From an optimization exercise on the open Yosys and OpenROAD flow, aimed at small area, a short achievable clock period and few clock cycles per item; shortcuts taken in it are not production practice. At most, simulation tests tie the RTL to the original design; equivalence was not proved. Not every run is shown, and edits may drop behaviour that the tests do not exercise. Only the layout flow was run in runs 2 to 5; the RTL was not checked for function there. Power is estimated from default activity; no workload was simulated.

**Run 1: wiring by layer**

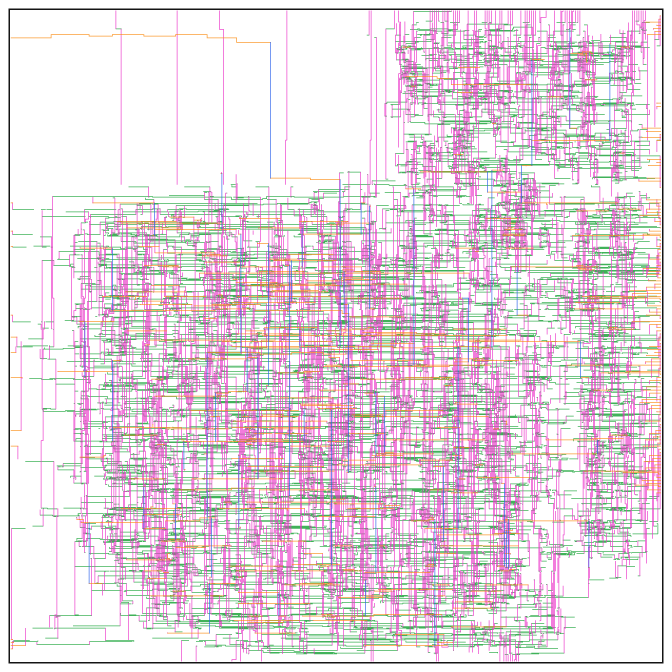
**Run 1: the metal 2 layer**

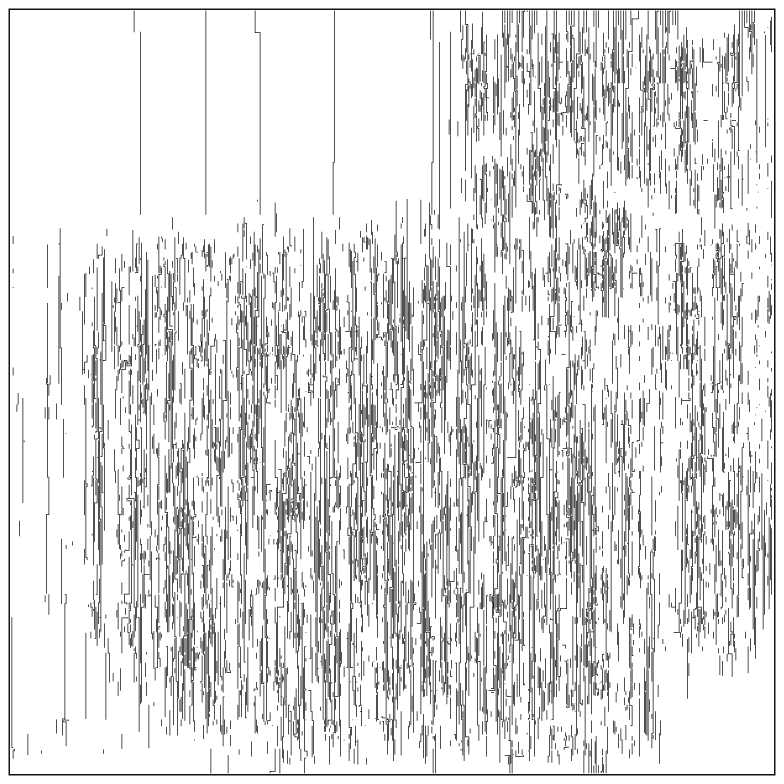
**Run 1: routing congestion map**

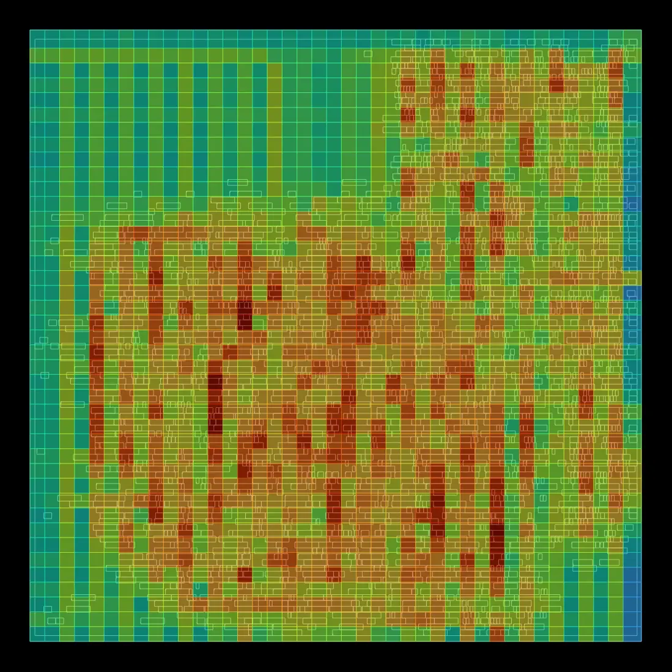
## design.v

```verilog
module sync_fifo (
    input  wire        clk,
    input  wire        reset,
    input  wire        FIFO_WR_EN,
    input  wire        FIFO_RD_EN,
    input  wire [31:0] write_data,
    output reg  [31:0] read_data,
    output wire        FIFO_FULL,
    output wire        FIFO_EMPTY
);
    localparam DEPTH      = 16;
    localparam ADDR_WIDTH = 4;            
    localparam PTR_WIDTH  = ADDR_WIDTH + 1;  
    reg [31:0] mem [0:DEPTH-1];
    reg [PTR_WIDTH-1:0] wr_ptr;    
    reg [PTR_WIDTH-1:0] rd_ptr;
    wire [ADDR_WIDTH-1:0] wr_addr = wr_ptr[ADDR_WIDTH-1:0];
    wire [ADDR_WIDTH-1:0] rd_addr = rd_ptr[ADDR_WIDTH-1:0];
    assign FIFO_EMPTY = (wr_ptr == rd_ptr);
    assign FIFO_FULL =
        (wr_addr == rd_addr) && (wr_ptr[PTR_WIDTH-1] != rd_ptr[PTR_WIDTH-1]);
    always @(posedge clk or posedge reset) begin
        if (reset) begin
            wr_ptr <= 0;
        end else begin
            if (FIFO_WR_EN && !FIFO_FULL) begin
                mem[wr_addr] <= write_data;
                wr_ptr <= wr_ptr + 1;        
            end
        end
    end
    always @(posedge clk or posedge reset) begin
        if (reset) begin
            rd_ptr <= 0;
            read_data <= 0;
        end else begin
            if (FIFO_RD_EN && !FIFO_EMPTY) begin
                read_data <= mem[rd_addr];
                rd_ptr <= rd_ptr + 1;        
            end
        end
    end
endmodule
`timescale 1ns / 1ps
module dma_controller(
    input wire clk,
    input wire reset,
    input wire trigger,
    input wire [4:0] length,
    input wire [31:0] source_address,
    input wire [31:0] destination_add,
    input wire ARREADY,
    input wire [31:0] RDATA,
    input wire RVALID,
    input wire AWREADY,
    input wire WREADY,
    input wire BVALID,
    output reg done,
    output reg [31:0] ARADDR,
    output reg ARVALID,
    output reg RREADY,
    output reg [31:0] AWADDR,
    output reg AWVALID,
    output reg [31:0] WDATA,
    output reg WVALID,
    output reg BREADY
);
    localparam READ_IDLE = 2'b00;
    localparam READ_INIT = 2'b01;
    localparam READ_WAIT = 2'b10;
    localparam READ_DATA = 2'b11;
    localparam WRITE_IDLE = 3'b000;
    localparam WRITE_WAIT = 3'b001;
    localparam WRITE_DATA = 3'b010;
    localparam WRITE_AW_HANDSHAKE = 3'b011;
    localparam WRITE_W_HANDSHAKE = 3'b100;
    localparam WRITE_RESP = 3'b101;
    localparam WRITE_STALL = 3'b110;
    reg [1:0] read_state;
    reg [2:0] write_state;
    reg [4:0] read_count, write_count;
    reg [31:0] current_read_addr, current_write_addr;
    reg [2:0] xfer_words;    
    reg fifo_write_en, fifo_read_en;
    wire fifo_full, fifo_empty;
    wire [31:0] fifo_read_data;
    reg [31:0] fifo_write_data;
    wire read_done, write_done;
    sync_fifo fifo (
        .clk(clk),
        .reset(reset),
        .FIFO_RD_EN(fifo_read_en),
        .FIFO_WR_EN(fifo_write_en),
        .write_data(fifo_write_data),
        .read_data(fifo_read_data),
        .FIFO_FULL(fifo_full),
        .FIFO_EMPTY(fifo_empty)
    );
    assign read_done = (read_count == xfer_words) && !(xfer_words == 0);
    assign write_done = (write_count == xfer_words) && !(xfer_words == 0);
    always @(posedge clk or posedge reset) begin
        if (reset) begin
            done <= 0;
        end
        else if (read_state == READ_IDLE && trigger) begin
            done <= 0;
        end
        else begin
            done <= read_done && write_done;
        end
    end    
    always @(posedge clk or posedge reset) begin
        if (reset) begin
            read_state <= READ_IDLE;
            read_count <= 0;
            xfer_words <= 0;
            ARADDR <= 0;
            ARVALID <= 0;
            RREADY <= 1;
            fifo_write_en <= 0;
        end else begin
            case (read_state)
                READ_IDLE: begin
                    ARADDR <= 0;
                    ARVALID <= 0;
                    if (trigger) begin
                        read_count <= 0;
                        xfer_words <= length[4:2];
                        current_read_addr <= source_address;
                        read_state <= READ_INIT;
                    end    
                end
                READ_INIT: begin
                    fifo_write_en <= 0;
                    if (read_count == xfer_words) begin    
                        read_state <= READ_IDLE;
                    end
                    else if (!fifo_full) begin
                        ARADDR <= current_read_addr;
                        ARVALID <= 1;
                        read_state <= READ_WAIT;
                    end
                end
                READ_WAIT: begin
                    if (ARREADY && ARVALID) begin
                        ARVALID <= 0;
                        read_state <= READ_DATA;
                    end
                end
                READ_DATA: begin
                    if (RVALID && RREADY) begin
                        fifo_write_en <= 1;
                        fifo_write_data <= RDATA;
                        read_count <= read_count + 1;
                        current_read_addr <= current_read_addr + 4;                 
                        read_state <= READ_INIT;
                    end    
                end                      
                default: read_state <= READ_IDLE;
            endcase
        end
    end
    always @(posedge clk or posedge reset) begin
        if (reset) begin
            write_state <= WRITE_IDLE;
            write_count <= 0;
            AWADDR <= 32'b0;            
            WDATA <= 32'b0;            
            AWVALID <= 0;
            WVALID <= 0;
            BREADY <= 1;
            fifo_read_en <= 0;
        end 
        else begin
            case (write_state)
                WRITE_IDLE: begin
                    AWADDR <= 32'b0;
                    WDATA <= 32'b0;
                    AWVALID <= 0;
                    WVALID <= 0;
                    if(!fifo_empty) begin
                        write_count <= 0;
                        current_write_addr <= destination_add;
                        fifo_read_en <= 1;
                        write_state <= WRITE_WAIT;
                    end
                    else if (trigger && read_state == READ_IDLE) begin
                        write_count <= 0;
                    end
                end
                WRITE_WAIT: begin
                    fifo_read_en <= 0;
                    if (write_count == xfer_words) begin   
                        write_state <= WRITE_IDLE;
                    end    
                    else begin
                        write_state <= WRITE_DATA;
                    end
                end
                WRITE_DATA: begin
                        AWADDR <= current_write_addr;
                        AWVALID <= 1;
                        WDATA <= fifo_read_data;
                        WVALID <= 1;
                        write_state <= WRITE_AW_HANDSHAKE;
                end
                WRITE_AW_HANDSHAKE: begin
                    if(AWVALID && AWREADY) begin
                        AWVALID <= 0;
                        write_state <= WRITE_W_HANDSHAKE;
                    end
                end
                WRITE_W_HANDSHAKE: begin
                    if(WVALID && WREADY) begin
                        WVALID <= 0;
                        write_state <= WRITE_RESP;
                    end
                end
                WRITE_RESP: begin
                    if(BVALID && BREADY) begin
                        write_count <= write_count + 1;
                        current_write_addr <= current_write_addr + 4;
                        if (!fifo_empty) begin
                            fifo_read_en <= 1;
                            write_state <= WRITE_WAIT;
                        end
                        else begin
                            write_state <= WRITE_STALL;
                        end
                    end
                end
                WRITE_STALL: begin
                    if (write_count == xfer_words) begin
                        write_state <= WRITE_IDLE;
                    end
                    else if (!fifo_empty) begin
                        fifo_read_en <= 1;
                        write_state <= WRITE_WAIT;
                    end
                end
                default: write_state <= WRITE_WAIT;
            endcase 
        end
    end
endmodule  
```

## run.sh

```bash
#!/bin/bash
# synth_recipe.tcl (not shown) runs the flow's synth.tcl, then flattens the netlist and writes it again
# the make line also repeats each setting of config.mk as NAME=value (left out here)
make -C /OpenROAD-flow-scripts/flow DESIGN_CONFIG=/design/flow/config.mk WORK_HOME=/design/flow/orfs CLKGATE_MAP_FILE= SYNTH_SCRIPT=/design/flow/synth_recipe.tcl finish
```

## config.mk

```make
export PLATFORM = sky130hd
export DESIGN_NAME = dma_controller
export DESIGN_NICKNAME = dma_controller
export VERILOG_FILES = /design/flow/design.v
export SDC_FILE = /design/flow/constraint.sdc
export NUM_CORES = 4
export LEC_CHECK = 0
export CAP_MARGIN = 20
export CORE_MARGIN = 2
export CORE_UTILIZATION = 40
export SLEW_MARGIN = 20
```

## constraint.sdc

```tcl
create_clock -name core_clock -period 4.0 [get_ports {clk}]
set_input_delay 0.8000 -clock core_clock [delete_from_list [all_inputs] [get_ports {clk}]]
set_output_delay 0.8000 -clock core_clock [all_outputs]
set_load 0.01 [all_outputs]
```

==> impl_metrics.py, run 1 <==
metrics = {
    "floorplan": {
        "dieArea_um2": 80900,
        "core-area_um2": 77700,
        "fp.dieW_um": 284,
    },
    "route": {
        "first_pass_iters": 7,
    },
    "clock_network": {
        "cts.htree.levels": 3,
        "numCtsBuffers": 80,
        "postCtsSetupBuffers": 0,
        "cts_root_buffer": "clkbuf_16",
        "clk_pin_slew_ns": 0.06,
    },
    "logic_synthesis": {
        "seq_area_frac_synth": 0.709,
        "synth_ff_type": "edfxtp_1",
        "avgSynthCellArea_um2": 13.6,
        "synth_edf_count": 608,
        "synth_top_area_frac": 0.580,
        "async_flop_share": 0.210,
        "ys_ff_latch": 770,
        "synth_area_leaders": "edfxtp_1 58%, dfrtp_1 13%, nand2_1 4.2%",
        "postSynthCellCount": 2311,
    },
    "critical_path": {
        "r2r_setup_slack_ns": 0.99,
        "critical_path_class": "flop to flop",
        "endpoint": "fifo.read_data[3]",
    },
    "global_routing": {
        "grt_pass1_wl_um": 128000,
        "grt_start_max_net_pins": 140,
        "antenna_found_initial": 0,
    },
    "sta": {
        "rsz0062_at_grt": "false",
        "slew_headroom": 0.406,
    },
    "placed_design": {
        "dp_slack_ns": 0.822,
        "gp_congestion": 0.809,
    },
    "power_and_ir_drop": {
        "power.leakage_nw": 12.8,
        "p_switching_mw": 4.75,
        "p_per_area_nw_per_um2": 509,
        "combPwrFrac": 0.104,
        "clkPwrFrac": 0.398,
        "ir_drop_uv": 349,
    },
    "finish": {
        "clkbuf_count": 106,
        "nFillCells": 6645,
        "mostFrequentLayoutCell": "edfxtp_1",
        "multi_input_area_share": 0.225,
        "n_all_inverters": 23,
        "seq_share": 0.594,
    },
    "job": {
        "maxCapViolCount": 0,
    },
    "min_path": {
        "hold_class": "flop to flop",
        "holdPathEnd": "ARADDR[0]",
        "hold_start": "current_read_addr[0]",
        "whs_path_depth": 2,
    },
    "status": {
        "status": "no timing/DRC/antenna violations",
    },
}
Testbench counts for the RTL of run 1, summed over its fixed seeds: cycles 17,536, words 1,889.
About 'wiring by layer':
layer	colour	wire length
metal 1	green	36.8 mm
metal 2	magenta	40.4 mm
metal 3	orange	6010 µm
metal 4	blue	1830 µm
routed len/inst: 23.6 µm
Routed WL: 85000 µm

About 'the metal 2 layer':
share of all routed wire	48%
wire length on this layer	40.4 mm
main direction	vertical
longest straight run	91.5 µm
nets with wire on the layer	2128
grt met2 use: 0.335
total number of vias: 20400

About 'routing congestion map':
met1 Resource Use GR: 0.292
Most Crowded Layer GR: met2
Tot GR Track Use: 0.207

[run 1: cell usage after synthesis, drive strengths merged, types with 8 or more instances]
cell type	number
a211oi	12
a21oi	79
a221oi	34
a222oi	31
a22o	34
a22oi	58
a311oi	8
a31oi	16
and3	17
and4	10
buf	108
clkbuf	51
dfrtp	162
edfxtp	608
ha	18
inv	23
mux2	18
mux2i	19
nand2	349
nand3	117
nand4	22
nor2	123
nor2b	12
nor3	29
nor4	13
o211ai	12
o21ai	131
o22ai	14
o31ai	21
xnor2	56
xor2	22
[run 1: metrics by stage]
stage                     instance area (µm²)  hold slack, ns  cells
after floorplan                         31500           0.426   2312
after global placement                  34900           0.439   3457
after detailed placement                34900           0.447   3457
after CTS                               37600           0.460   3607
after global routing                    37600           0.482   3608
final                                   37600           0.459   3608
[run 1: registers in the layout, indices dropped and copies added, names as in the netlist, 2 cells and up]
signal and flops:
fifo.mem 512, fifo.wr_ptr 5, fifo.read_data 32, write_count 5, read_state 2, current_write_addr 32
fifo.rd_ptr 5, current_read_addr 32, AWADDR 32, write_state 3, fifo_write_data 32, WDATA 32
ARADDR 32, xfer_words 3, read_count 5
[run 1: logic make-up after synthesis]
group                      share of synthesized area
buffers and inverters                         0.0292
muxes                                         0.0168
other                                       0.000119
DFF                                            0.709
AOI/OAI and AO/OA                              0.108
xor gates and xnor gates                      0.0217
adders and majority gates                    0.00716
and+or+nand+nor                                0.108
[run 1: power by group through the flow]
stage	registers, mW	logic, mW	clock network [mW]
after floorplan	9.64	1.13	0
after global placement	9.66	1.95	0
after detailed placement	9.69	2.00	0
after CTS	9.52	2.01	7.75
after global routing	9.58	2.20	8.07
final	9.52	1.99	7.62
[run 1: metal layers]
layer | share of wire | routed length (µm)
met1 | 0.43 | 36800
met2 | 0.48 | 40400
met3 | 0.071 | 6010
met4 | 0.022 | 1830
met5 | 0 | 0
[run 1: critical path, stage by stage (launching register included)]
cell,delay (ns)
dfrtp_1,0.49
inv_1,0.17
ha_4,0.62
nor3_2,0.10
buf_4,0.21
a211oi_1,0.23
a311oi_1,0.08
a2111oi_0,0.78
o31ai_1,0.15
**Run 1: supply voltage drop heat map**

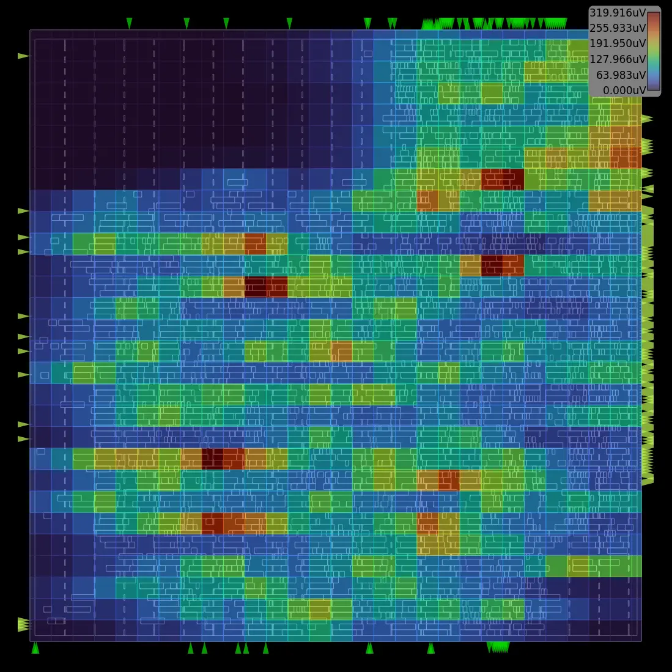

==> run 1 -> run 2 <==
==> design.v (replaced) <==
`timescale 1ns / 1ps
module dma_controller(
    input wire clk,
    input wire reset,
    input wire trigger,
    input wire [4:0] length,
    input wire [31:0] source_address,
    input wire [31:0] destination_add,
    input wire ARREADY,
    input wire [31:0] RDATA,
    input wire RVALID,
    input wire AWREADY,
    input wire WREADY,
    input wire BVALID,
    output reg done,
    output wire [31:0] ARADDR,
    output wire ARVALID,
    output wire RREADY,
    output wire [31:0] AWADDR,
    output wire AWVALID,
    output wire [31:0] WDATA,
    output wire WVALID,
    output wire BREADY
);
    wire [2:0] words = length[4:2];
    addr_stream ar (.clk(clk), .reset(reset), .trigger(trigger), .words(words),
                    .base(source_address), .ready(ARREADY),
                    .valid(ARVALID), .addr(ARADDR));
    addr_stream aw (.clk(clk), .reset(reset), .trigger(trigger), .words(words),
                    .base(destination_add), .ready(AWREADY),
                    .valid(AWVALID), .addr(AWADDR));
    reg [2:0] b_left;
    wire busy = |b_left;
    assign WDATA = RDATA;
    assign WVALID = RVALID & busy;
    assign RREADY = WREADY & busy;
    assign BREADY = BVALID;
    always @(posedge clk or posedge reset) begin
        if (reset) begin
            b_left <= 3'd0;
            done <= 1'b0;
        end else if (trigger) begin
            b_left <= words;
            done <= 1'b0;
        end else if (busy && BVALID) begin
            b_left <= b_left - 3'd1;
            done <= b_left == 3'd1;
        end
    end
endmodule
module addr_stream(
    input wire clk,
    input wire reset,
    input wire trigger,
    input wire [2:0] words,
    input wire [31:0] base,
    input wire ready,
    output wire valid,
    output wire [31:0] addr
);
    localparam G = 4;                       
    localparam NG = (27 + G - 1) / G;       
    reg busy;
    reg [2:0] idx;
    reg [2:0] flip_lo;
    reg [NG-1:0] carry;
    assign valid = trigger | busy;
    wire hs = valid & ready;
    wire [2:0] idx_inc = idx + 3'd1;
    wire last = idx_inc == words;
    wire step = hs & !last;                 
    always @(posedge clk or posedge reset) begin
        if (reset) begin
            idx <= 3'd0;
            busy <= 1'b0;
        end else begin
            if (hs)
                idx <= last ? 3'd0 : idx_inc;
            if (hs)
                busy <= !last;
            else if (trigger)
                busy <= 1'b1;
        end
    end
    wire [2:0] flip_inc = flip_lo ^ {addr[3] & addr[2], addr[2], 1'b1};
    wire carry_inc = carry[0] | (&addr[4:2]);
    wire [26:0] up = base[31:5];
    always @(posedge clk) begin
        if (step)
            flip_lo <= flip_inc;
        else if (!busy)
            flip_lo <= 3'd0;
    end
    reg carry0;
    always @(posedge clk) begin
        if (step)
            carry0 <= carry_inc;
        else if (!busy)
            carry0 <= 1'b0;
    end
    genvar g, k;
    generate
        for (g = 0; g < NG; g = g + 1) begin : grp
            if (g == 0) begin : first
                always @(*) carry[g] = carry0;
            end else begin : rest
                reg below;
                always @(posedge clk)
                    below <= &up[g*G-1:0];
                always @(*) carry[g] = carry0 & below;
            end
        end
    endgenerate
    assign addr[1:0] = base[1:0];           
    assign addr[4:2] = base[4:2] ^ flip_lo;
    generate
        for (k = 0; k < 27; k = k + 1) begin : bit_up
            localparam integer GB = (k / G) * G;    
            wire inner;
            if (k == GB) begin : first
                assign inner = 1'b1;
            end else begin : rest
                assign inner = &up[k-1:GB];
            end
            assign addr[5 + k] = up[k] ^ (carry[k / G] & inner);
        end
    endgenerate
endmodule
==> flow/run.sh (new file) <==
#!/bin/bash
# Standard layout, but with the smallest buffer on the ports (the flow upsizes
# them where timing needs it).
set -euo pipefail
export BUFFER_PORTS_ARGS="-buffer_cell sky130_fd_sc_hd__buf_1"
bash standard.sh > standard.log 2>&1
==> standard.sh (new file) <==
#!/bin/bash
# synth_recipe.tcl (not shown) runs the flow's synth.tcl, then flattens the netlist and writes it again
# the make line also repeats each setting of config.mk as NAME=value (left out here)
make -C /OpenROAD-flow-scripts/flow DESIGN_CONFIG=/design/flow/config.mk WORK_HOME=/design/flow/orfs CLKGATE_MAP_FILE= SYNTH_SCRIPT=/design/flow/synth_recipe.tcl "${@:-finish}"
--- a/config.mk
+++ b/config.mk
@@ -10,2 +10,4 @@
 export CORE_UTILIZATION = 40
+export CTS_BUF_LIST = sky130_fd_sc_hd__clkbuf_4
+export SETUP_SLACK_MARGIN = 1.5
 export SLEW_MARGIN = 20
removed: run.sh
**Run 2: supply voltage drop heat map**

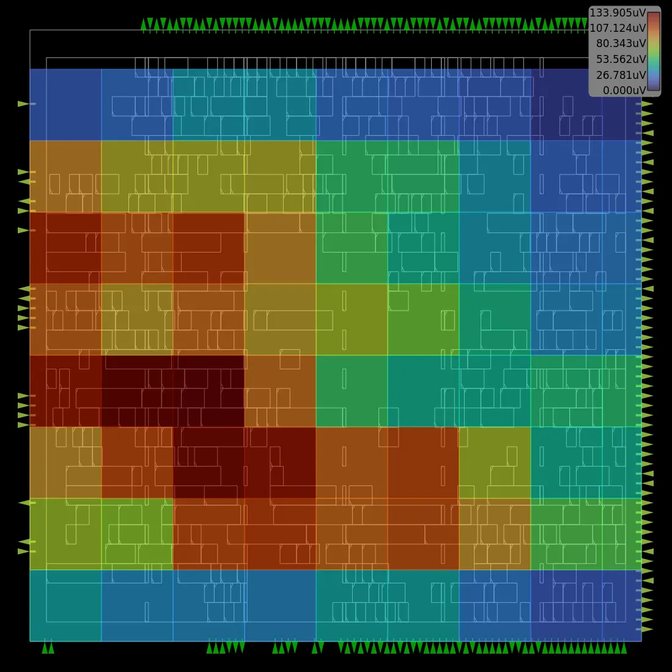
Sw Pwr: 566 µW
Power Density: 450 nW/µm²
Tot Pwr: 1.38 mW
Int Pwr: 815 µW

**Run 2: the metal 2 layer**

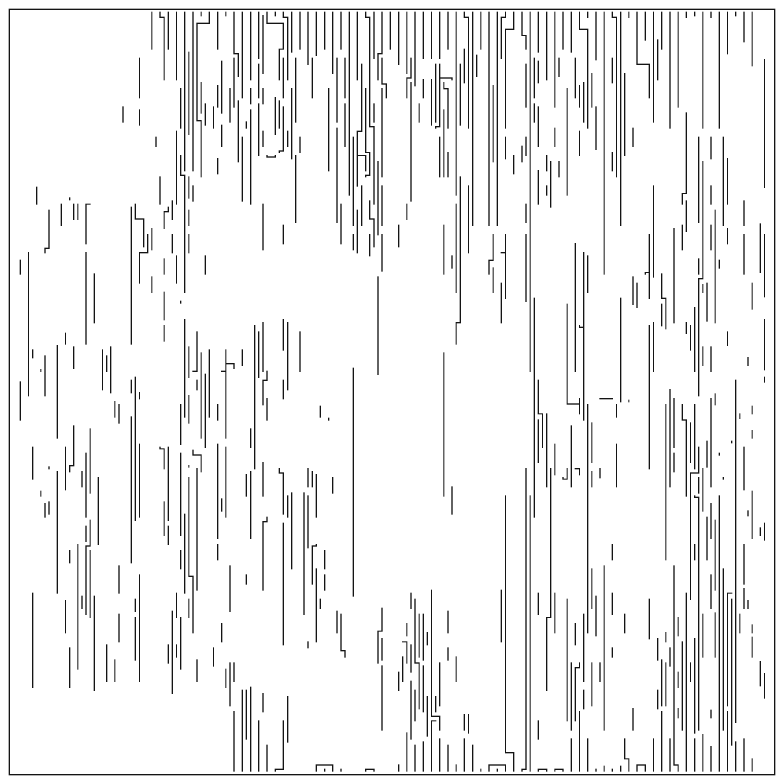
nets with wire on the layer	444
share of all routed wire	54%
main direction	vertical
wire length on this layer	3270 µm
longest straight run	40.2 µm
total number of vias: 2331
Routed WL: 6060 µm

==> run 2 against run 1 <==
- still clean on timing, DRC and antenna
- sequential share of layout area down 34 points
- fmax up 26%
- global-route usage decreased by 4.3 points
- critical endpoint is now ARADDR[12]
==> impl_metrics.py, run 2 <==
metrics = {
    "logic_synthesis": {
        "synth_top_family_by_area": "simple AND/OR/NAND/NOR gates",
        "synth_edf_count": 8,
        "postSynthCellCount": 295,
        "yosys.area_share.adder": 0.0895,
        "seq_area_frac_synth": 0.294,
        "async_flop_share": 0.375,
        "synth_area_leaders": "dfrtp_1 11%, buf_4 10%, dfxtp_1 9.0%",
        "synth_compound_area_frac": 0.0754,
        "synth_xor_area_frac": 0.187,
        "synth_ff_type": "dfxtp_1",
        "ys_ff_latch": 32,
        "synth_common_cells": "37 x buf_4, 26 x xor2_1, 25 x xnor2_1",
        "muxShareOfSynthArea": 0.0123,
        "synth_top_area_frac": 0.113,
    },
    "route": {
        "first_pass_iters": 6,
        "detail-route-antenna-nets": 0,
        "wl_per_cell_um": 12.6,
    },
    "floorplan": {
        "core-area_um2": 6390,
        "fp.dieW_um": 85.5,
        "dieArea_um2": 7310,
    },
    "sta": {
        "min_period_ns": 2.39,
        "max_freq_mhz": 418,
        "worst_pin_slew_ns": 0.657,
        "slew_headroom": 0.557,
        "rsz0062_at_grt": "false",
    },
    "clock_network": {
        "numCtsBuffers": 5,
        "cts.htree.levels": 2,
        "clk_pin_slew_ns": 0.10,
        "cts_root_buffer": "clkbuf_4",
    },
    "critical_path": {
        "cp_slowest_cell": "buf_1",
        "crit_chain": "buf_1 > nand4_1 > nor2_1 > xor2_1 > buf_1",
        "worstSetupEndpointType": "output pin",
        "r2r_setup_slack_ns": 1.79,
        "slowest_delay_ns": 0.17,
        "endpoint": "ARADDR[12]",
    },
    "job": {
        "maxCapViolCount": 0,
    },
    "global_routing": {
        "antenna_found_initial": 0,
        "grt_pass1_wl_um": 9670,
        "grt_start_max_net_pins": 14,
        "grtUsageTotal": 0.164,
    },
    "status": {
        "status": "no timing/DRC/antenna violations",
    },
    "finish": {
        "mostFrequentLayoutCell": "buf_1",
        "biggestRegsByFlops": "ar.grp.rest.below x6, aw.grp.rest.below x6",
        "nFillCells": 671,
        "design_area_um2": 3070,
    },
    "placed_design": {
        "gp_congestion": 0.753,
        "placed_area_um2": 2970,
    },
    "power_and_ir_drop": {
        "combPwrFrac": 0.493,
        "ir_drop_uv": 296,
        "power.leakage_nw": 1.29,
    },
}
## run 2: layer usage
layer	share of wire	global-route usage	vias to the layer above
met5	0	0	-
met2	0.54	0.301	70
met4	0.013	0.0534	0
met3	0.052	0.0370	13
met1	0.39	0.187	1063
li1	-	-	1185
## run 2: layout make-up
| cell class | count | share of cell area |
|---|---|---|
| inverter | 23 | 0.0282 |
| multi-input combinational | 200 | 0.489 |
| sequential | 32 | 0.255 |
| clock inverter | 1 | 0.00122 |
| tap | 77 | 0.0314 |
| timing repair buffer | 141 | 0.179 |
| clock buffer | 7 | 0.0171 |
## run 2: cells by family (layout without fill, tap and decap cells)
logic type      after synthesis  after routing
fa+ha+maj                    19             19
flops                        32             32
compound gates               27             27
buf+inv                      63            172
simple gates                 98             98
mux                           3              3
xor+xnor                     53             53
## run 2: per-stage QoR
stage	hold WS [ns]	worst slack, ns	power, mW	cells
floorplan	0.453	1.91	1.02	295
global placement	0.469	1.59	1.16	468
detailed placement	0.474	1.58	1.18	468
CTS	0.457	1.53	1.39	479
global route	0.481	1.51	1.51	481
finish	0.447	1.61	1.38	481
## run 2: worst min path at each step
stage | from | endpoint | slack [ns] | depth (start not counted)
floorplan | ar.idx[1] | ar.idx[1] | 0.45 | 2
global placement | ar.idx[1] | ar.idx[1] | 0.47 | 2
detailed placement | aw.idx[1] | aw.idx[1] | 0.47 | 2
CTS | reset | ar.idx[2] | 0.46 | 2
global route | reset | ar.idx[2] | 0.48 | 2
finish | reset | aw.idx[0] | 0.45 | 2
## run 2: critical path, delay by kind of cell
| kind | cells | cell delay (ns) |
|---|---|---|
| XOR/XNOR | 1 | 0.16 |
| AND/OR/NAND/NOR | 2 | 0.31 |
| buffers and inverters | 2 | 0.32 |
## run 2: power groups by stage
stage / Sequential [mW] / Clock (mW) / Combinational (mW)
after floorplan: 0.506 / 0 / 0.515
after global placement: 0.549 / 0 / 0.616
after detailed placement: 0.549 / 0 / 0.627
after CTS: 0.530 / 0.197 / 0.661
after global routing: 0.529 / 0.210 / 0.767
final: 0.514 / 0.186 / 0.680
## run 2: what timing repair did
item / CTS / global route
setup endpoints to repair: 2 / 9
pin swaps: 0 / 0
buffers inserted: 3 / 2
**Run 2: routing congestion map**

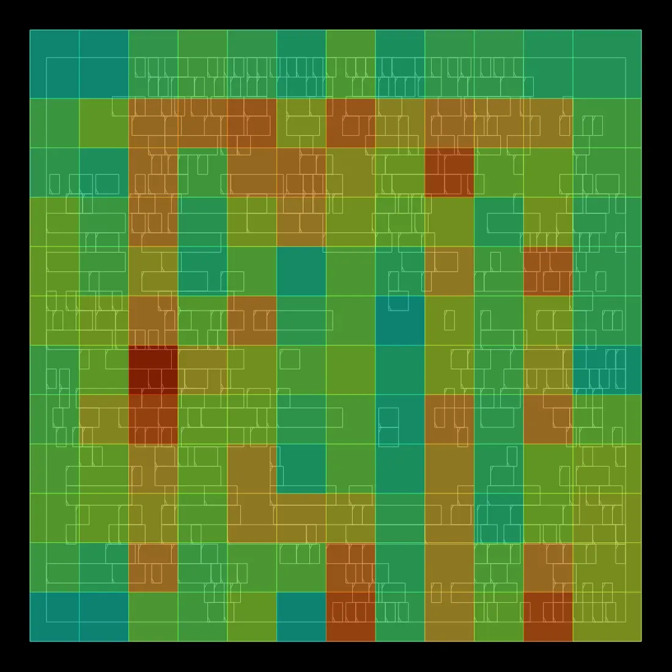

==> run 2 -> run 3 <==
--- a/design.v
+++ b/design.v
@@ -60,3 +60,3 @@
 );
-    localparam G = 4;                       
+    localparam G = 3;                       
     localparam NG = (27 + G - 1) / G;       
**Run 3: routing congestion map**

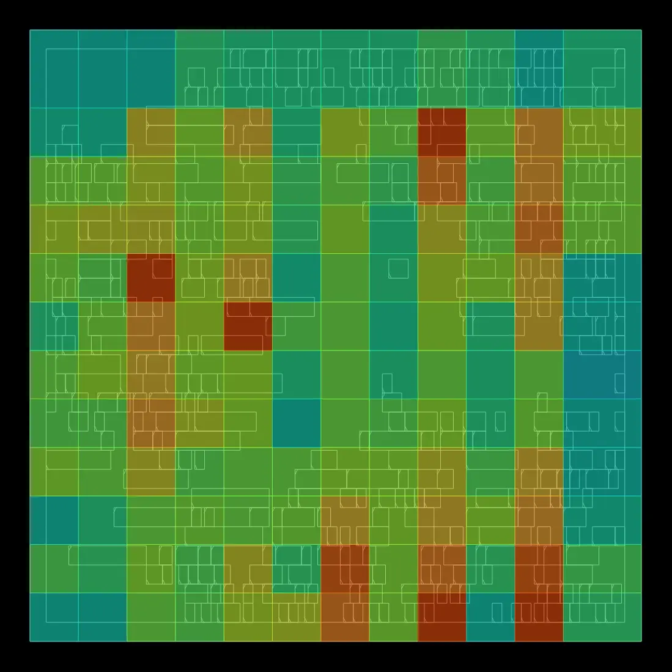
grt met2 use: 0.251
routed len/inst: 11.7 µm
met1 Resource Use GR: 0.161

**Run 3: the metal 2 layer**

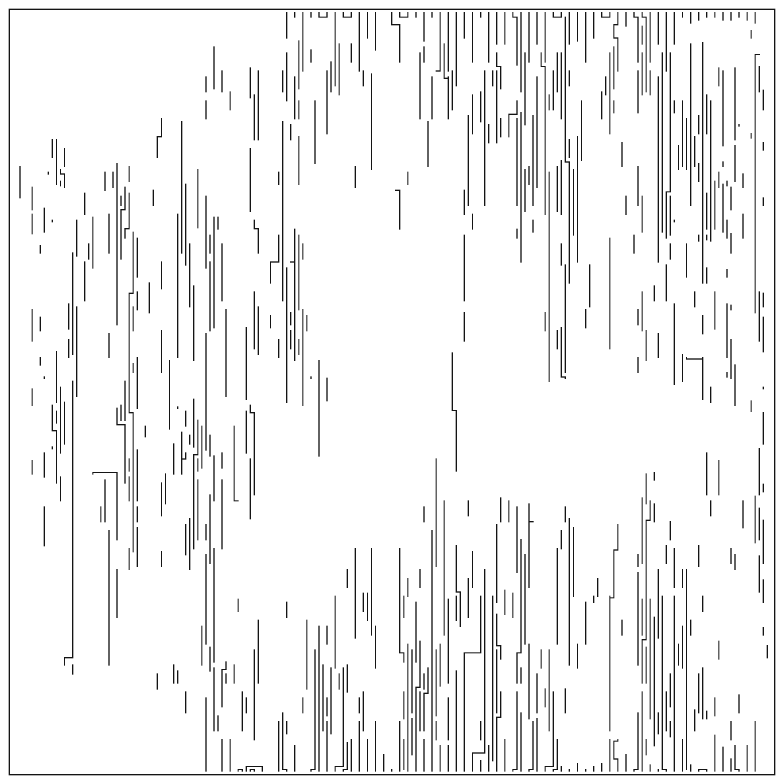
longest straight run	31.5 µm
wire length on this layer	2900 µm
main direction	vertical
Routed WL: 5690 µm
total number of vias: 2341

==> run 3 against run 2 <==
- critical path depth shrank 1
- clock power is essentially flat
- count of clock-buffer cells in the layout shrank 1
- worst hold slack lost 0.0082 ns
- combinational power shrank 11%
- critical endpoint unchanged
- die area grew 3.6%
==> impl_metrics.py, run 3 <==
metrics = {
    "logic_synthesis": {
        "synth_ff_type": "dfxtp_1",
        "synth_xor_area_frac": 0.167,
        "ys_ff_latch": 36,
        "postSynthCellCount": 299,
        "seq_area_frac_synth": 0.312,
        "synth_edf_count": 8,
        "async_flop_share": 0.333,
        "muxShareOfSynthArea": 0.00409,
        "synth_common_cells": "37 x buf_4, 30 x nand3_1, 25 x xnor2_1",
        "avgSynthCellArea_um2": 9.22,
        "synthSimpleGateAreaFrac": 0.211,
        "synth_compound_area_frac": 0.0708,
        "synth_area_leaders": "dfxtp_1 12%, dfrtp_1 11%, ha_1 10%",
        "synth_top_family_by_area": "simple AND/OR/NAND/NOR gates",
        "yosysMostFrequentCell": "buf_4",
    },
    "floorplan": {
        "fp.dieW_um": 87.0,
        "start_util": 0.410,
        "dieArea_um2": 7570,
        "core-area_um2": 6720,
        "die_h_um": 87.0,
    },
    "placed_design": {
        "placed_area_um2": 3090,
        "dp_slack_ns": 1.68,
        "hpwl_um": 4870,
        "gp_congestion": 0.828,
    },
    "clock_network": {
        "clk_pin_slew_ns": 0.12,
        "numCtsBuffers": 5,
        "cts.htree.levels": 2,
        "cts_root_buffer": "clkbuf_4",
    },
    "job": {
        "maxCapViolCount": 0,
    },
    "critical_path": {
        "critical_path_class": "flop to output pin",
        "slowest_delay_ns": 0.52,
        "cp_slowest_cell": "edfxtp_1",
        "startpoint_type": "flop",
        "crit_chain": "and2_1 > ha_1 > xor2_1 > buf_1",
        "worstSetupEndpointType": "output pin",
    },
    "global_routing": {
        "antenna_found_initial": 0,
        "grtUsageTotal": 0.140,
        "top_usage_layer": "met2",
        "grt_util_met3": 0.0332,
        "grt_start_max_net_pins": 14,
    },
    "min_path": {
        "hold_class": "input pin to async pin",
    },
    "sta": {
        "hold-worst-slack_ns": 0.439,
        "worst_pin_slew_ns": 0.513,
        "min_period_ns": 2.38,
        "setup_slack_ns": 1.62,
        "max_freq_mhz": 419,
        "final.setup_skew_ns": 0.0177,
        "rsz0062_at_grt": "false",
        "slew_headroom": 0.658,
    },
    "power_and_ir_drop": {
        "ir_drop_uv": 209,
        "power.leakage_nw": 1.29,
        "p_per_area_nw_per_um2": 431,
    },
    "finish": {
        "design_area_um2": 3150,
        "mostFrequentLayoutCell": "buf_1",
        "biggestRegsByFlops": "ar.grp.rest.below x8, aw.grp.rest.below x8",
    },
    "route": {
        "detail-route-antenna-nets": 0,
        "first_pass_iters": 5,
    },
    "status": {
        "status": "no timing/DRC/antenna violations",
    },
}
## run 3: changes by cell type after synthesis, sizes merged, moves of 6 or more
cell	before	now
nand4	18	2
nor2	17	10
and3	6	0
nand3	12	34
## run 3: where the power goes
part	switching, mW	internal (mW)	total, mW
combinational	0.343	0.263	0.606
sequential	0.0812	0.485	0.566
clock	0.116	0.0719	0.188
total	0.540	0.820	1.36
## run 3: through the flow
stage	std cells	power [mW]
3_3_place_gp	477	1.17
4_1_cts	485	1.37
5_1_grt	487	1.48
2_1_floorplan	299	1.03
3_5_place_dp	477	1.18
6_report	487	1.36
## run 3: timing repair
item / CTS / global route
setup buffers: 0 / 2
gates resized for setup: 0 / 0
hold buffers: 0 / 0
setup endpoints to repair: 0 / 11
## run 3: worst max-delay path, delay by kind of cell, from the launching register on
kind,cells,cell delay [ns]
and+or+nand+nor,1,0.21
buffers and inverters,1,0.18
DFF,1,0.52
xor gates and xnor gates,1,0.14
adders and majority gates,1,0.19
## run 3: worst max path at each step
stage,from,endpoint,slack (ns),cells past startpoint
final,ar.carry0,ARADDR[12],1.62,4
after global routing,ar.carry0,ARADDR[15],1.51,4
after CTS,ar.carry0,ARADDR[12],1.55,4
after detailed placement,trigger,AWVALID,1.68,3
after global placement,trigger,AWVALID,1.68,3
after floorplan,trigger,ARVALID,1.93,2
## run 3: final cells by class
type | count | area [µm²]
Multi-Input combinational cell | 204 | 1540
Clock buffer | 6 | 45.0
Inverter | 21 | 78.8
Tap cell | 80 | 100
Timing Repair Buffer | 138 | 526
Fill cell | 696 | 3570
Sequential cell | 36 | 861
Clock inverter | 2 | 7.51
## run 3: cells by family after synthesis
family          count (synthesis)
flops                          36
xor+xnor                       49
simple gates                  102
mux                             1
buf+inv                        59
fa+ha+maj                      23
compound gates                 29
## run 3: layer usage
metal,up-vias,share of wire
li1,1194,-
met1,1066,0.42
met2,71,0.51
met3,10,0.056
met4,0,0.014
met5,-,0
**Run 3: local utilization**

Bar = 20 µm. The die is cut into 9 by 9 equal tiles; black is low, pale yellow is high, 0 to 100% covered.
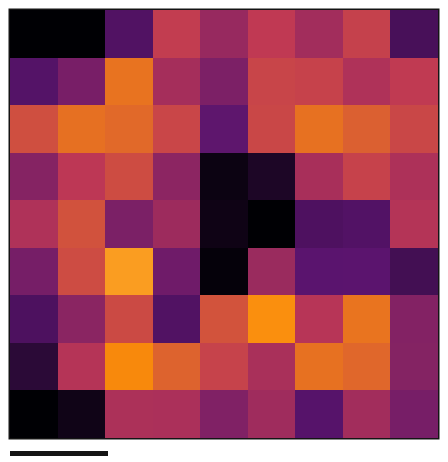

==> run 3 -> run 4 <==
--- a/design.v
+++ b/design.v
@@ -60,3 +60,3 @@
 );
-    localparam G = 3;                       
+    localparam G = 4;                       
     localparam NG = (27 + G - 1) / G;       
==> flow/run.sh (replaced) <==
#!/bin/bash
# Standard layout in steps: the smallest buffer on the ports, no timing repair
# before clock tree synthesis, then repair by resizing gates only.
set -euo pipefail
export BUFFER_PORTS_ARGS="-buffer_cell sky130_fd_sc_hd__buf_1"
export SETUP_SLACK_MARGIN=0
bash standard.sh synth floorplan place > standard_place.log 2>&1
export SETUP_SLACK_MARGIN=1.8
export SETUP_MOVE_SEQUENCE=sizeup,swap
bash standard.sh cts > standard_cts.log 2>&1
bash standard.sh > standard_finish.log 2>&1
--- a/config.mk
+++ b/config.mk
@@ -11,3 +11,2 @@
 export CTS_BUF_LIST = sky130_fd_sc_hd__clkbuf_4
-export SETUP_SLACK_MARGIN = 1.5
 export SLEW_MARGIN = 20
**Run 4: local utilization**

Bar = 20 µm. The die is cut into 9 by 9 equal tiles; black is low, pale yellow is high, 0 to 100% covered.
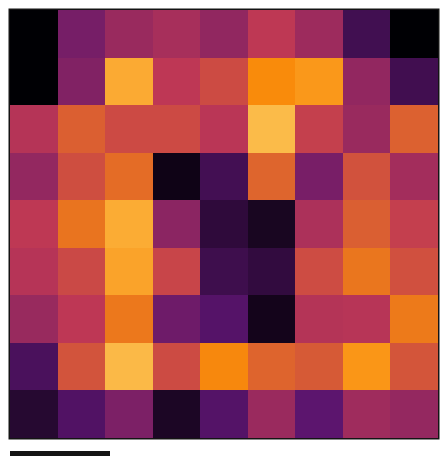
densest ninth of the die	middle left
tiles over 75% full	8.6%
emptiest ninth of the die	centre
Starting Density: 0.416
Finished Core Util: 0.529
core area: 6390 µm²

**Run 4: clock distribution**

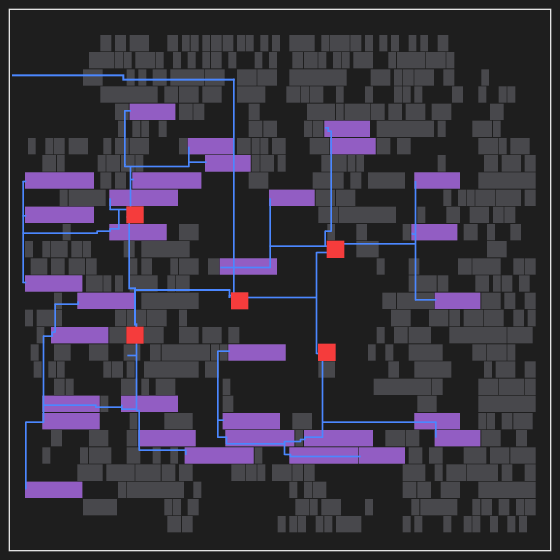
[flip-flops] purple | count: 32
[clock drivers] red | count: 5
[clock wires] blue | length: 463 µm
routed clock nets	6
Worst-Skew Late Latency: 0.32 ns
clock skew: 0.00347 ns
clk pwr: 185 µW
clock power share: 0.133

==> run 4 against run 3 <==
- still clean
- combinational power rose by 9.7%
- cell count decreased by 2.3%
- routed wire length grew 13%
- area after synthesis down 3.7%
- non-clock buffer count decreased by 2
- sequential power shrank 3%
- via count grew 0.13%
- core utilization grew 6.0 points
- synthesized cell count shrank 1.3%
- power rose by 2.8%
- register-to-register slack got worse by 0.10 ns
- global-route usage increased by 3.3 points
- critical path type unchanged
- critical endpoint is now AWADDR[23]
- largest cell class unchanged
==> impl_metrics.py, run 4 <==
metrics = {
    "critical_path": {
        "critPathTopFamily": "flip-flops",
        "cp_slowest_cell": "edfxtp_1",
        "crit_buf_inv": 1,
        "worstSetupEndpointType": "output pin",
        "startpoint_type": "flop",
        "r2r_setup_slack_ns": 1.97,
    },
    "logic_synthesis": {
        "async_flop_share": 0.375,
        "synth_xor_area_frac": 0.187,
        "avgSynthCellArea_um2": 9.00,
        "synth_top_area_frac": 0.113,
        "synthSimpleGateAreaFrac": 0.201,
        "ys_ff_latch": 32,
        "yosysMostFrequentCell": "buf_4",
        "synth_edf_count": 8,
        "yosys.area_share.adder": 0.0895,
    },
    "power_and_ir_drop": {
        "power.leakage_nw": 1.43,
        "seq_power_share": 0.391,
        "p_switching_uw": 576,
        "power.total_mw": 1.40,
        "p_per_area_nw_per_um2": 414,
        "switching_share": 0.412,
    },
    "sta": {
        "min_period_ns": 2.46,
        "setup_slack_ns": 1.54,
        "rsz0062_at_grt": "true",
        "slew_headroom": 0.690,
    },
    "status": {
        "status": "no timing/DRC/antenna violations",
    },
    "global_routing": {
        "grt_start_max_net_pins": 14,
        "grt_pass1_wl_um": 10200,
        "grtUsageTotal": 0.174,
    },
    "floorplan": {
        "fp.dieW_um": 85.5,
        "die_h_um": 85.5,
    },
    "clock_network": {
        "postCtsSetupBuffers": 0,
        "cts.htree.levels": 2,
        "clk_pin_slew_ns": 0.09,
        "numCtsBuffers": 5,
    },
    "route": {
        "detail-route-antenna-nets": 0,
        "wl_per_cell_um": 13.5,
        "vias": 2344,
        "drt-total-wl_um": 6450,
    },
    "finish": {
        "biggestRegsByFlops": "ar.grp.rest.below x6, aw.grp.rest.below x6",
        "nFillCells": 624,
    },
    "placed_design": {
        "hpwl_um": 5230,
        "gp_congestion": 0.753,
    },
    "min_path": {
        "hold_class": "input pin to async pin",
    },
    "job": {
        "maxCapViolCount": 0,
    },
}
run 4: final timing paths:
path | endpoint | cells past startpoint
min in group core_clock | aw.idx[1] | 2
max in group asynchronous | ar.idx[0] | 2
hold / removal | aw.busy | 2
hold reg to reg | aw.idx[1] | 2
setup reg to reg | aw.flip_lo[0] | 4
setup / recovery | AWADDR[23] | 4
run 4: logic make-up after synthesis:
group	after synthesis
buf+inv	63
simple gates	98
fa+ha+maj	19
xor+xnor	53
mux	3
flops	32
compound gates	27
run 4: routing by layer:
| layer | track usage | part of all wire | vias up |
|---|---|---|---|
| met4 | 0.0548 | 0.013 | 0 |
| met5 | 0 | 0 | - |
| met1 | 0.192 | 0.38 | 1087 |
| li1 | - | - | 1170 |
| met3 | 0.0370 | 0.048 | 13 |
| met2 | 0.328 | 0.56 | 74 |
run 4: final cells by class:
type | instances | area [µm²] | share of cell area
multi-input cells | 200 | 1720 | 0.510
well taps | 77 | 96.3 | 0.0285
inverters | 23 | 86.3 | 0.0255
flip-flops and latches | 32 | 781 | 0.231
repair buffers | 136 | 636 | 0.188
clock buffers | 7 | 52.6 | 0.0155
clock inverters | 1 | 3.75 | 0.00111
run 4: stage by stage:
stage	cells	area (µm²)
final	476	3380
after global routing	476	3380
after CTS	476	3280
after detailed placement	468	2970
after global placement	468	2970
after floorplan	295	2660
run 4: what timing repair did:
action	4_1_cts	5_1_grt
gates resized for setup	87	19
hold buffers	0	0
pin swaps	18	21
endpoints found under the setup margin	62	61
cloned	0	0
run 4: power groups by stage:
| stage | combinational [mW] | sequential, mW | clock (mW) |
|---|---|---|---|
| finish | 0.665 | 0.547 | 0.185 |
| global placement | 0.616 | 0.549 | 0 |
| floorplan | 0.515 | 0.506 | 0 |
| global route | 0.749 | 0.565 | 0.211 |
| CTS | 0.658 | 0.547 | 0.197 |
| detailed placement | 0.627 | 0.549 | 0 |
run 4: worst register-to-register path, stage by stage (launching register included):
cell	delay (ns)
dfrtp_1	0.44
ha_1	0.35
xor2_1	0.36
nor3_1	0.15
o21ai_1	0.40
**Run 4: routing congestion map**

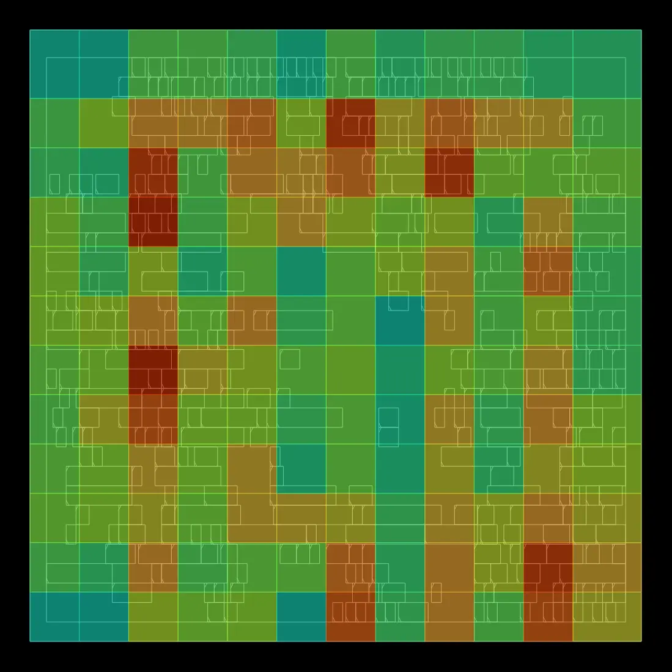

==> run 4 -> run 5 <==
--- a/flow/run.sh
+++ b/flow/run.sh
@@ -7,3 +7,3 @@
 bash standard.sh synth floorplan place > standard_place.log 2>&1
-export SETUP_SLACK_MARGIN=1.8
+export SETUP_SLACK_MARGIN=2.0
 export SETUP_MOVE_SEQUENCE=sizeup,swap
**Run 5: routing congestion map**

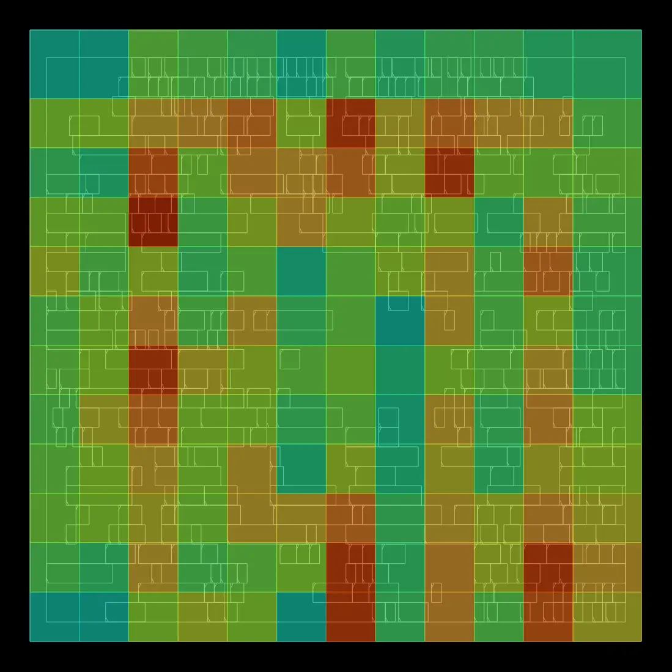
Finished Core Util: 0.558
routed len/inst: 14.1 µm
Tot GR Track Use: 0.177
GRT met3 Usage: 0.0370
grt met2 use: 0.337

**Run 5: the metal 2 layer**

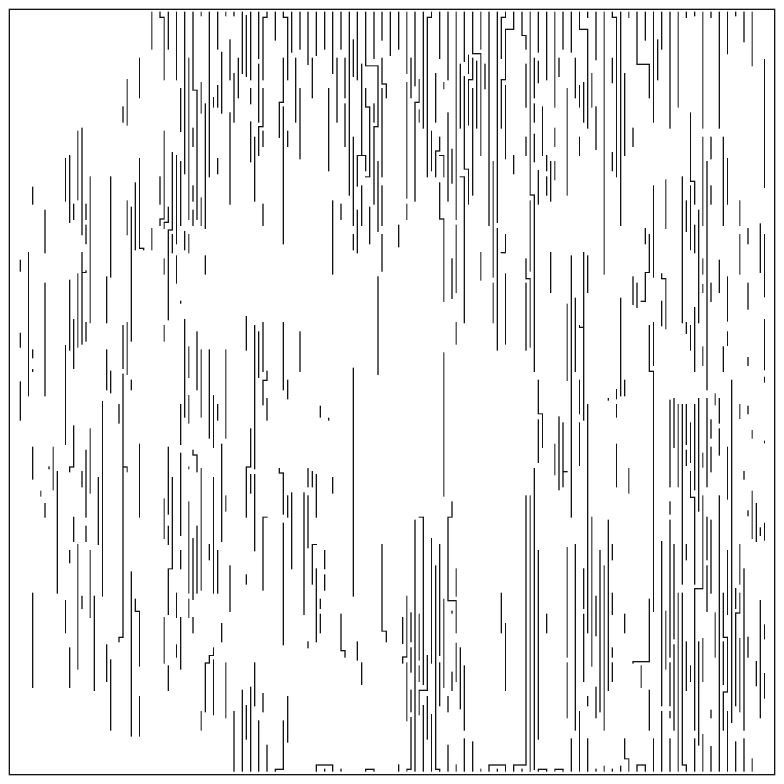
main direction	vertical
longest straight run	38.2 µm
wire length on this layer	3840 µm
share of all routed wire	57%
total number of vias: 2360
Routed WL: 6690 µm

==> run 5 against run 4 <==
- largest power group unchanged
- combinational power is 18% higher
- critical path type unchanged
- count of clock-buffer cells in the layout is the same
- first-iteration DRC count rose by 46%
==> impl_metrics.py, run 5 <==
metrics = {
    "status": {
        "status": "no timing/DRC/antenna violations",
    },
    "clock_network": {
        "cts.htree.levels": 2,
        "cts_hold_buf": 0,
        "postCtsSetupBuffers": 0,
        "numCtsBuffers": 5,
        "cts_root_buffer": "clkbuf_4",
        "clk_pin_slew_ns": 0.10,
    },
    "critical_path": {
        "crit_chain": "and2_4 > nand3_2 > xnor2_2 > buf_2",
        "critical_path_class": "flop to output pin",
        "slowest_delay_ns": 0.63,
        "cp_slowest_cell": "edfxtp_1",
        "startpoint_type": "flop",
        "worstSetupEndpointType": "output pin",
    },
    "finish": {
        "nFillCells": 600,
        "biggestRegsByFlops": "ar.grp.rest.below x6, aw.grp.rest.below x6",
        "multi_input_area_um2": 1810,
        "mostFrequentLayoutCell": "buf_1",
    },
    "logic_synthesis": {
        "synth_area_leaders": "dfrtp_1 11%, buf_4 10%, dfxtp_1 9.0%",
        "avgSynthCellArea_um2": 9.00,
        "synth_edf_count": 8,
        "seq_area_frac_synth": 0.294,
        "async_flop_share": 0.375,
        "synth_common_cells": "37 x buf_4, 26 x xor2_1, 25 x xnor2_1",
        "postSynthCellCount": 295,
        "yosysMostFrequentCell": "buf_4",
        "ys_ff_latch": 32,
        "synth_top_area_frac": 0.113,
    },
    "global_routing": {
        "antenna_found_initial": 0,
        "grt_pass1_wl_um": 10400,
        "grt_start_max_net_pins": 14,
    },
    "floorplan": {
        "start_util": 0.416,
        "core-area_um2": 6390,
        "fp.dieW_um": 85.5,
    },
    "placed_design": {
        "hpwl_um": 5230,
        "gp_congestion": 0.753,
    },
    "min_path": {
        "hold_class": "input pin to async pin",
    },
    "sta": {
        "final.setup_skew_ns": 0.00234,
        "worst_pin_slew_ns": 0.493,
        "min_period_ns": 2.47,
        "hold-worst-slack_ns": 0.445,
    },
    "job": {
        "maxCapViolCount": 0,
    },
    "route": {
        "first_pass_iters": 4,
    },
}
-- run 5: changes by cell type in the layout (fill, tap and decap cells not counted), moves of 3 or more --
cell / previous run / this run
buf_1: 88 / 77
buf_6: 10 / 15
buf_8: 0 / 4
inv_1: 23 / 19
inv_2: 0 / 4
xnor2_1: 22 / 19
xnor2_4: 0 / 4
-- run 5: power by group --
group / internal [mW] / switching (mW) / leakage (nW)
registers: 0.446 / 0.122 / 0.318
clock network: 0.0812 / 0.106 / 0.0338
logic: 0.380 / 0.403 / 1.16
total: 0.907 / 0.631 / 1.51
-- run 5: layout make-up --
cell class                 instances  area share
sequential                        32       0.219
clock buffer                       7      0.0147
multi-input combinational        200       0.508
timing repair buffer             136       0.206
inverter                          23      0.0242
clock inverter                     1     0.00105
tap                               77      0.0270
-- run 5: worst max-delay path, delay by kind of cell, from the launching register on --
kind / cells / cell delay (ns)
xor+xnor: 1 / 0.19
simple gates: 2 / 0.37
buf+inv: 1 / 0.15
flops: 1 / 0.63
-- run 5: path summary, 6_finish.rpt --
path,start,end,slack [ns],cells after the start
min in group core_clock,aw.idx[1],aw.idx[1],0.49,2
max reg2reg,aw.idx[0],aw.flip_lo[0],2.10,4
min reg2reg,aw.idx[1],aw.idx[1],0.49,2
min,reset,aw.idx[0],0.44,2
max in group asynchronous,reset,ar.idx[2],3.24,2
max,aw.carry0,AWADDR[23],1.53,4
-- run 5: cells by family after synthesis --
| group | share of synthesized area |
|---|---|
| and+or+nand+nor | 0.201 |
| DFF | 0.294 |
| xor gates and xnor gates | 0.187 |
| muxes | 0.0123 |
| AOI/OAI and AO/OA | 0.0754 |
| buffers and inverters | 0.141 |
| adders and majority gates | 0.0895 |
-- run 5: routing by layer --
layer  wire length [µm]  track usage  part of all wire
met1               2460        0.194              0.37
met2               3840        0.337              0.57
met3                316       0.0370             0.047
met4                 81       0.0548             0.012
met5                  0            0                 0
-- run 5: what timing repair did --
action,4_1_cts,5_1_grt
setup endpoints to repair,72,72
gates resized for setup,104,51
pin swaps,20,25
-- run 5: per-stage QoR --
stage	area (µm²)	setup slack [ns]	power, mW	std cells
floorplan	2660	1.91	1.02	295
global placement	2970	1.59	1.16	468
detailed placement	2970	1.58	1.18	468
CTS	3350	1.52	1.44	476
global route	3560	1.40	1.67	476
finish	3560	1.53	1.54	476
**Run 5: clock distribution**

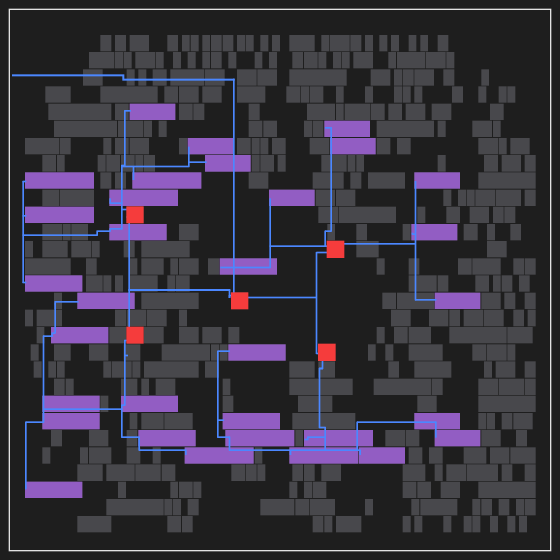

==> run 5 -> run 6 <==
--- a/design.v
+++ b/design.v
@@ -94,8 +94,13 @@
     reg carry0;
-    always @(posedge clk) begin
+    reg carry0_next;
+    always @(*) begin
         if (step)
-            carry0 <= carry_inc;
+            carry0_next = carry_inc;
         else if (!busy)
-            carry0 <= 1'b0;
+            carry0_next = 1'b0;
+        else
+            carry0_next = carry0;
     end
+    always @(posedge clk)
+        carry0 <= carry0_next;
     genvar g, k;
@@ -106,6 +111,6 @@
             end else begin : rest
-                reg below;
+                reg into;
                 always @(posedge clk)
-                    below <= &up[g*G-1:0];
-                always @(*) carry[g] = carry0 & below;
+                    into <= carry0_next & (&up[g*G-1:0]);
+                always @(*) carry[g] = into;
             end
==> flow/run.sh (replaced) <==
#!/bin/bash
# Standard layout, but with the smallest buffer on the ports (the flow upsizes
# them where timing needs it).
set -euo pipefail
export BUFFER_PORTS_ARGS="-buffer_cell sky130_fd_sc_hd__buf_1"
bash standard.sh > standard.log 2>&1
--- a/config.mk
+++ b/config.mk
@@ -11,2 +11,3 @@
 export CTS_BUF_LIST = sky130_fd_sc_hd__clkbuf_4
+export SETUP_SLACK_MARGIN = 1.5
 export SLEW_MARGIN = 20
**Run 6: clock distribution**

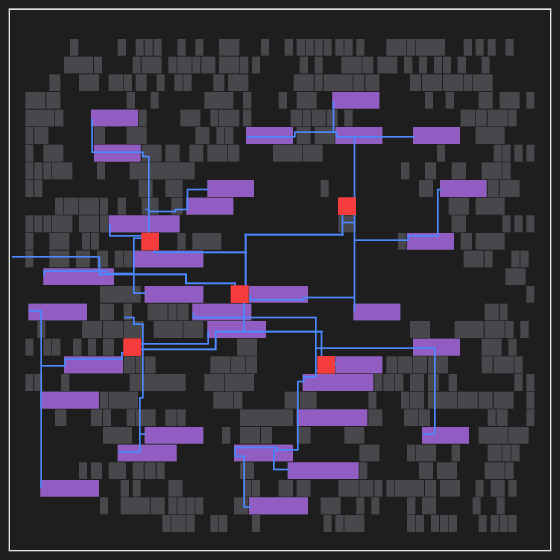
[flip-flops] purple | count: 32
[clock drivers] red | count: 5
[clock wires] blue | length: 495 µm
routed clock nets	6
clk pwr: 194 µW
clock power share: 0.143
Worst-Skew Late Latency: 0.33 ns
clock skew: 0.00870 ns

**Run 6: the metal 2 layer**

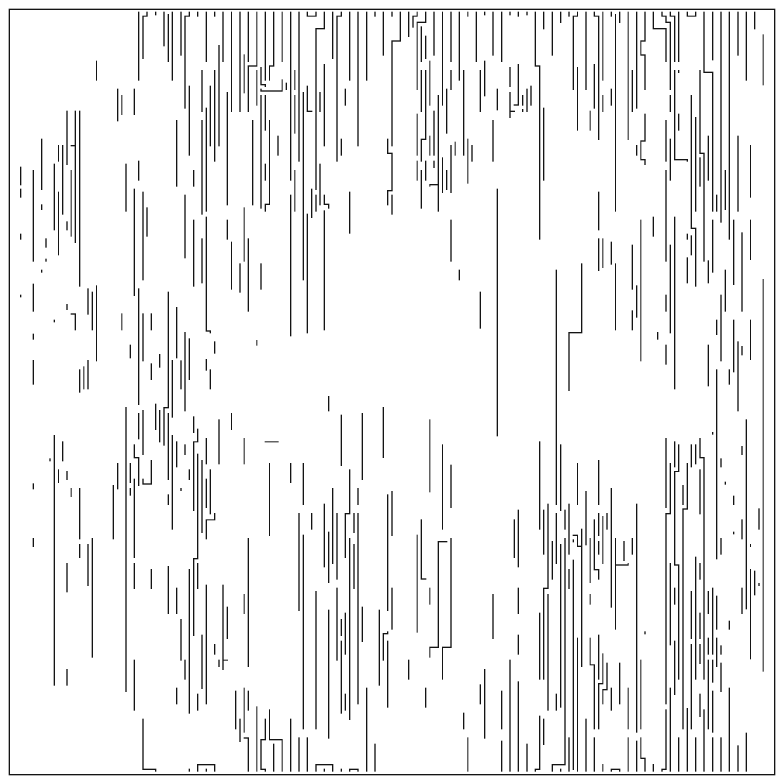
wire length on this layer	3140 µm
share of all routed wire	53%
nets with wire on the layer	415
longest straight run	42.7 µm
main direction	vertical
Routed WL: 5930 µm
grt met2 use: 0.314

==> run 6 against run 5 <==
- still clean on timing, DRC and antenna
- highest routed layer unchanged
- setup slack better by 0.14 ns
- die area down 5.0%
- via count down 4.7%
==> impl_metrics.py, run 6 <==
metrics = {
    "status": {
        "status": "no timing/DRC/antenna violations",
    },
    "critical_path": {
        "critPathTopFamily": "buffers and inverters",
        "startpoint_type": "input pin",
        "r2r_setup_slack_ns": 1.97,
        "critical_path_class": "input pin to output pin",
        "slowest_delay_ns": 0.34,
        "rr_worst_depth": 5,
        "cp_common_cell": "buf_1",
        "crit_buf_inv": 3,
    },
    "power_and_ir_drop": {
        "seq_power_share": 0.387,
        "p_per_area_nw_per_um2": 469,
        "power.internal_uw": 787,
        "power.total_mw": 1.36,
        "p_switching_uw": 569,
    },
    "logic_synthesis": {
        "postSynthCellCount": 271,
        "seq_area_frac_synth": 0.302,
        "synth_area_leaders": "dfrtp_1 12%, dfxtp_1 11%, buf_4 11%",
        "synth_edf_count": 6,
        "synth_top_area_frac": 0.119,
    },
    "global_routing": {
        "grt_pass1_wl_um": 9740,
        "antenna_found_initial": 0,
        "grt_start_max_net_pins": 13,
        "grtUsageTotal": 0.168,
    },
    "sta": {
        "worst_pin_slew_ns": 0.659,
        "max_freq_mhz": 429,
        "slew_headroom": 0.556,
        "hold-worst-slack_ns": 0.439,
        "rsz0062_at_grt": "false",
    },
    "clock_network": {
        "numCtsBuffers": 5,
        "cts_resized": 0,
        "cts_hold_buf": 0,
        "cts_root_buffer": "clkbuf_4",
    },
    "min_path": {
        "hold_class": "input pin to async pin",
    },
    "job": {
        "maxCapViolCount": 0,
    },
    "floorplan": {
        "core-area_um2": 5990,
    },
    "finish": {
        "mostFrequentLayoutCell": "buf_1",
        "biggestRegsByFlops": "ar.grp.rest.into x6, aw.grp.rest.into x6",
    },
    "route": {
        "vias": 2249,
        "detail-route-antenna-nets": 0,
        "first_pass_iters": 4,
    },
    "placed_design": {
        "gp_congestion": 0.820,
        "hpwl_um": 5050,
        "dp_cells": 443,
    },
}
Testbench counts for the RTL of run 6, summed over its fixed seeds: cycles 5,957, words 1,889.
## run 6: changes by cell type after synthesis, sizes merged, moves of 4 or more
cell and change:
inv -15, a41oi +4, xnor2 +6, o31ai -4
and2 -10, and3 -4, o311ai -4, nand3 +4
nor2b -4
## run 6: how the worst max path moves through the flow
stage / start / end / slack (ns) / cells past startpoint
2_1_floorplan: source_address[21] / ARADDR[24] / 1.92 / 3
3_3_place_gp: length[4] / ar.grp[5].rest.into / 1.56 / 5
3_5_place_dp: trigger / ar.grp[5].rest.into / 1.54 / 5
4_1_cts: trigger / AWVALID / 1.67 / 4
5_1_grt: trigger / AWVALID / 1.57 / 4
6_report: trigger / AWVALID / 1.67 / 4
## run 6: stage by stage
step                worst slack (ns)  utilization  area (µm²)
global placement                1.56        0.473        2840
CTS                             1.67        0.483        2890
floorplan                       1.92            -        2510
finish                          1.67        0.483        2890
detailed placement              1.54        0.473        2840
global route                    1.57        0.483        2890
## run 6: power by group through the flow
stage	registers [mW]	clock network (mW)	logic (mW)
after global placement	0.528	0	0.626
after CTS	0.524	0.204	0.644
after detailed placement	0.530	0	0.642
final	0.525	0.194	0.636
after global routing	0.536	0.220	0.716
after floorplan	0.507	0	0.505
## run 6: routing by layer
metal / part of all wire / vias up / global-route usage
met5: 0 / - / 0
met4: 0.015 / 0 / 0.0432
met3: 0.070 / 17 / 0.0567
met2: 0.53 / 82 / 0.314
met1: 0.38 / 1017 / 0.179
li1: - / 1133 / -
## run 6: logic make-up after synthesis
group,synth area share
buf+inv,0.127
compound gates,0.0856
fa+ha+maj,0.0945
flops,0.302
simple gates,0.184
xor+xnor,0.206
## run 6: final cells by class
| class | count | area [µm²] | share of cell area |
|---|---|---|---|
| clock buffer | 7 | 52.6 | 0.0182 |
| clock inverter | 1 | 3.75 | 0.00130 |
| inverter | 8 | 30.0 | 0.0104 |
| multi-input combinational | 191 | 1430 | 0.496 |
| sequential | 32 | 761 | 0.263 |
| tap | 75 | 93.8 | 0.0324 |
| timing repair buffer | 137 | 518 | 0.179 |
## run 6: worst register-to-register path: stages, from the launching register on
cell       delay, ns
dfrtp_1         0.43
ha_1            0.26
xnor3_2         0.42
a31o_4          0.30
a2111oi_4       0.35
and4_1          0.22
**Run 6: supply voltage drop heat map**

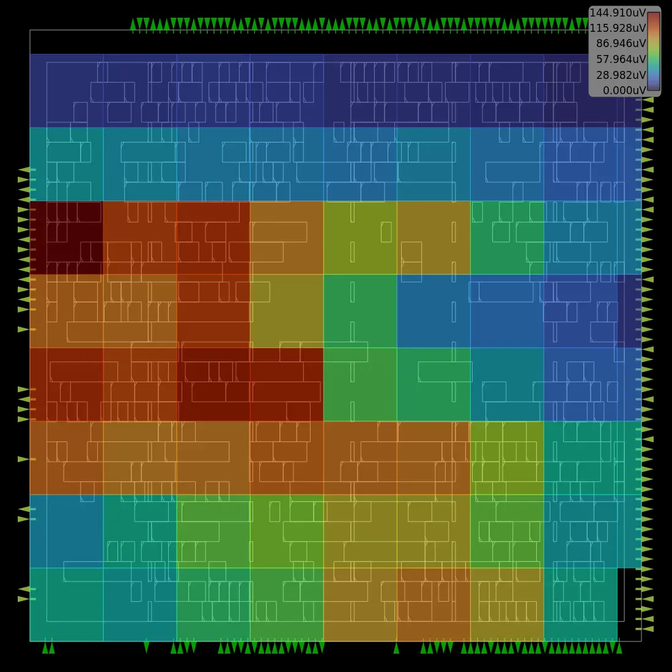

==> run 6 -> run 7 <==
--- a/config.mk
+++ b/config.mk
@@ -11,3 +11,3 @@
 export CTS_BUF_LIST = sky130_fd_sc_hd__clkbuf_4
-export SETUP_SLACK_MARGIN = 1.5
+export SETUP_SLACK_MARGIN = 1.9
 export SLEW_MARGIN = 20
**Run 7: supply voltage drop heat map**

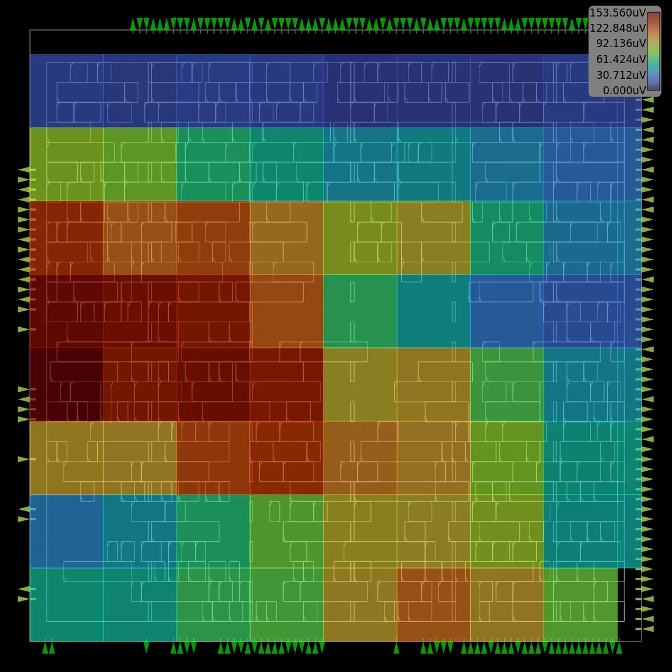
Power Density: 413 nW/µm²
Int Pwr: 944 µW
Sw Pwr: 636 µW
Tot Pwr: 1.58 mW

**Run 7: clock distribution**

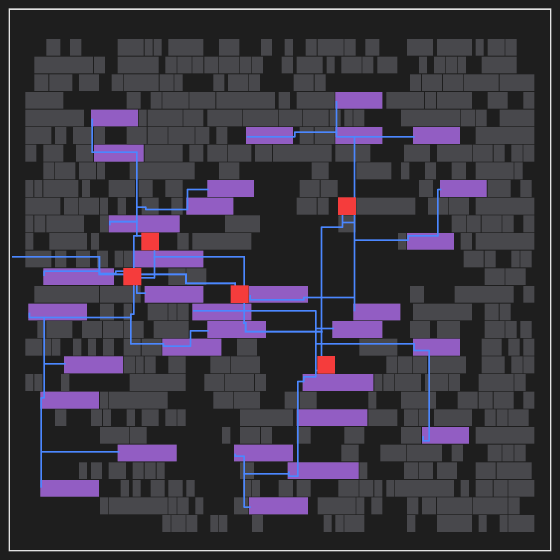
[flip-flops] purple | count: 32
[clock wires] blue | length: 474 µm
[clock drivers] red | count: 5
routed clock nets	6
clock power share: 0.122
clk pwr: 192 µW
Worst-Skew Late Latency: 0.32 ns
clock skew: 0.00769 ns

==> run 7 against run 6 <==
- synthesized cell count unchanged
- setup slack better by 0.12 ns
- via count up 4.2%
- area after synthesis unchanged
- combinational power up 32%
- largest cell class unchanged
- largest power group unchanged
- highest routed layer unchanged
==> impl_metrics.py, run 7 <==
metrics = {
    "logic_synthesis": {
        "postSynthCellCount": 271,
        "synth_common_cells": "37 x buf_4, 31 x xnor2_1, 23 x xor2_1",
        "synth_area_leaders": "dfrtp_1 12%, dfxtp_1 11%, buf_4 11%",
        "yosysMostFrequentCell": "buf_4",
        "seq_area_frac_synth": 0.302,
    },
    "floorplan": {
        "fp.dieW_um": 83.3,
        "dieArea_um2": 6940,
        "start_util": 0.420,
        "core-area_um2": 5990,
    },
    "critical_path": {
        "cp_slowest_cell": "and2_4",
        "slowest_delay_ns": 0.16,
        "crit_chain": "buf_8 > and2_4 > nand2_4 > xnor2_2 > buf_2",
        "critical_path_class": "input pin to output pin",
    },
    "clock_network": {
        "numCtsBuffers": 5,
        "cts_root_buffer": "clkbuf_4",
    },
    "global_routing": {
        "antenna_found_initial": 0,
        "grt_start_max_net_pins": 13,
        "grt_pass1_wl_um": 10900,
    },
    "sta": {
        "slew_headroom": 0.551,
        "worst_pin_slew_ns": 0.666,
        "min_period_ns": 2.21,
        "setup_slack_ns": 1.79,
    },
    "finish": {
        "fin_cells": 461,
        "nFillCells": 500,
        "biggestRegsByFlops": "ar.grp.rest.into x6, aw.grp.rest.into x6",
    },
    "route": {
        "detail-route-antenna-nets": 0,
        "wl_per_cell_um": 15.5,
        "drt-total-wl_um": 7150,
        "vias": 2344,
    },
    "min_path": {
        "hold_class": "input pin to async pin",
    },
    "status": {
        "status": "no timing/DRC/antenna violations",
    },
    "job": {
        "maxCapViolCount": 0,
    },
    "placed_design": {
        "hpwl_um": 5050,
        "dp_cells": 443,
    },
    "power_and_ir_drop": {
        "ir_drop_uv": 363,
        "power.leakage_nw": 1.59,
    },
}
## run 7: cell counts after synthesis
Identical to the previous run, type by type.
## run 7: cell type report
cell class | instances | area share
tap | 75 | 0.0245
clock buffer | 7 | 0.0137
timing repair buffer | 147 | 0.277
clock inverter | 1 | 0.000980
inverter | 8 | 0.00784
multi-input combinational | 191 | 0.476
sequential | 32 | 0.199
## run 7: final timing paths
kind,start,end,slack (ns),cells after the start
max,source_address[21],ARADDR[23],1.79,5
min,reset,aw.idx[2],0.45,2
max reg2reg,ar.idx[0],ar.grp[5].rest.into,1.96,5
min reg2reg,ar.idx[2],ar.idx[2],0.50,1
max in group asynchronous,reset,aw.busy,3.22,2
min in group core_clock,ar.idx[2],ar.idx[2],0.50,1
## run 7: stage by stage
step / utilization / total power [mW] / area (µm²)
after floorplan: - / 1.01 / 2510
after global placement: 0.473 / 1.15 / 2840
after detailed placement: 0.473 / 1.17 / 2840
after CTS: 0.593 / 1.46 / 3550
after global routing: 0.639 / 1.70 / 3830
final: 0.639 / 1.58 / 3830
## run 7: routing by layer
| layer | global-route usage | vias up | share of wire |
|---|---|---|---|
| met5 | 0 | - | 0 |
| met1 | 0.189 | 1092 | 0.34 |
| met4 | 0.0432 | 0 | 0.014 |
| met3 | 0.0606 | 16 | 0.058 |
| met2 | 0.370 | 88 | 0.58 |
| li1 | - | 1148 | - |
## run 7: kinds of logic after synthesis
| family | after synthesis | share of synthesized area |
|---|---|---|
| and+or+nand+nor | 87 | 0.184 |
| DFF | 32 | 0.302 |
| xor gates and xnor gates | 56 | 0.206 |
| AOI/OAI and AO/OA | 29 | 0.0856 |
| buffers and inverters | 48 | 0.127 |
| adders and majority gates | 19 | 0.0945 |
## run 7: critical path: cells and delay by family
| kind | cells | cell delay [ns] |
|---|---|---|
| buffers and inverters | 2 | 0.24 |
| XOR/XNOR | 1 | 0.16 |
| AND/OR/NAND/NOR | 2 | 0.21 |
## run 7: what timing repair did
action,4_1_cts,5_1_grt
hold buffers,0,0
buffers inserted,3,7
resized for setup,194,69
endpoints found under the setup margin,61,63
pin swaps,34,34
## run 7: report_power, final
group | internal (mW) | leakage [nW] | switching (mW)
sequential | 0.443 | 0.318 | 0.108
clock | 0.0812 | 0.0338 | 0.111
combinational | 0.420 | 1.24 | 0.417
**Run 7: wiring by layer**

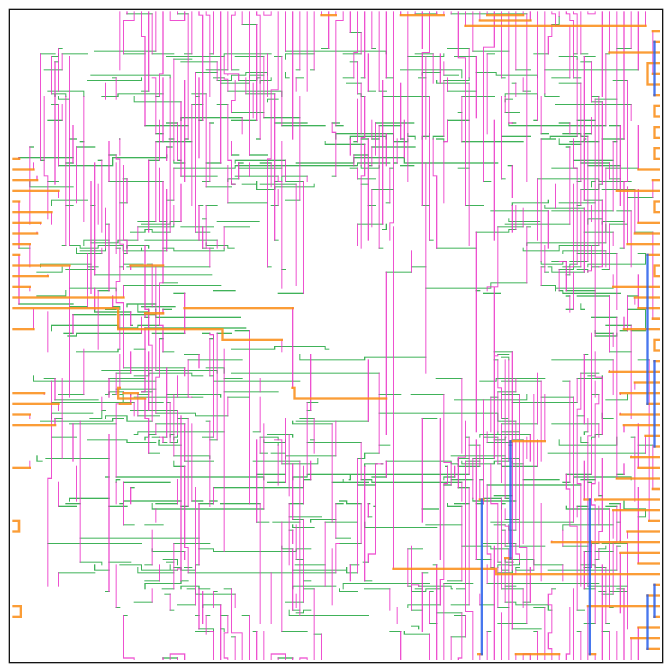

==> run 7 -> run 8 <==
--- a/config.mk
+++ b/config.mk
@@ -11,3 +11,3 @@
 export CTS_BUF_LIST = sky130_fd_sc_hd__clkbuf_4
-export SETUP_SLACK_MARGIN = 1.9
+export SETUP_SLACK_MARGIN = 1.7
 export SLEW_MARGIN = 20
**Run 8: wiring by layer**

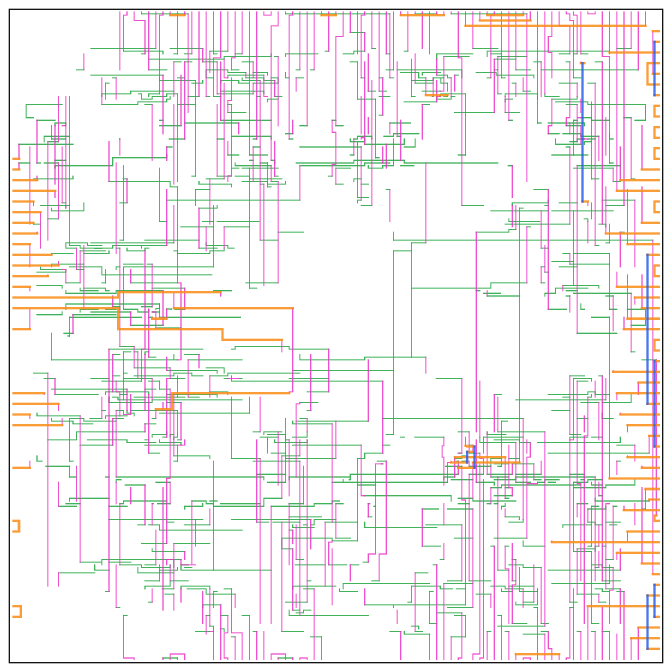
layer	colour	wire length
metal 2	magenta	3200 µm
metal 3	orange	409 µm
metal 1	green	2270 µm
metal 4	blue	69.4 µm
Routed WL: 5950 µm
Tot GR Track Use: 0.168

==> run 8 against run 7 <==
- still clean on timing, DRC and antenna
- via count fell by 4.0%
- non-clock buffer count fell by 9
- combinational power fell by 23%
- worst hold slack got worse by 0.0089 ns
- critical endpoint is now ARADDR[12]
- largest power group unchanged
==> impl_metrics.py, run 8 <==
metrics = {
    "floorplan": {
        "die_h_um": 83.3,
        "start_util": 0.420,
        "core-area_um2": 5990,
    },
    "global_routing": {
        "grt_pass1_wl_um": 9740,
        "antenna_found_initial": 0,
        "grt_start_max_net_pins": 13,
    },
    "sta": {
        "worst_pin_slew_ns": 0.654,
        "hold-worst-slack_ns": 0.439,
        "rsz0062_at_grt": "true",
        "slew_headroom": 0.559,
    },
    "clock_network": {
        "worstSkewPairLatency_ns": 0.33,
        "cts_root_buffer": "clkbuf_4",
    },
    "placed_design": {
        "gp_congestion": 0.820,
    },
    "finish": {
        "utilization": 0.492,
        "nFillCells": 600,
    },
    "power_and_ir_drop": {
        "power.total_mw": 1.36,
        "ir_drop_uv": 315,
        "power.leakage_nw": 1.21,
    },
    "logic_synthesis": {
        "synth_top_area_frac": 0.119,
        "seq_area_frac_synth": 0.302,
        "postSynthCellCount": 271,
        "synth_edf_count": 6,
    },
    "status": {
        "status": "no timing/DRC/antenna violations",
    },
    "critical_path": {
        "worstSetupEndpointType": "output pin",
        "critical_path_class": "input pin to output pin",
        "slowest_delay_ns": 0.18,
        "startpoint_type": "input pin",
    },
}
**Run 8: the metal 2 layer**

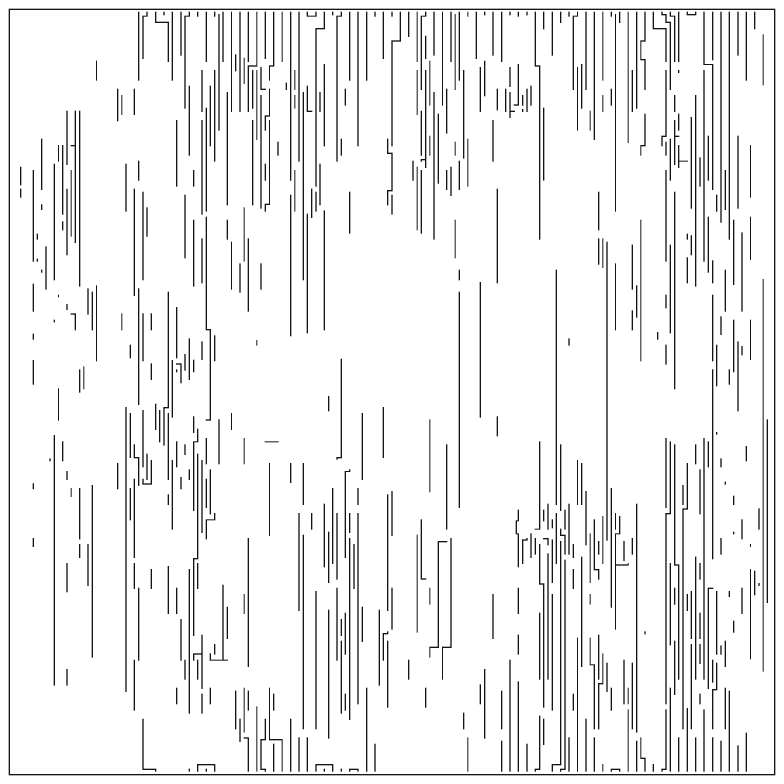
share of all routed wire	54%
wire length on this layer	3200 µm
nets with wire on the layer	417
main direction	vertical
longest straight run	42.7 µm
grt met2 use: 0.315
total number of vias: 2251

-- run 8: cell types whose count changed in the layout (fill, tap and decap cells not counted), moves of 13 or more --
cell      before  now
clkbuf_2      14   30
buf_4         15    2
buf_6         15    0
buf_8         24    0
buf_2         43    6
buf_1         36  100
ha_4          16    0
ha_1           2   18
-- run 8: logic make-up after synthesis --
family	Yosys count	synth area share
AOI/OAI and AO/OA	29	0.0856
xor gates and xnor gates	56	0.206
adders and majority gates	19	0.0945
buffers and inverters	48	0.127
DFF	32	0.302
and+or+nand+nor	87	0.184
-- run 8: final timing paths --
path,startpoint,endpoint,slack (ns)
setup / recovery,source_address[10],ARADDR[12],1.74
max in group asynchronous,reset,aw.busy,3.22
hold / removal,reset,aw.idx[0],0.44
min in group core_clock,ar.idx[2],ar.idx[2],0.51
setup reg to reg,ar.idx[0],ar.grp[5].rest.into,1.97
hold reg to reg,ar.idx[2],ar.idx[2],0.51
-- run 8: worst max-delay path: cells and delay by family --
family                 cells  cell delay, ns
buffers and inverters      2            0.28
XOR/XNOR                   1            0.13
AND/OR/NAND/NOR            2            0.25
-- run 8: routing by layer --
layer	wire, µm	track usage	up-vias
li1	-	-	1133
met1	2270	0.179	1014
met2	3200	0.315	88
met3	409	0.0567	16
met4	69	0.0432	0
met5	0	0	-
-- run 8: through the flow --
step | instances | worst slack, ns | area [µm²]
finish | 452 | 1.74 | 2950
global route | 452 | 1.66 | 2950
CTS | 451 | 1.70 | 2900
detailed placement | 443 | 1.54 | 2840
global placement | 443 | 1.56 | 2840
floorplan | 271 | 1.92 | 2510
-- run 8: power breakdown --
part	leakage [nW]	switching (mW)	internal, mW
sequential	0.318	0.0854	0.440
clock	0.0338	0.114	0.0812
combinational	0.856	0.371	0.274
-- run 8: area by class of cell --
type | instances | area [µm²] | area share
Clock inverter | 1 | 3.75 | 0.00127
Sequential cell | 32 | 761 | 0.258
Clock buffer | 7 | 52.6 | 0.0178
Inverter | 8 | 30.0 | 0.0102
Timing Repair Buffer | 138 | 571 | 0.193
Multi-Input combinational cell | 191 | 1440 | 0.488
Tap cell | 75 | 93.8 | 0.0318
-- run 8: timing repair --
item                       4_1_cts  5_1_grt
setup buffers                    0        1
gates resized for setup          3       39
pin swaps                        0        4
hold endpoints to repair         0        0
cloned                           0        0
setup endpoints to repair        2       25
**Run 8: routing congestion map**

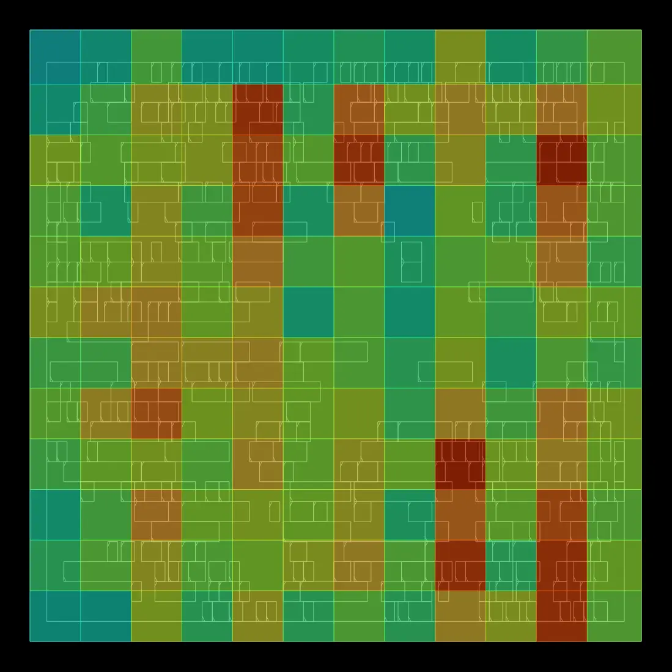

==> run 8 -> run 9 <==
--- a/design.v
+++ b/design.v
@@ -63,3 +63,2 @@
     reg busy;
-    reg [2:0] idx;
     reg [2:0] flip_lo;
@@ -68,19 +67,17 @@
     wire hs = valid & ready;
-    wire [2:0] idx_inc = idx + 3'd1;
-    wire last = idx_inc == words;
+    wire [2:0] flip_inc = flip_lo ^ {addr[3] & addr[2], addr[2], 1'b1};
+    wire [2:0] lo = base[4:2];
+    wire c1 = lo[0] & words[0];
+    wire c2 = (lo[1] & words[1]) | ((lo[1] | words[1]) & c1);
+    wire [2:0] flip_end = words ^ {c2, c1, 1'b0};
+    wire last = flip_inc == flip_end;
     wire step = hs & !last;                 
     always @(posedge clk or posedge reset) begin
-        if (reset) begin
-            idx <= 3'd0;
+        if (reset)
             busy <= 1'b0;
-        end else begin
-            if (hs)
-                idx <= last ? 3'd0 : idx_inc;
-            if (hs)
-                busy <= !last;
-            else if (trigger)
-                busy <= 1'b1;
-        end
+        else if (hs)
+            busy <= !last;
+        else if (trigger)
+            busy <= 1'b1;
     end
-    wire [2:0] flip_inc = flip_lo ^ {addr[3] & addr[2], addr[2], 1'b1};
     wire carry_inc = carry[0] | (&addr[4:2]);
--- a/config.mk
+++ b/config.mk
@@ -10,3 +10,3 @@
 export CORE_UTILIZATION = 40
-export CTS_BUF_LIST = sky130_fd_sc_hd__clkbuf_4
+export CTS_BUF_LIST = sky130_fd_sc_hd__clkbuf_4 sky130_fd_sc_hd__clkbuf_8
 export SETUP_SLACK_MARGIN = 1.7
**Run 9: routing congestion map**

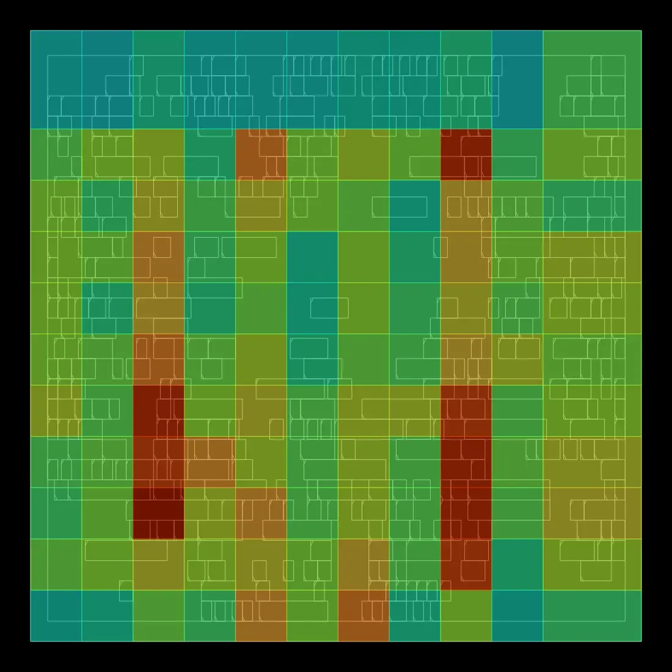
routed len/inst: 12.5 µm
Tot GR Track Use: 0.153
grt met2 use: 0.296
met1 Resource Use GR: 0.170

**Run 9: supply voltage drop heat map**

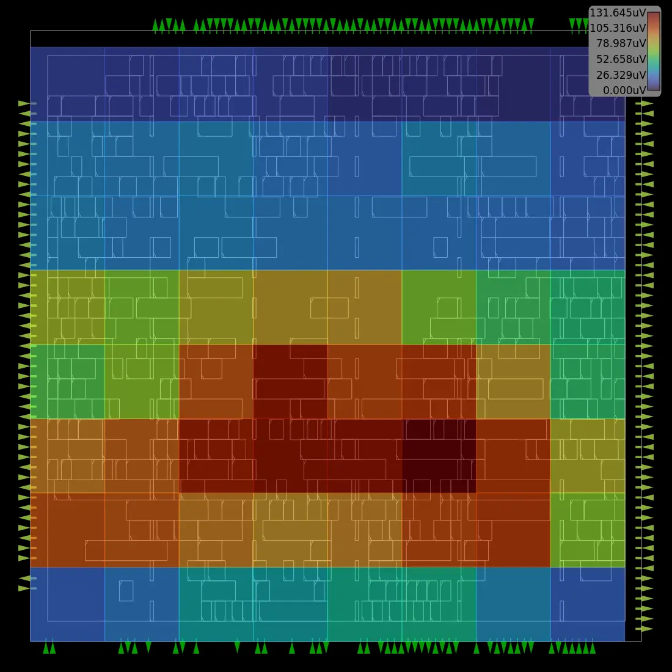
Power Density: 431 nW/µm²
Int Pwr: 750 µW

==> run 9 against run 8 <==
- fmax is 1.0% higher
- via count is 3.2% higher
- cell count is 1.5% higher
- critical endpoint is now ARADDR[24]
- global-route usage is 1.5 points lower
- critical path type unchanged
- critical path depth stayed put
- design area is 0.51% higher
- clock power is 14% higher
- die area is 2.5% lower
- flip-flop and latch count is 6 lower
==> impl_metrics.py, run 9 <==
metrics = {
    "status": {
        "status": "no timing/DRC/antenna violations",
    },
    "sta": {
        "worst_pin_slew_ns": 0.606,
        "min_period_ns": 2.24,
    },
    "logic_synthesis": {
        "postSynthCellCount": 282,
        "synth_compound_area_frac": 0.110,
        "yosysMostFrequentCell": "buf_4",
        "yosys.area_share.adder": 0.0869,
        "seq_area_frac_synth": 0.249,
        "synth_common_cells": "37 x buf_4, 32 x xnor2_1, 21 x xor2_1",
        "ys_ff_latch": 26,
    },
    "floorplan": {
        "fp.dieW_um": 82.2,
        "core-area_um2": 5920,
        "die_h_um": 82.2,
        "start_util": 0.414,
    },
    "critical_path": {
        "rr_worst_depth": 5,
        "crit_chain": "clkbuf_2 > and3_4 > nand2_1 > xnor2_1 > buf_2",
        "startpoint": "source_address[22]",
        "r2r_setup_slack_ns": 1.94,
        "r2r-start": "ar.flip_lo[0]",
        "cp_slowest_cell": "and3_4",
        "crit_buf_inv": 2,
        "startpoint_type": "input pin",
        "critical_path_class": "input pin to output pin",
    },
    "clock_network": {
        "cts_root_buffer": "clkbuf_8",
        "worstSkewPairLatency_ns": 0.27,
        "clk_pin_slew_ns": 0.10,
    },
    "finish": {
        "biggestRegsByFlops": "ar.grp.rest.into x6, aw.grp.rest.into x6",
        "mostFrequentLayoutCell": "buf_1",
        "fin_cells": 459,
    },
    "global_routing": {
        "antenna_found_initial": 0,
        "grt_start_max_net_pins": 16,
    },
    "power_and_ir_drop": {
        "power.total_mw": 1.28,
        "ir_drop_uv": 292,
    },
    "route": {
        "first_pass_iters": 6,
    },
    "placed_design": {
        "dp_cells": 453,
    },
}
Testbench counts for the RTL of run 9, summed over its fixed seeds: cycles 5,957, words 1,889.
-- run 9: worst reg2reg max path: cells and delay by family (launching register included) --
family	cells	cell delay [ns]
AND/OR/NAND/NOR	1	0.40
AO/OA/AOI/OAI	3	0.90
XOR/XNOR	1	0.21
flip-flops	1	0.47
-- run 9: layer usage --
| metal | share of wire | vias to the layer above | global-route usage | routed length [µm] |
|---|---|---|---|---|
| met5 | 0 | - | 0 | 0 |
| met2 | 0.52 | 93 | 0.296 | 2950 |
| met1 | 0.39 | 1050 | 0.170 | 2240 |
| met3 | 0.079 | 8 | 0.0217 | 451 |
| li1 | - | 1172 | - | - |
| met4 | 0.015 | 0 | 0.0450 | 85 |
-- run 9: worst max path at each step --
stage                          endpoint  slack [ns]  cells past startpoint
after global routing         ARADDR[24]        1.70                      5
after detailed placement  ar.flip_lo[0]        1.33                      5
after floorplan           aw.flip_lo[0]        1.72                      6
after CTS                    AWADDR[24]        1.70                      5
final                        ARADDR[24]        1.76                      5
after global placement    ar.flip_lo[0]        1.37                      5
-- run 9: area by class of cell --
type | instances | area (µm²) | share of cell area
Multi-Input combinational cell | 206 | 1580 | 0.532
Sequential cell | 26 | 611 | 0.206
Inverter | 10 | 37.5 | 0.0127
Clock buffer | 3 | 41.3 | 0.0139
Clock inverter | 1 | 30.0 | 0.0101
Timing Repair Buffer | 138 | 574 | 0.194
Tap cell | 75 | 93.8 | 0.0316
-- run 9: cells by family (layout without fill, tap and decap cells) --
group | Yosys count | count (layout)
adder cells (fa/ha/maj) | 17 | 17
multiplexers | 1 | 1
AND/OR/NAND/NOR | 93 | 93
AO/OA/AOI/OAI | 40 | 40
flip-flops | 26 | 26
buffers and inverters | 50 | 152
XOR/XNOR | 55 | 55
-- run 9: metrics by stage --
stage,setup WS (ns),instance area (µm²),util
5_1_grt,1.70,2970,0.501
2_1_floorplan,1.72,2460,-
3_5_place_dp,1.33,2780,0.469
3_3_place_gp,1.37,2780,0.469
6_report,1.76,2970,0.501
4_1_cts,1.70,2870,0.485
-- run 9: what timing repair did --
action | in CTS | in global routing
setup buffers | 0 | 2
pin swaps | 0 | 6
endpoints found under the setup margin | 18 | 26
gates resized for setup | 7 | 45
-- run 9: power breakdown --
part / internal, mW / total (mW) / switching (mW)
logic: 0.273 / 0.632 / 0.358
registers: 0.342 / 0.423 / 0.0804
clock network: 0.134 / 0.223 / 0.0892
**Run 9: local utilization**

Bar = 20 µm. The die is cut into 8 by 8 equal tiles; black is low, pale yellow is high, 0 to 100% covered.
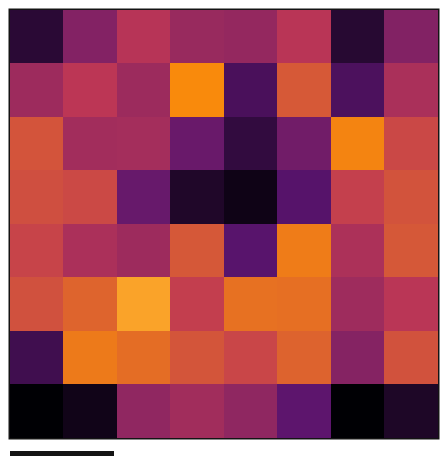

==> run 9 -> run 10 <==
--- a/config.mk
+++ b/config.mk
@@ -10,4 +10,3 @@
 export CORE_UTILIZATION = 40
-export CTS_BUF_LIST = sky130_fd_sc_hd__clkbuf_4 sky130_fd_sc_hd__clkbuf_8
-export SETUP_SLACK_MARGIN = 1.7
+export SETUP_SLACK_MARGIN = 1.8
 export SLEW_MARGIN = 20
**Run 10: local utilization**

Bar = 20 µm. The die is cut into 8 by 8 equal tiles; black is low, pale yellow is high, 0 to 100% covered.
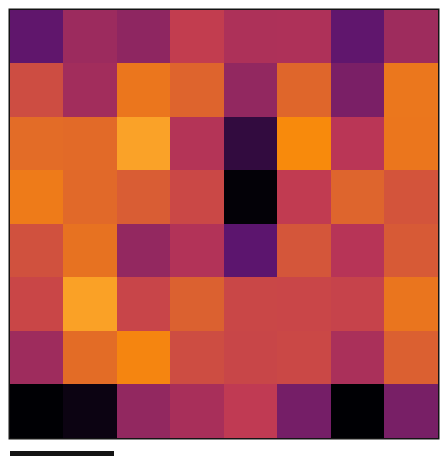
nearly empty tiles	4.7%
fullest tile	80%
mean over tiles	50%
tiles over 75% full	3.1%
Starting Density: 0.414
core area: 5920 µm²
Finished Core Util: 0.584

**Run 10: routing congestion map**

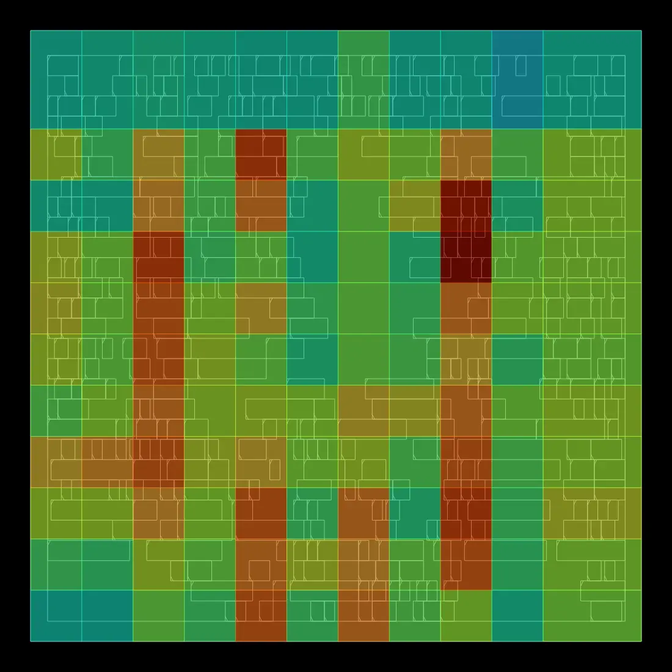
grt met2 use: 0.306
GRT met3 Usage: 0.0326

==> run 10 against run 9 <==
- count of clock-buffer cells in the layout is 1 higher
- design area is 17% higher
- routed wire length is 6.7% higher
- sequential share of layout area is 2.9 points lower
- power is 5.0% higher
- still clean
- register-to-register slack better by 0.04 ns
- first-iteration DRC count is 8.9% lower
- core utilization is 8.3 points higher
==> impl_metrics.py, run 10 <==
metrics = {
    "power_and_ir_drop": {
        "switching_share": 0.420,
        "seq_power_share": 0.322,
        "p_switching_uw": 564,
        "p_per_area_nw_per_um2": 388,
        "ir_drop_uv": 298,
        "power.total_mw": 1.34,
        "clkPwrFrac": 0.115,
        "power.internal_uw": 778,
    },
    "critical_path": {
        "worstSetupEndpointType": "output pin",
        "r2r-start": "ar.flip_lo[1]",
        "critical_path_class": "input pin to output pin",
        "reg2reg_to": "ar.flip_lo[2]",
        "startpoint_type": "input pin",
        "r2r_setup_slack_ns": 1.98,
        "rr_worst_depth": 5,
    },
    "route": {
        "vias": 2375,
        "detail-route-antenna-nets": 0,
        "wl_per_cell_um": 13.2,
        "drt-total-wl_um": 6100,
    },
    "status": {
        "status": "no timing/DRC/antenna violations",
    },
    "finish": {
        "multi_input_area_um2": 1860,
        "biggestRegsByFlops": "ar.grp.rest.into x6, aw.grp.rest.into x6",
        "nFillCells": 533,
    },
    "global_routing": {
        "grt_start_max_net_pins": 15,
        "top_usage_layer": "met2",
        "grt_use_met1": 0.180,
        "antenna_found_initial": 0,
    },
    "placed_design": {
        "hpwl_um": 4740,
        "gp_congestion": 0.796,
        "placed_area_um2": 2800,
    },
    "floorplan": {
        "fp.dieW_um": 82.2,
        "die_h_um": 82.2,
    },
    "logic_synthesis": {
        "synth_area_leaders": "dfxtp_1 11%, xnor2_1 11%, buf_4 11%",
        "seq_area_frac_synth": 0.249,
        "yosysMostFrequentCell": "buf_4",
        "avgSynthCellArea_um2": 8.68,
        "async_flop_share": 0.231,
        "synth_ff_type": "dfxtp_1",
        "postSynthCellCount": 282,
    },
    "sta": {
        "min_period_ns": 2.22,
    },
    "min_path": {
        "hold_class": "input pin to async pin",
    },
    "clock_network": {
        "worstSkewPairLatency_ns": 0.27,
    },
}
run 10: worst max-delay path by stage:
stage	start	to	slack, ns	depth (start not counted)
6_report	destination_add[26]	AWADDR[28]	1.78	5
5_1_grt	destination_add[26]	AWADDR[28]	1.74	5
4_1_cts	destination_add[26]	AWADDR[28]	1.67	5
3_5_place_dp	length[3]	ar.grp[2].rest.into	1.48	6
3_3_place_gp	source_address[2]	ar.flip_lo[2]	1.49	6
2_1_floorplan	source_address[2]	ar.flip_lo[2]	1.80	5
run 10: cell families (layout without fill, tap and decap cells):
group,after synthesis,in the layout,share of synthesized area
xor gates and xnor gates,55,55,0.208
and+or+nand+nor,93,93,0.208
adders and majority gates,17,17,0.0869
AOI/OAI and AO/OA,40,40,0.110
muxes,1,1,0.00409
buffers and inverters,50,157,0.134
DFF,26,26,0.249
run 10: per-layer routing:
layer / wire length, µm / vias to the layer above
li1: - / 1179
met1: 2460 / 1094
met2: 3090 / 92
met3: 485 / 10
met4: 68 / 0
met5: 0 / -
run 10: final cells by class:
class	instances	area share
Clock buffer	4	0.0130
Inverter	10	0.0109
Multi-Input combinational cell	206	0.539
Sequential cell	26	0.177
Tap cell	75	0.0271
Timing Repair Buffer	143	0.233
run 10: through the flow:
step | utilization | worst slack, ns | std cells
after floorplan | - | 1.80 | 282
after global placement | 0.473 | 1.49 | 453
after detailed placement | 0.473 | 1.48 | 453
after CTS | 0.509 | 1.67 | 460
after global routing | 0.584 | 1.74 | 464
final | 0.584 | 1.78 | 464
run 10: what timing repair did:
item	CTS	global route
setup buffers	3	4
pin swaps	7	41
gates resized for setup	55	147
endpoints found under the setup margin	38	66
run 10: power by group through the flow:
stage          sequential (mW)  combinational [mW]  clock, mW
6_report                 0.433               0.755      0.154
5_1_grt                  0.447               0.835      0.169
2_1_floorplan            0.407               0.503          0
3_5_place_dp             0.427               0.625          0
3_3_place_gp             0.425               0.621          0
4_1_cts                  0.427               0.668      0.159
run 10: worst max-delay path, cell delays in order:
cell	delay, ns
buf_6	0.08
and3_4	0.19
nand2_2	0.05
xnor2_1	0.15
buf_2	0.15
**Run 10: wiring by layer**

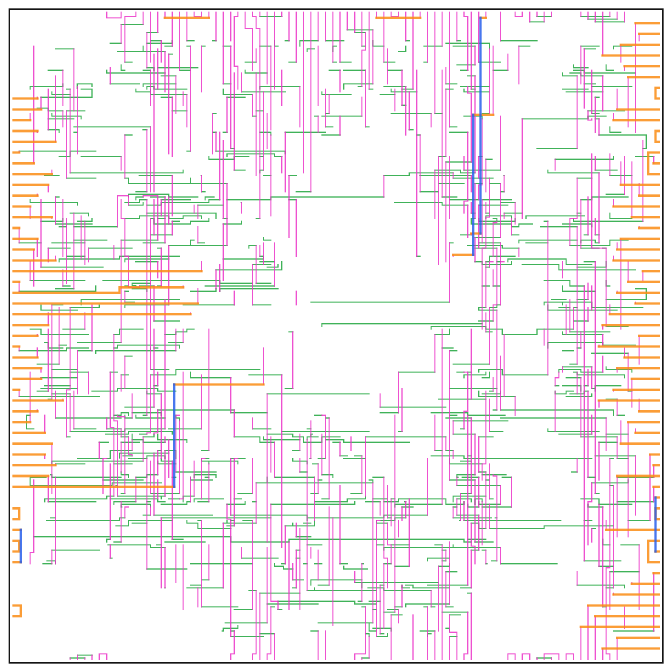

==> run 10 -> run 11 <==
--- a/config.mk
+++ b/config.mk
@@ -10,3 +10,3 @@
 export CORE_UTILIZATION = 40
-export SETUP_SLACK_MARGIN = 1.8
+export SETUP_SLACK_MARGIN = 1.6
 export SLEW_MARGIN = 20
**Run 11: wiring by layer**

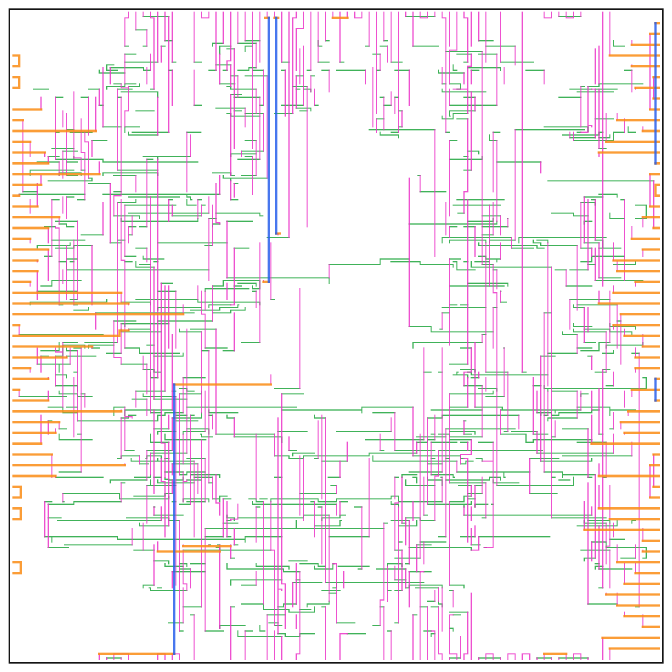
layer	colour	wire length
metal 1	green	2230 µm
metal 3	orange	482 µm
metal 4	blue	115 µm
metal 2	magenta	2940 µm
Routed WL: 5770 µm
routed len/inst: 12.6 µm
Tot GR Track Use: 0.157

**Run 11: supply voltage drop heat map**

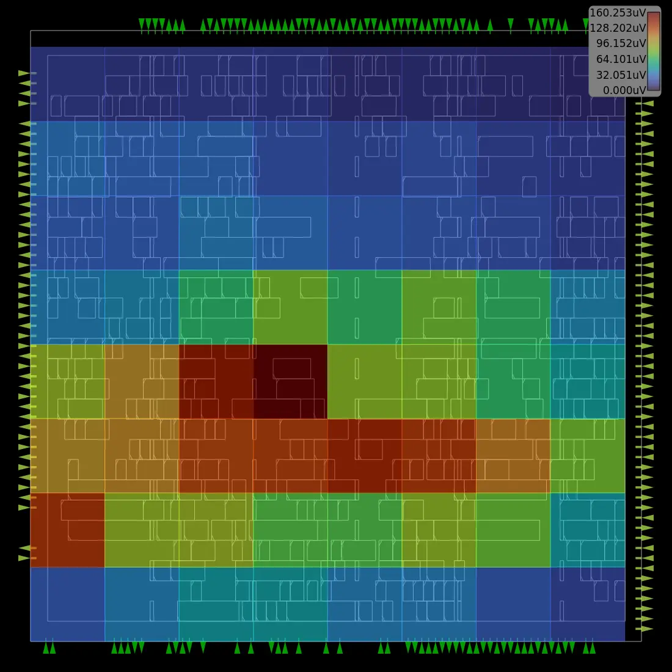
Int Pwr: 688 µW
Tot Pwr: 1.21 mW
Power Density: 422 nW/µm²
Sw Pwr: 517 µW

==> run 11 against run 10 <==
- clock power grew 12%
- setup slack lost 0.11 ns
- cell count shrank 1.5%
- non-clock buffer count shrank 7
- clock skew shrank 0.0052 ns
- sequential share of layout area grew 3.7 points
- design area shrank 17%
- global-route usage shrank 0.24 points
- die area is the same
- fmax shrank 4.8%
- flip-flop and latch count is the same
- register-to-register slack lost 0.03 ns
==> impl_metrics.py, run 11 <==
metrics = {
    "logic_synthesis": {
        "synth_edf_count": 6,
        "synth_ff_type": "dfxtp_1",
        "synth_top_area_frac": 0.114,
        "avgSynthCellArea_um2": 8.68,
        "async_flop_share": 0.231,
        "ys_ff_latch": 26,
        "postSynthCellCount": 282,
        "yosysMostFrequentCell": "buf_4",
        "seq_area_frac_synth": 0.249,
        "synth_common_cells": "37 x buf_4, 32 x xnor2_1, 21 x xor2_1",
    },
    "min_path": {
        "hold_class": "input pin to async pin",
    },
    "sta": {
        "setup_slack_ns": 1.66,
        "max_freq_mhz": 428,
        "slew_headroom": 0.582,
        "rsz0062_at_grt": "false",
        "final.setup_skew_ns": 0.00253,
        "min_period_ns": 2.34,
        "worst_pin_slew_ns": 0.624,
    },
    "finish": {
        "mostFrequentLayoutCell": "buf_1",
        "fin_cells": 457,
        "drive_gt1_frac": 0.0497,
        "biggestRegsByFlops": "ar.grp.rest.into x6, aw.grp.rest.into x6",
        "utilization": 0.482,
    },
    "floorplan": {
        "die_h_um": 82.2,
        "fp.dieW_um": 82.2,
        "dieArea_um2": 6760,
        "core-area_um2": 5920,
        "start_util": 0.414,
    },
    "clock_network": {
        "cts_root_buffer": "clkbuf_8",
        "clock_sinks": 26,
        "cts.htree.levels": 1,
        "worstSkewPairLatency_ns": 0.27,
        "clk_pin_slew_ns": 0.09,
        "cts_hold_buf": 0,
    },
    "power_and_ir_drop": {
        "clkPwrFrac": 0.143,
        "seq_power_share": 0.347,
        "p_comb_uw": 615,
        "combPwrFrac": 0.510,
        "pg_seq_uw": 419,
        "ir_drop_uv": 304,
        "switching_share": 0.429,
        "powerClk_uw": 172,
        "power.leakage_nw": 1.07,
    },
    "job": {
        "maxCapViolCount": 0,
    },
    "status": {
        "status": "no timing/DRC/antenna violations",
    },
    "global_routing": {
        "grt_start_max_net_pins": 15,
        "grt_pass1_vias": 2018,
        "grt_pass1_wl_um": 8470,
        "antenna_found_initial": 0,
    },
    "placed_design": {
        "hpwl_um": 4890,
        "dp_cells": 453,
        "gp_congestion": 0.806,
        "dp_slack_ns": 1.16,
    },
    "critical_path": {
        "startpoint_type": "input pin",
    },
    "route": {
        "detail-route-antenna-nets": 0,
        "first_pass_iters": 4,
        "vias": 2353,
    },
}
## run 11: cell counts after synthesis
Identical to the previous run, type by type.
## run 11: area by class of cell
class / instances / area (µm²)
inverters: 10 / 37.5
clock buffers: 4 / 55.1
well taps: 75 / 93.8
repair buffers: 136 / 515
fillers: 636 / 3070
flip-flops and latches: 26 / 611
multi-input cells: 206 / 1540
## run 11: final timing paths
check                                    start  slack (ns)             to  cells past startpoint
setup / recovery           destination_add[26]        1.66     AWADDR[28]                      5
hold / removal                           reset        0.40      b_left[2]                      2
setup reg to reg                 ar.flip_lo[0]        1.95  ar.flip_lo[2]                      5
hold reg to reg                           done        0.53           done                      2
max in group asynchronous                reset        3.40        aw.busy                      2
min in group core_clock                   done        0.53           done                      2
## run 11: worst max-delay path, stage by stage
cell and delay (ns):
buf_1 0.14, and3_4 0.22, nand2_1 0.06, xnor2_1 0.16, clkbuf_2 0.16
## run 11: routing by layer
| layer | routed length [µm] | track usage | share of wire | vias to the layer above |
|---|---|---|---|---|
| met1 | 2230 | 0.169 | 0.39 | 1072 |
| met5 | 0 | 0 | 0 | - |
| met4 | 114 | 0.0517 | 0.020 | 0 |
| met2 | 2940 | 0.300 | 0.51 | 103 |
| met3 | 482 | 0.0348 | 0.084 | 10 |
| li1 | - | - | - | 1168 |
## run 11: cells by family (layout without fill, tap and decap cells)
group	after synthesis	after routing	share of synthesized area
multiplexers	1	1	0.00409
flip-flops	26	26	0.249
AO/OA/AOI/OAI	40	40	0.110
XOR/XNOR	55	55	0.208
buffers and inverters	50	150	0.134
adder cells (fa/ha/maj)	17	17	0.0869
AND/OR/NAND/NOR	93	93	0.208
## run 11: timing repair
item | 4_1_cts | 5_1_grt
cloned | 0 | 0
endpoints found under the setup margin | 7 | 22
gates resized for setup | 1 | 9
setup buffers | 0 | 0
## run 11: per-stage QoR
| stage | area, µm² | power (mW) | hold WS [ns] |
|---|---|---|---|
| 6_report | 2850 | 1.21 | 0.404 |
| 5_1_grt | 2850 | 1.29 | 0.410 |
| 4_1_cts | 2830 | 1.19 | 0.408 |
| 3_5_place_dp | 2770 | 1.01 | 0.511 |
| 3_3_place_gp | 2770 | 1.01 | 0.508 |
| 2_1_floorplan | 2450 | 0.870 | 0.525 |
**Run 11: routing congestion map**

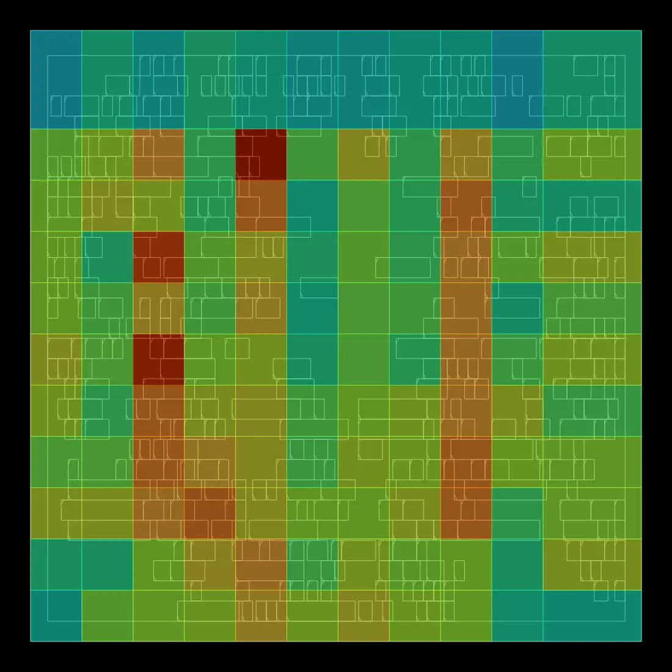

==> run 11 -> run 12 <==
--- a/config.mk
+++ b/config.mk
@@ -7,2 +7,3 @@
 export LEC_CHECK = 0
+export ABC_AREA = 1
 export CAP_MARGIN = 20
@@ -10,3 +11,3 @@
 export CORE_UTILIZATION = 40
-export SETUP_SLACK_MARGIN = 1.6
+export SETUP_SLACK_MARGIN = 1.7
 export SLEW_MARGIN = 20
**Run 12: routing congestion map**

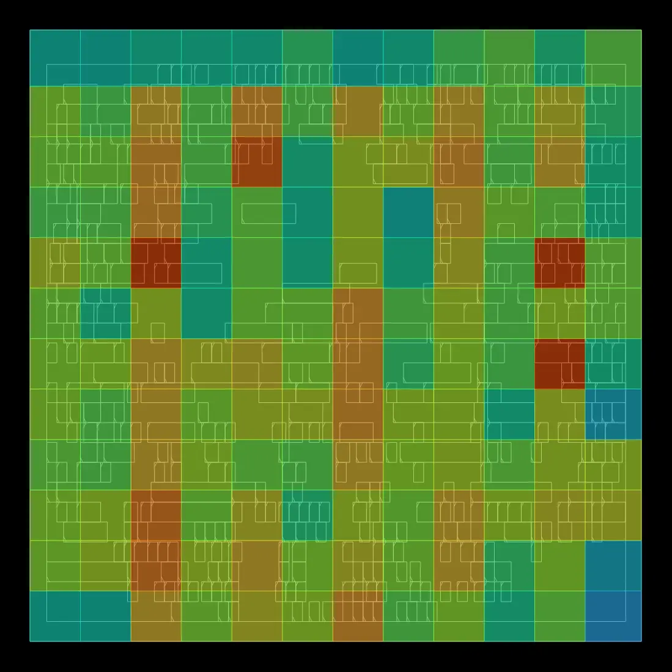
Finished Core Util: 0.508
routed len/inst: 11.0 µm
Tot GR Track Use: 0.160
grt met2 use: 0.287

**Run 12: supply voltage drop heat map**

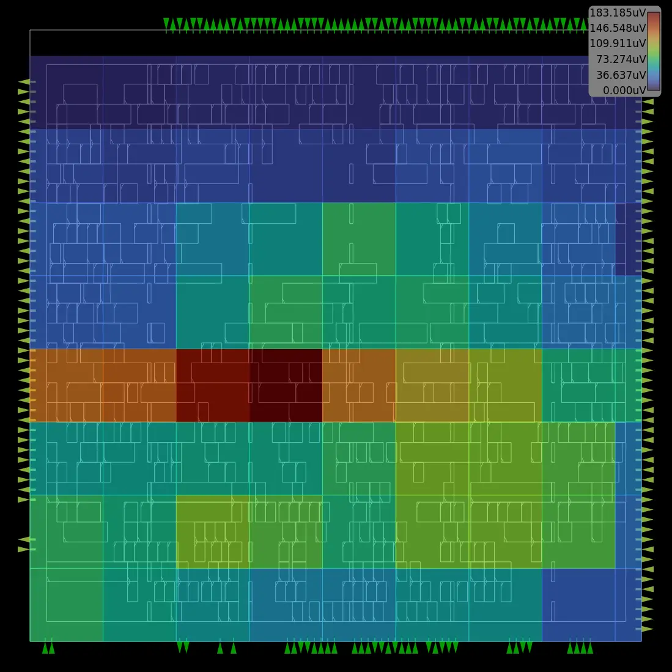
Int Pwr: 634 µW
Power Density: 372 nW/µm²
Tot Pwr: 1.14 mW

==> run 12 against run 11 <==
- largest cell class unchanged
- core utilization grew 2.6 points
- sequential share of layout area shrank 1.5 points
- largest power group unchanged
- routed wire length grew 2.2%
- setup slack gained 0.061 ns
- critical path depth grew 1
- critical endpoint is now ARADDR[8]
- design area grew 7.3%
- cell count grew 18%
- power shrank 5.4%
- area after synthesis grew 3.5%
- count of clock-buffer cells in the layout is the same
- highest routed layer unchanged
==> impl_metrics.py, run 12 <==
metrics = {
    "global_routing": {
        "grt_start_max_net_pins": 16,
        "grt_pass1_vias": 2311,
        "grt_util_met3": 0.0425,
        "top_usage_layer": "met2",
        "grt_use_met1": 0.193,
        "grt_pass1_wl_um": 9720,
    },
    "critical_path": {
        "crit_chain": "buf_2 > nand2_2 > nor2_4 > nand2_2 > xnor2_2 > buf_2",
        "rr_worst_depth": 11,
        "worstSetupEndpointType": "output pin",
        "startpoint_type": "input pin",
        "critical_path_class": "input pin to output pin",
        "slowest_delay_ns": 0.16,
    },
    "logic_synthesis": {
        "seq_area_frac_synth": 0.241,
        "synth_ff_type": "dfxtp_1",
        "yosysMostFrequentCell": "nand2_1",
        "ys_ff_latch": 26,
        "postSynthCellCount": 361,
        "synth_area_leaders": "nand2_1 14%, xor2_1 12%, buf_4 11%",
    },
    "floorplan": {
        "die_h_um": 83.6,
        "fp.dieW_um": 83.6,
        "start_util": 0.420,
    },
    "route": {
        "detail-route-antenna-nets": 0,
        "drt-total-wl_um": 5890,
    },
    "clock_network": {
        "cts_root_buffer": "clkbuf_8",
        "worstSkewPairLatency_ns": 0.27,
        "clock_sinks": 26,
        "cts.htree.levels": 1,
        "clk_pin_slew_ns": 0.10,
        "numCtsBuffers": 3,
        "postCtsSetupBuffers": 0,
    },
    "sta": {
        "rsz0062_at_grt": "true",
        "hold-worst-slack_ns": 0.392,
        "max_freq_mhz": 440,
        "worst_pin_slew_ns": 0.498,
        "setup_slack_ns": 1.73,
        "slew_headroom": 0.666,
        "min_period_ns": 2.27,
    },
    "power_and_ir_drop": {
        "ir_drop_uv": 208,
    },
    "finish": {
        "biggestRegsByFlops": "ar.grp.rest.into x6, aw.grp.rest.into x6",
        "mostFrequentLayoutCell": "buf_1",
        "fin_cells": 538,
        "drive_gt1_frac": 0.153,
    },
    "placed_design": {
        "dp_slack_ns": 1.62,
        "dp_cells": 534,
        "gp_congestion": 0.816,
        "hpwl_um": 4940,
    },
    "status": {
        "status": "no timing/DRC/antenna violations",
    },
    "min_path": {
        "hold_class": "input pin to async pin",
    },
}
==> run 12: worst max-delay path: cells and delay by family <==
family	cells	cell delay [ns]
XOR/XNOR	1	0.16
buffers and inverters	2	0.26
AND/OR/NAND/NOR	3	0.25
==> run 12: final timing paths <==
path                       slack, ns            end              start
setup / recovery                1.73      ARADDR[8]  source_address[6]
hold / removal                  0.39           done              reset
setup reg to reg                2.24  aw.flip_lo[0]      aw.flip_lo[0]
hold reg to reg                 0.56           done          b_left[2]
max in group asynchronous       3.42      b_left[1]              reset
min in group core_clock         0.56           done          b_left[2]
==> run 12: cell families (layout without fill, tap and decap cells) <==
kind of cell / Yosys count / in the layout / synth area share
xor gates and xnor gates: 44 / 44 / 0.152
adders and majority gates: 17 / 17 / 0.0839
DFF: 26 / 26 / 0.241
AOI/OAI and AO/OA: 25 / 25 / 0.0523
and+or+nand+nor: 171 / 171 / 0.299
buffers and inverters: 78 / 180 / 0.172
==> run 12: layout make-up <==
cell class,count,area (µm²),area share
clock buffers,4,66.3,0.0217
inverters,40,150,0.0490
multi-input cells,257,1580,0.517
flip-flops and latches,26,611,0.199
well taps,75,93.8,0.0306
repair buffers,136,558,0.182
==> run 12: timing repair <==
| action | CTS | global route |
|---|---|---|
| resized for setup | 19 | 47 |
| gates cloned | 0 | 0 |
| endpoints found under the setup margin | 9 | 22 |
| pin swaps | 1 | 11 |
==> run 12: per-layer routing <==
metal / wire [µm] / vias to the layer above / share of wire
met5: 0 / - / 0
met4: 38 / 0 / 0.0064
met3: 530 / 6 / 0.090
met2: 2830 / 99 / 0.48
met1: 2490 / 1109 / 0.42
li1: - / 1313 / -
==> run 12: power breakdown <==
part           internal [mW]  switching [mW]
logic                  0.188           0.369
registers              0.337          0.0476
clock network          0.109          0.0882
total                  0.634           0.505
**Run 12: wiring by layer**

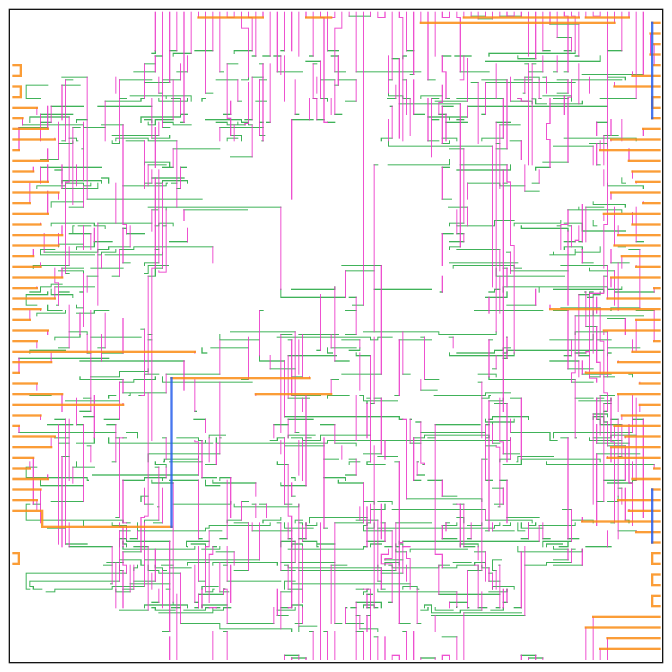

==> run 12 -> run 13 <==
--- a/config.mk
+++ b/config.mk
@@ -7,4 +7,3 @@
 export LEC_CHECK = 0
-export ABC_AREA = 1
-export CAP_MARGIN = 20
+export CAP_MARGIN = 0
 export CORE_MARGIN = 2
@@ -12,2 +11,2 @@
 export SETUP_SLACK_MARGIN = 1.7
-export SLEW_MARGIN = 20
+export SLEW_MARGIN = 0
**Run 13: wiring by layer**

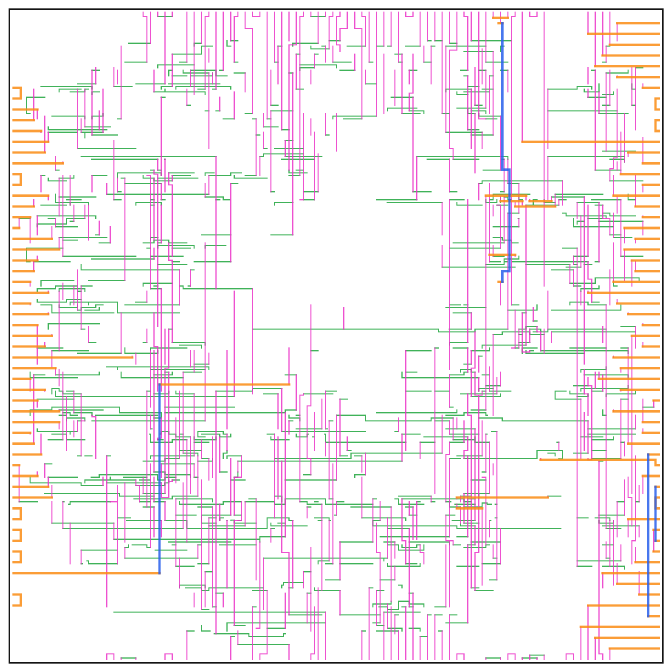
layer	colour	wire length
metal 4	blue	85.5 µm
metal 2	magenta	2970 µm
metal 3	orange	479 µm
metal 1	green	2210 µm
Tot GR Track Use: 0.154
routed len/inst: 12.5 µm
Routed WL: 5740 µm

**Run 13: local utilization**

Bar = 20 µm. The die is cut into 8 by 8 equal tiles; black is low, pale yellow is high, 0 to 100% covered.
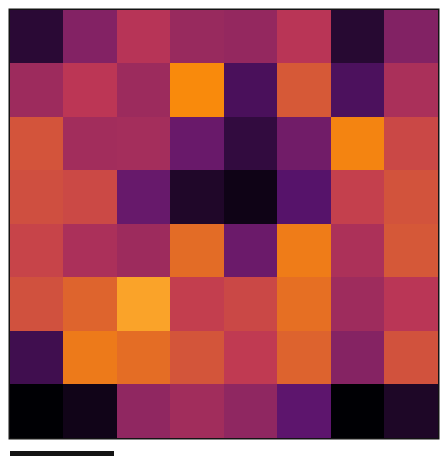
nearly empty tiles	3.1%
fullest tile	80%
mean over tiles	42%
tiles over 75% full	1.6%
Finished Core Util: 0.500

==> run 13 against run 12 <==
- still clean on timing, DRC and antenna
- first-iteration DRC count fell by 2.4%
- via count is 7.4% lower
- fmax rose by 1.7%
- non-clock buffer count is 2 higher
- routed wire length decreased by 2.6%
- clock power up 2%
- core utilization fell by 0.81 points
- area after synthesis down 3.4%
- die area shrank 3.2%
- combinational power grew 13%
- global-route usage down 0.63 points
- largest cell class unchanged
==> impl_metrics.py, run 13 <==
metrics = {
    "power_and_ir_drop": {
        "power.total_mw": 1.26,
        "power.leakage_nw": 1.18,
        "ir_drop_uv": 293,
        "p_per_area_nw_per_um2": 424,
    },
    "clock_network": {
        "cts_root_buffer": "clkbuf_8",
        "numCtsBuffers": 3,
        "worstSkewPairLatency_ns": 0.27,
        "cts.htree.levels": 1,
        "clk_pin_slew_ns": 0.10,
        "clock_sinks": 26,
    },
    "critical_path": {
        "r2r_setup_slack_ns": 1.94,
        "rr_worst_depth": 5,
        "startpoint_type": "input pin",
        "critical_path_class": "input pin to output pin",
        "worstSetupEndpointType": "output pin",
        "reg2reg_to": "ar.grp[2].rest.into",
        "r2r-start": "ar.flip_lo[0]",
        "critical_path.max_fanout": 3,
    },
    "floorplan": {
        "die_h_um": 82.2,
        "start_util": 0.414,
        "fp.dieW_um": 82.2,
        "dieArea_um2": 6760,
        "core-area_um2": 5920,
    },
    "finish": {
        "design_area_um2": 2960,
        "mostFrequentLayoutCell": "buf_1",
        "drive_gt1_frac": 0.151,
        "biggestRegsByFlops": "ar.grp.rest.into x6, aw.grp.rest.into x6",
    },
    "placed_design": {
        "hpwl_um": 4810,
        "placed_area_um2": 2780,
        "gp_congestion": 0.840,
    },
    "logic_synthesis": {
        "seq_area_frac_synth": 0.249,
        "synth_area_leaders": "dfxtp_1 11%, xnor2_1 11%, buf_4 11%",
        "synth_ff_type": "dfxtp_1",
        "postSynthCellCount": 282,
        "async_flop_share": 0.231,
        "avgSynthCellArea_um2": 8.68,
        "yosysMostFrequentCell": "buf_4",
        "ys_ff_latch": 26,
        "synth_common_cells": "37 x buf_4, 32 x xnor2_1, 21 x xor2_1",
        "synth_edf_count": 6,
        "synth_top_area_frac": 0.114,
    },
    "global_routing": {
        "grt_start_max_net_pins": 16,
        "antenna_found_initial": 0,
        "grt_pass1_wl_um": 8210,
        "grt_pass1_vias": 1974,
    },
    "sta": {
        "slew_headroom": 0.594,
        "min_period_ns": 2.24,
        "hold-worst-slack_ns": 0.407,
        "rsz0062_at_grt": "false",
        "final.setup_skew_ns": 0.00407,
        "max_freq_mhz": 447,
        "worst_pin_slew_ns": 0.606,
    },
    "route": {
        "detail-route-antenna-nets": 0,
        "first_pass_iters": 4,
        "vias": 2340,
    },
    "min_path": {
        "hold_class": "input pin to async pin",
    },
    "status": {
        "status": "no timing/DRC/antenna violations",
    },
    "job": {
        "maxCapViolCount": 0,
    },
}
## run 13: cell types whose count changed after synthesis, sizes merged, moves of 15 or more
cell / change
nand2: -83
xor2: -15
inv: -30
nor2: -15
xnor2: +24
nand3: -17
## run 13: layout make-up
cell class	count	area (µm²)	area share
Clock buffer	4	66.3	0.0224
Inverter	10	37.5	0.0127
Multi-Input combinational cell	206	1580	0.533
Sequential cell	26	611	0.206
Tap cell	75	93.8	0.0317
Timing Repair Buffer	138	574	0.194
## run 13: worst max-delay path: stages
cell and delay [ns]:
clkbuf_2 0.11, and3_4 0.18, nand2_1 0.06, xnor2_1 0.14
buf_2 0.15
## run 13: where the power goes
| part | leakage (nW) | switching, mW | internal [mW] |
|---|---|---|---|
| sequential | 0.244 | 0.0805 | 0.342 |
| combinational | 0.906 | 0.358 | 0.273 |
| clock | 0.0339 | 0.0917 | 0.109 |
## run 13: routing by layer
metal,GRT usage,wire [µm],vias up
met5,0,0,-
met4,0.0550,85,0
met3,0.0217,478,8
met2,0.294,2970,103
met1,0.172,2210,1058
li1,-,-,1171
## run 13: worst max-delay path by stage
stage / startpoint / cells past startpoint / endpoint / slack, ns
2_1_floorplan: length[3] / 6 / aw.flip_lo[0] / 1.72
3_3_place_gp: length[3] / 5 / ar.flip_lo[0] / 1.37
3_5_place_dp: length[3] / 5 / ar.flip_lo[0] / 1.33
4_1_cts: destination_add[22] / 5 / AWADDR[24] / 1.70
5_1_grt: source_address[22] / 5 / ARADDR[24] / 1.70
6_report: source_address[22] / 5 / ARADDR[24] / 1.76
## run 13: timing repair
| action | CTS | global route |
|---|---|---|
| setup endpoints to repair | 18 | 26 |
| pin swaps | 0 | 6 |
| gates resized for setup | 7 | 45 |
| hold buffers | 0 | 0 |
| buffers inserted | 0 | 2 |
## run 13: through the flow
stage	setup WS, ns	instances
after global routing	1.70	459
final	1.76	459
after detailed placement	1.33	453
after floorplan	1.72	282
after global placement	1.37	453
after CTS	1.70	457
## run 13: cell families (layout without fill, tap and decap cells)
group                    after synthesis  count (layout)  share of synthesized area
XOR/XNOR                              55              55                      0.208
multiplexers                           1               1                    0.00409
adder cells (fa/ha/maj)               17              17                     0.0869
AO/OA/AOI/OAI                         40              40                      0.110
buffers and inverters                 50             152                      0.134
AND/OR/NAND/NOR                       93              93                      0.208
flip-flops                            26              26                      0.249

[port drivers added, routing unchanged]
No port has a modelled driver above. Below, the same layouts with a new extraction and two added sets of constraints. Step 1: set_driving_cell puts a clkbuf_16 on clk and a buf_2 on each other input, an assumption about the parent block. Step 2 also shifts input and output timing later by t, the mid clock arrival at the registers, as if the neighbouring blocks saw the same clock. Three values: ideal ports, drivers, drivers and shift; two values: the first two.
run	t (ns)	setup slack, ns	worst hold slack (ns)	cell pins on the clock port's net
run 1	0.695	0.988 / 0.988 / 0.780	0.459 / 0.459 / 0.459	1
run 2	0.344	1.607 / 1.581 / 1.581	0.447 / 0.441 / 0.491	1
run 3	0.350	1.615 / 1.593 / 1.654	0.439 / 0.437 / 0.493	1
run 4	0.342	1.537 / 1.510 / 1.524	0.447 / 0.441 / 0.492	1
run 5	0.344	1.533 / 1.507 / 1.522	0.445 / 0.439 / 0.492	1
run 6	0.349	1.670 / 1.648 / 1.525	0.439 / 0.436 / 0.506	1
run 7	0.342	1.787 / 1.729 / 1.652	0.448 / 0.445 / 0.504	1
run 8	0.348	1.739 / 1.703 / 1.584	0.439 / 0.437 / 0.507	1
run 9	0.295	1.762 / 1.724 / 1.498	0.412 / 0.403 / 0.549	1
run 10	0.288	1.776 / 1.735 / 1.568	0.408 / 0.402 / 0.532	1
run 11	0.292	1.664 / 1.640 / 1.440	0.404 / 0.396 / 0.527	1
run 12	0.298	1.725 / 1.701 / 1.674	0.392 / 0.397 / 0.564	1
run 13	0.300	1.762 / 1.724 / 1.492	0.407 / 0.398 / 0.550	1
After both steps every run listed still meets setup and hold. For run 13, which loses most, drivers alone change the setup slack by -0.038 ns; drivers and shift together by -0.270 ns.
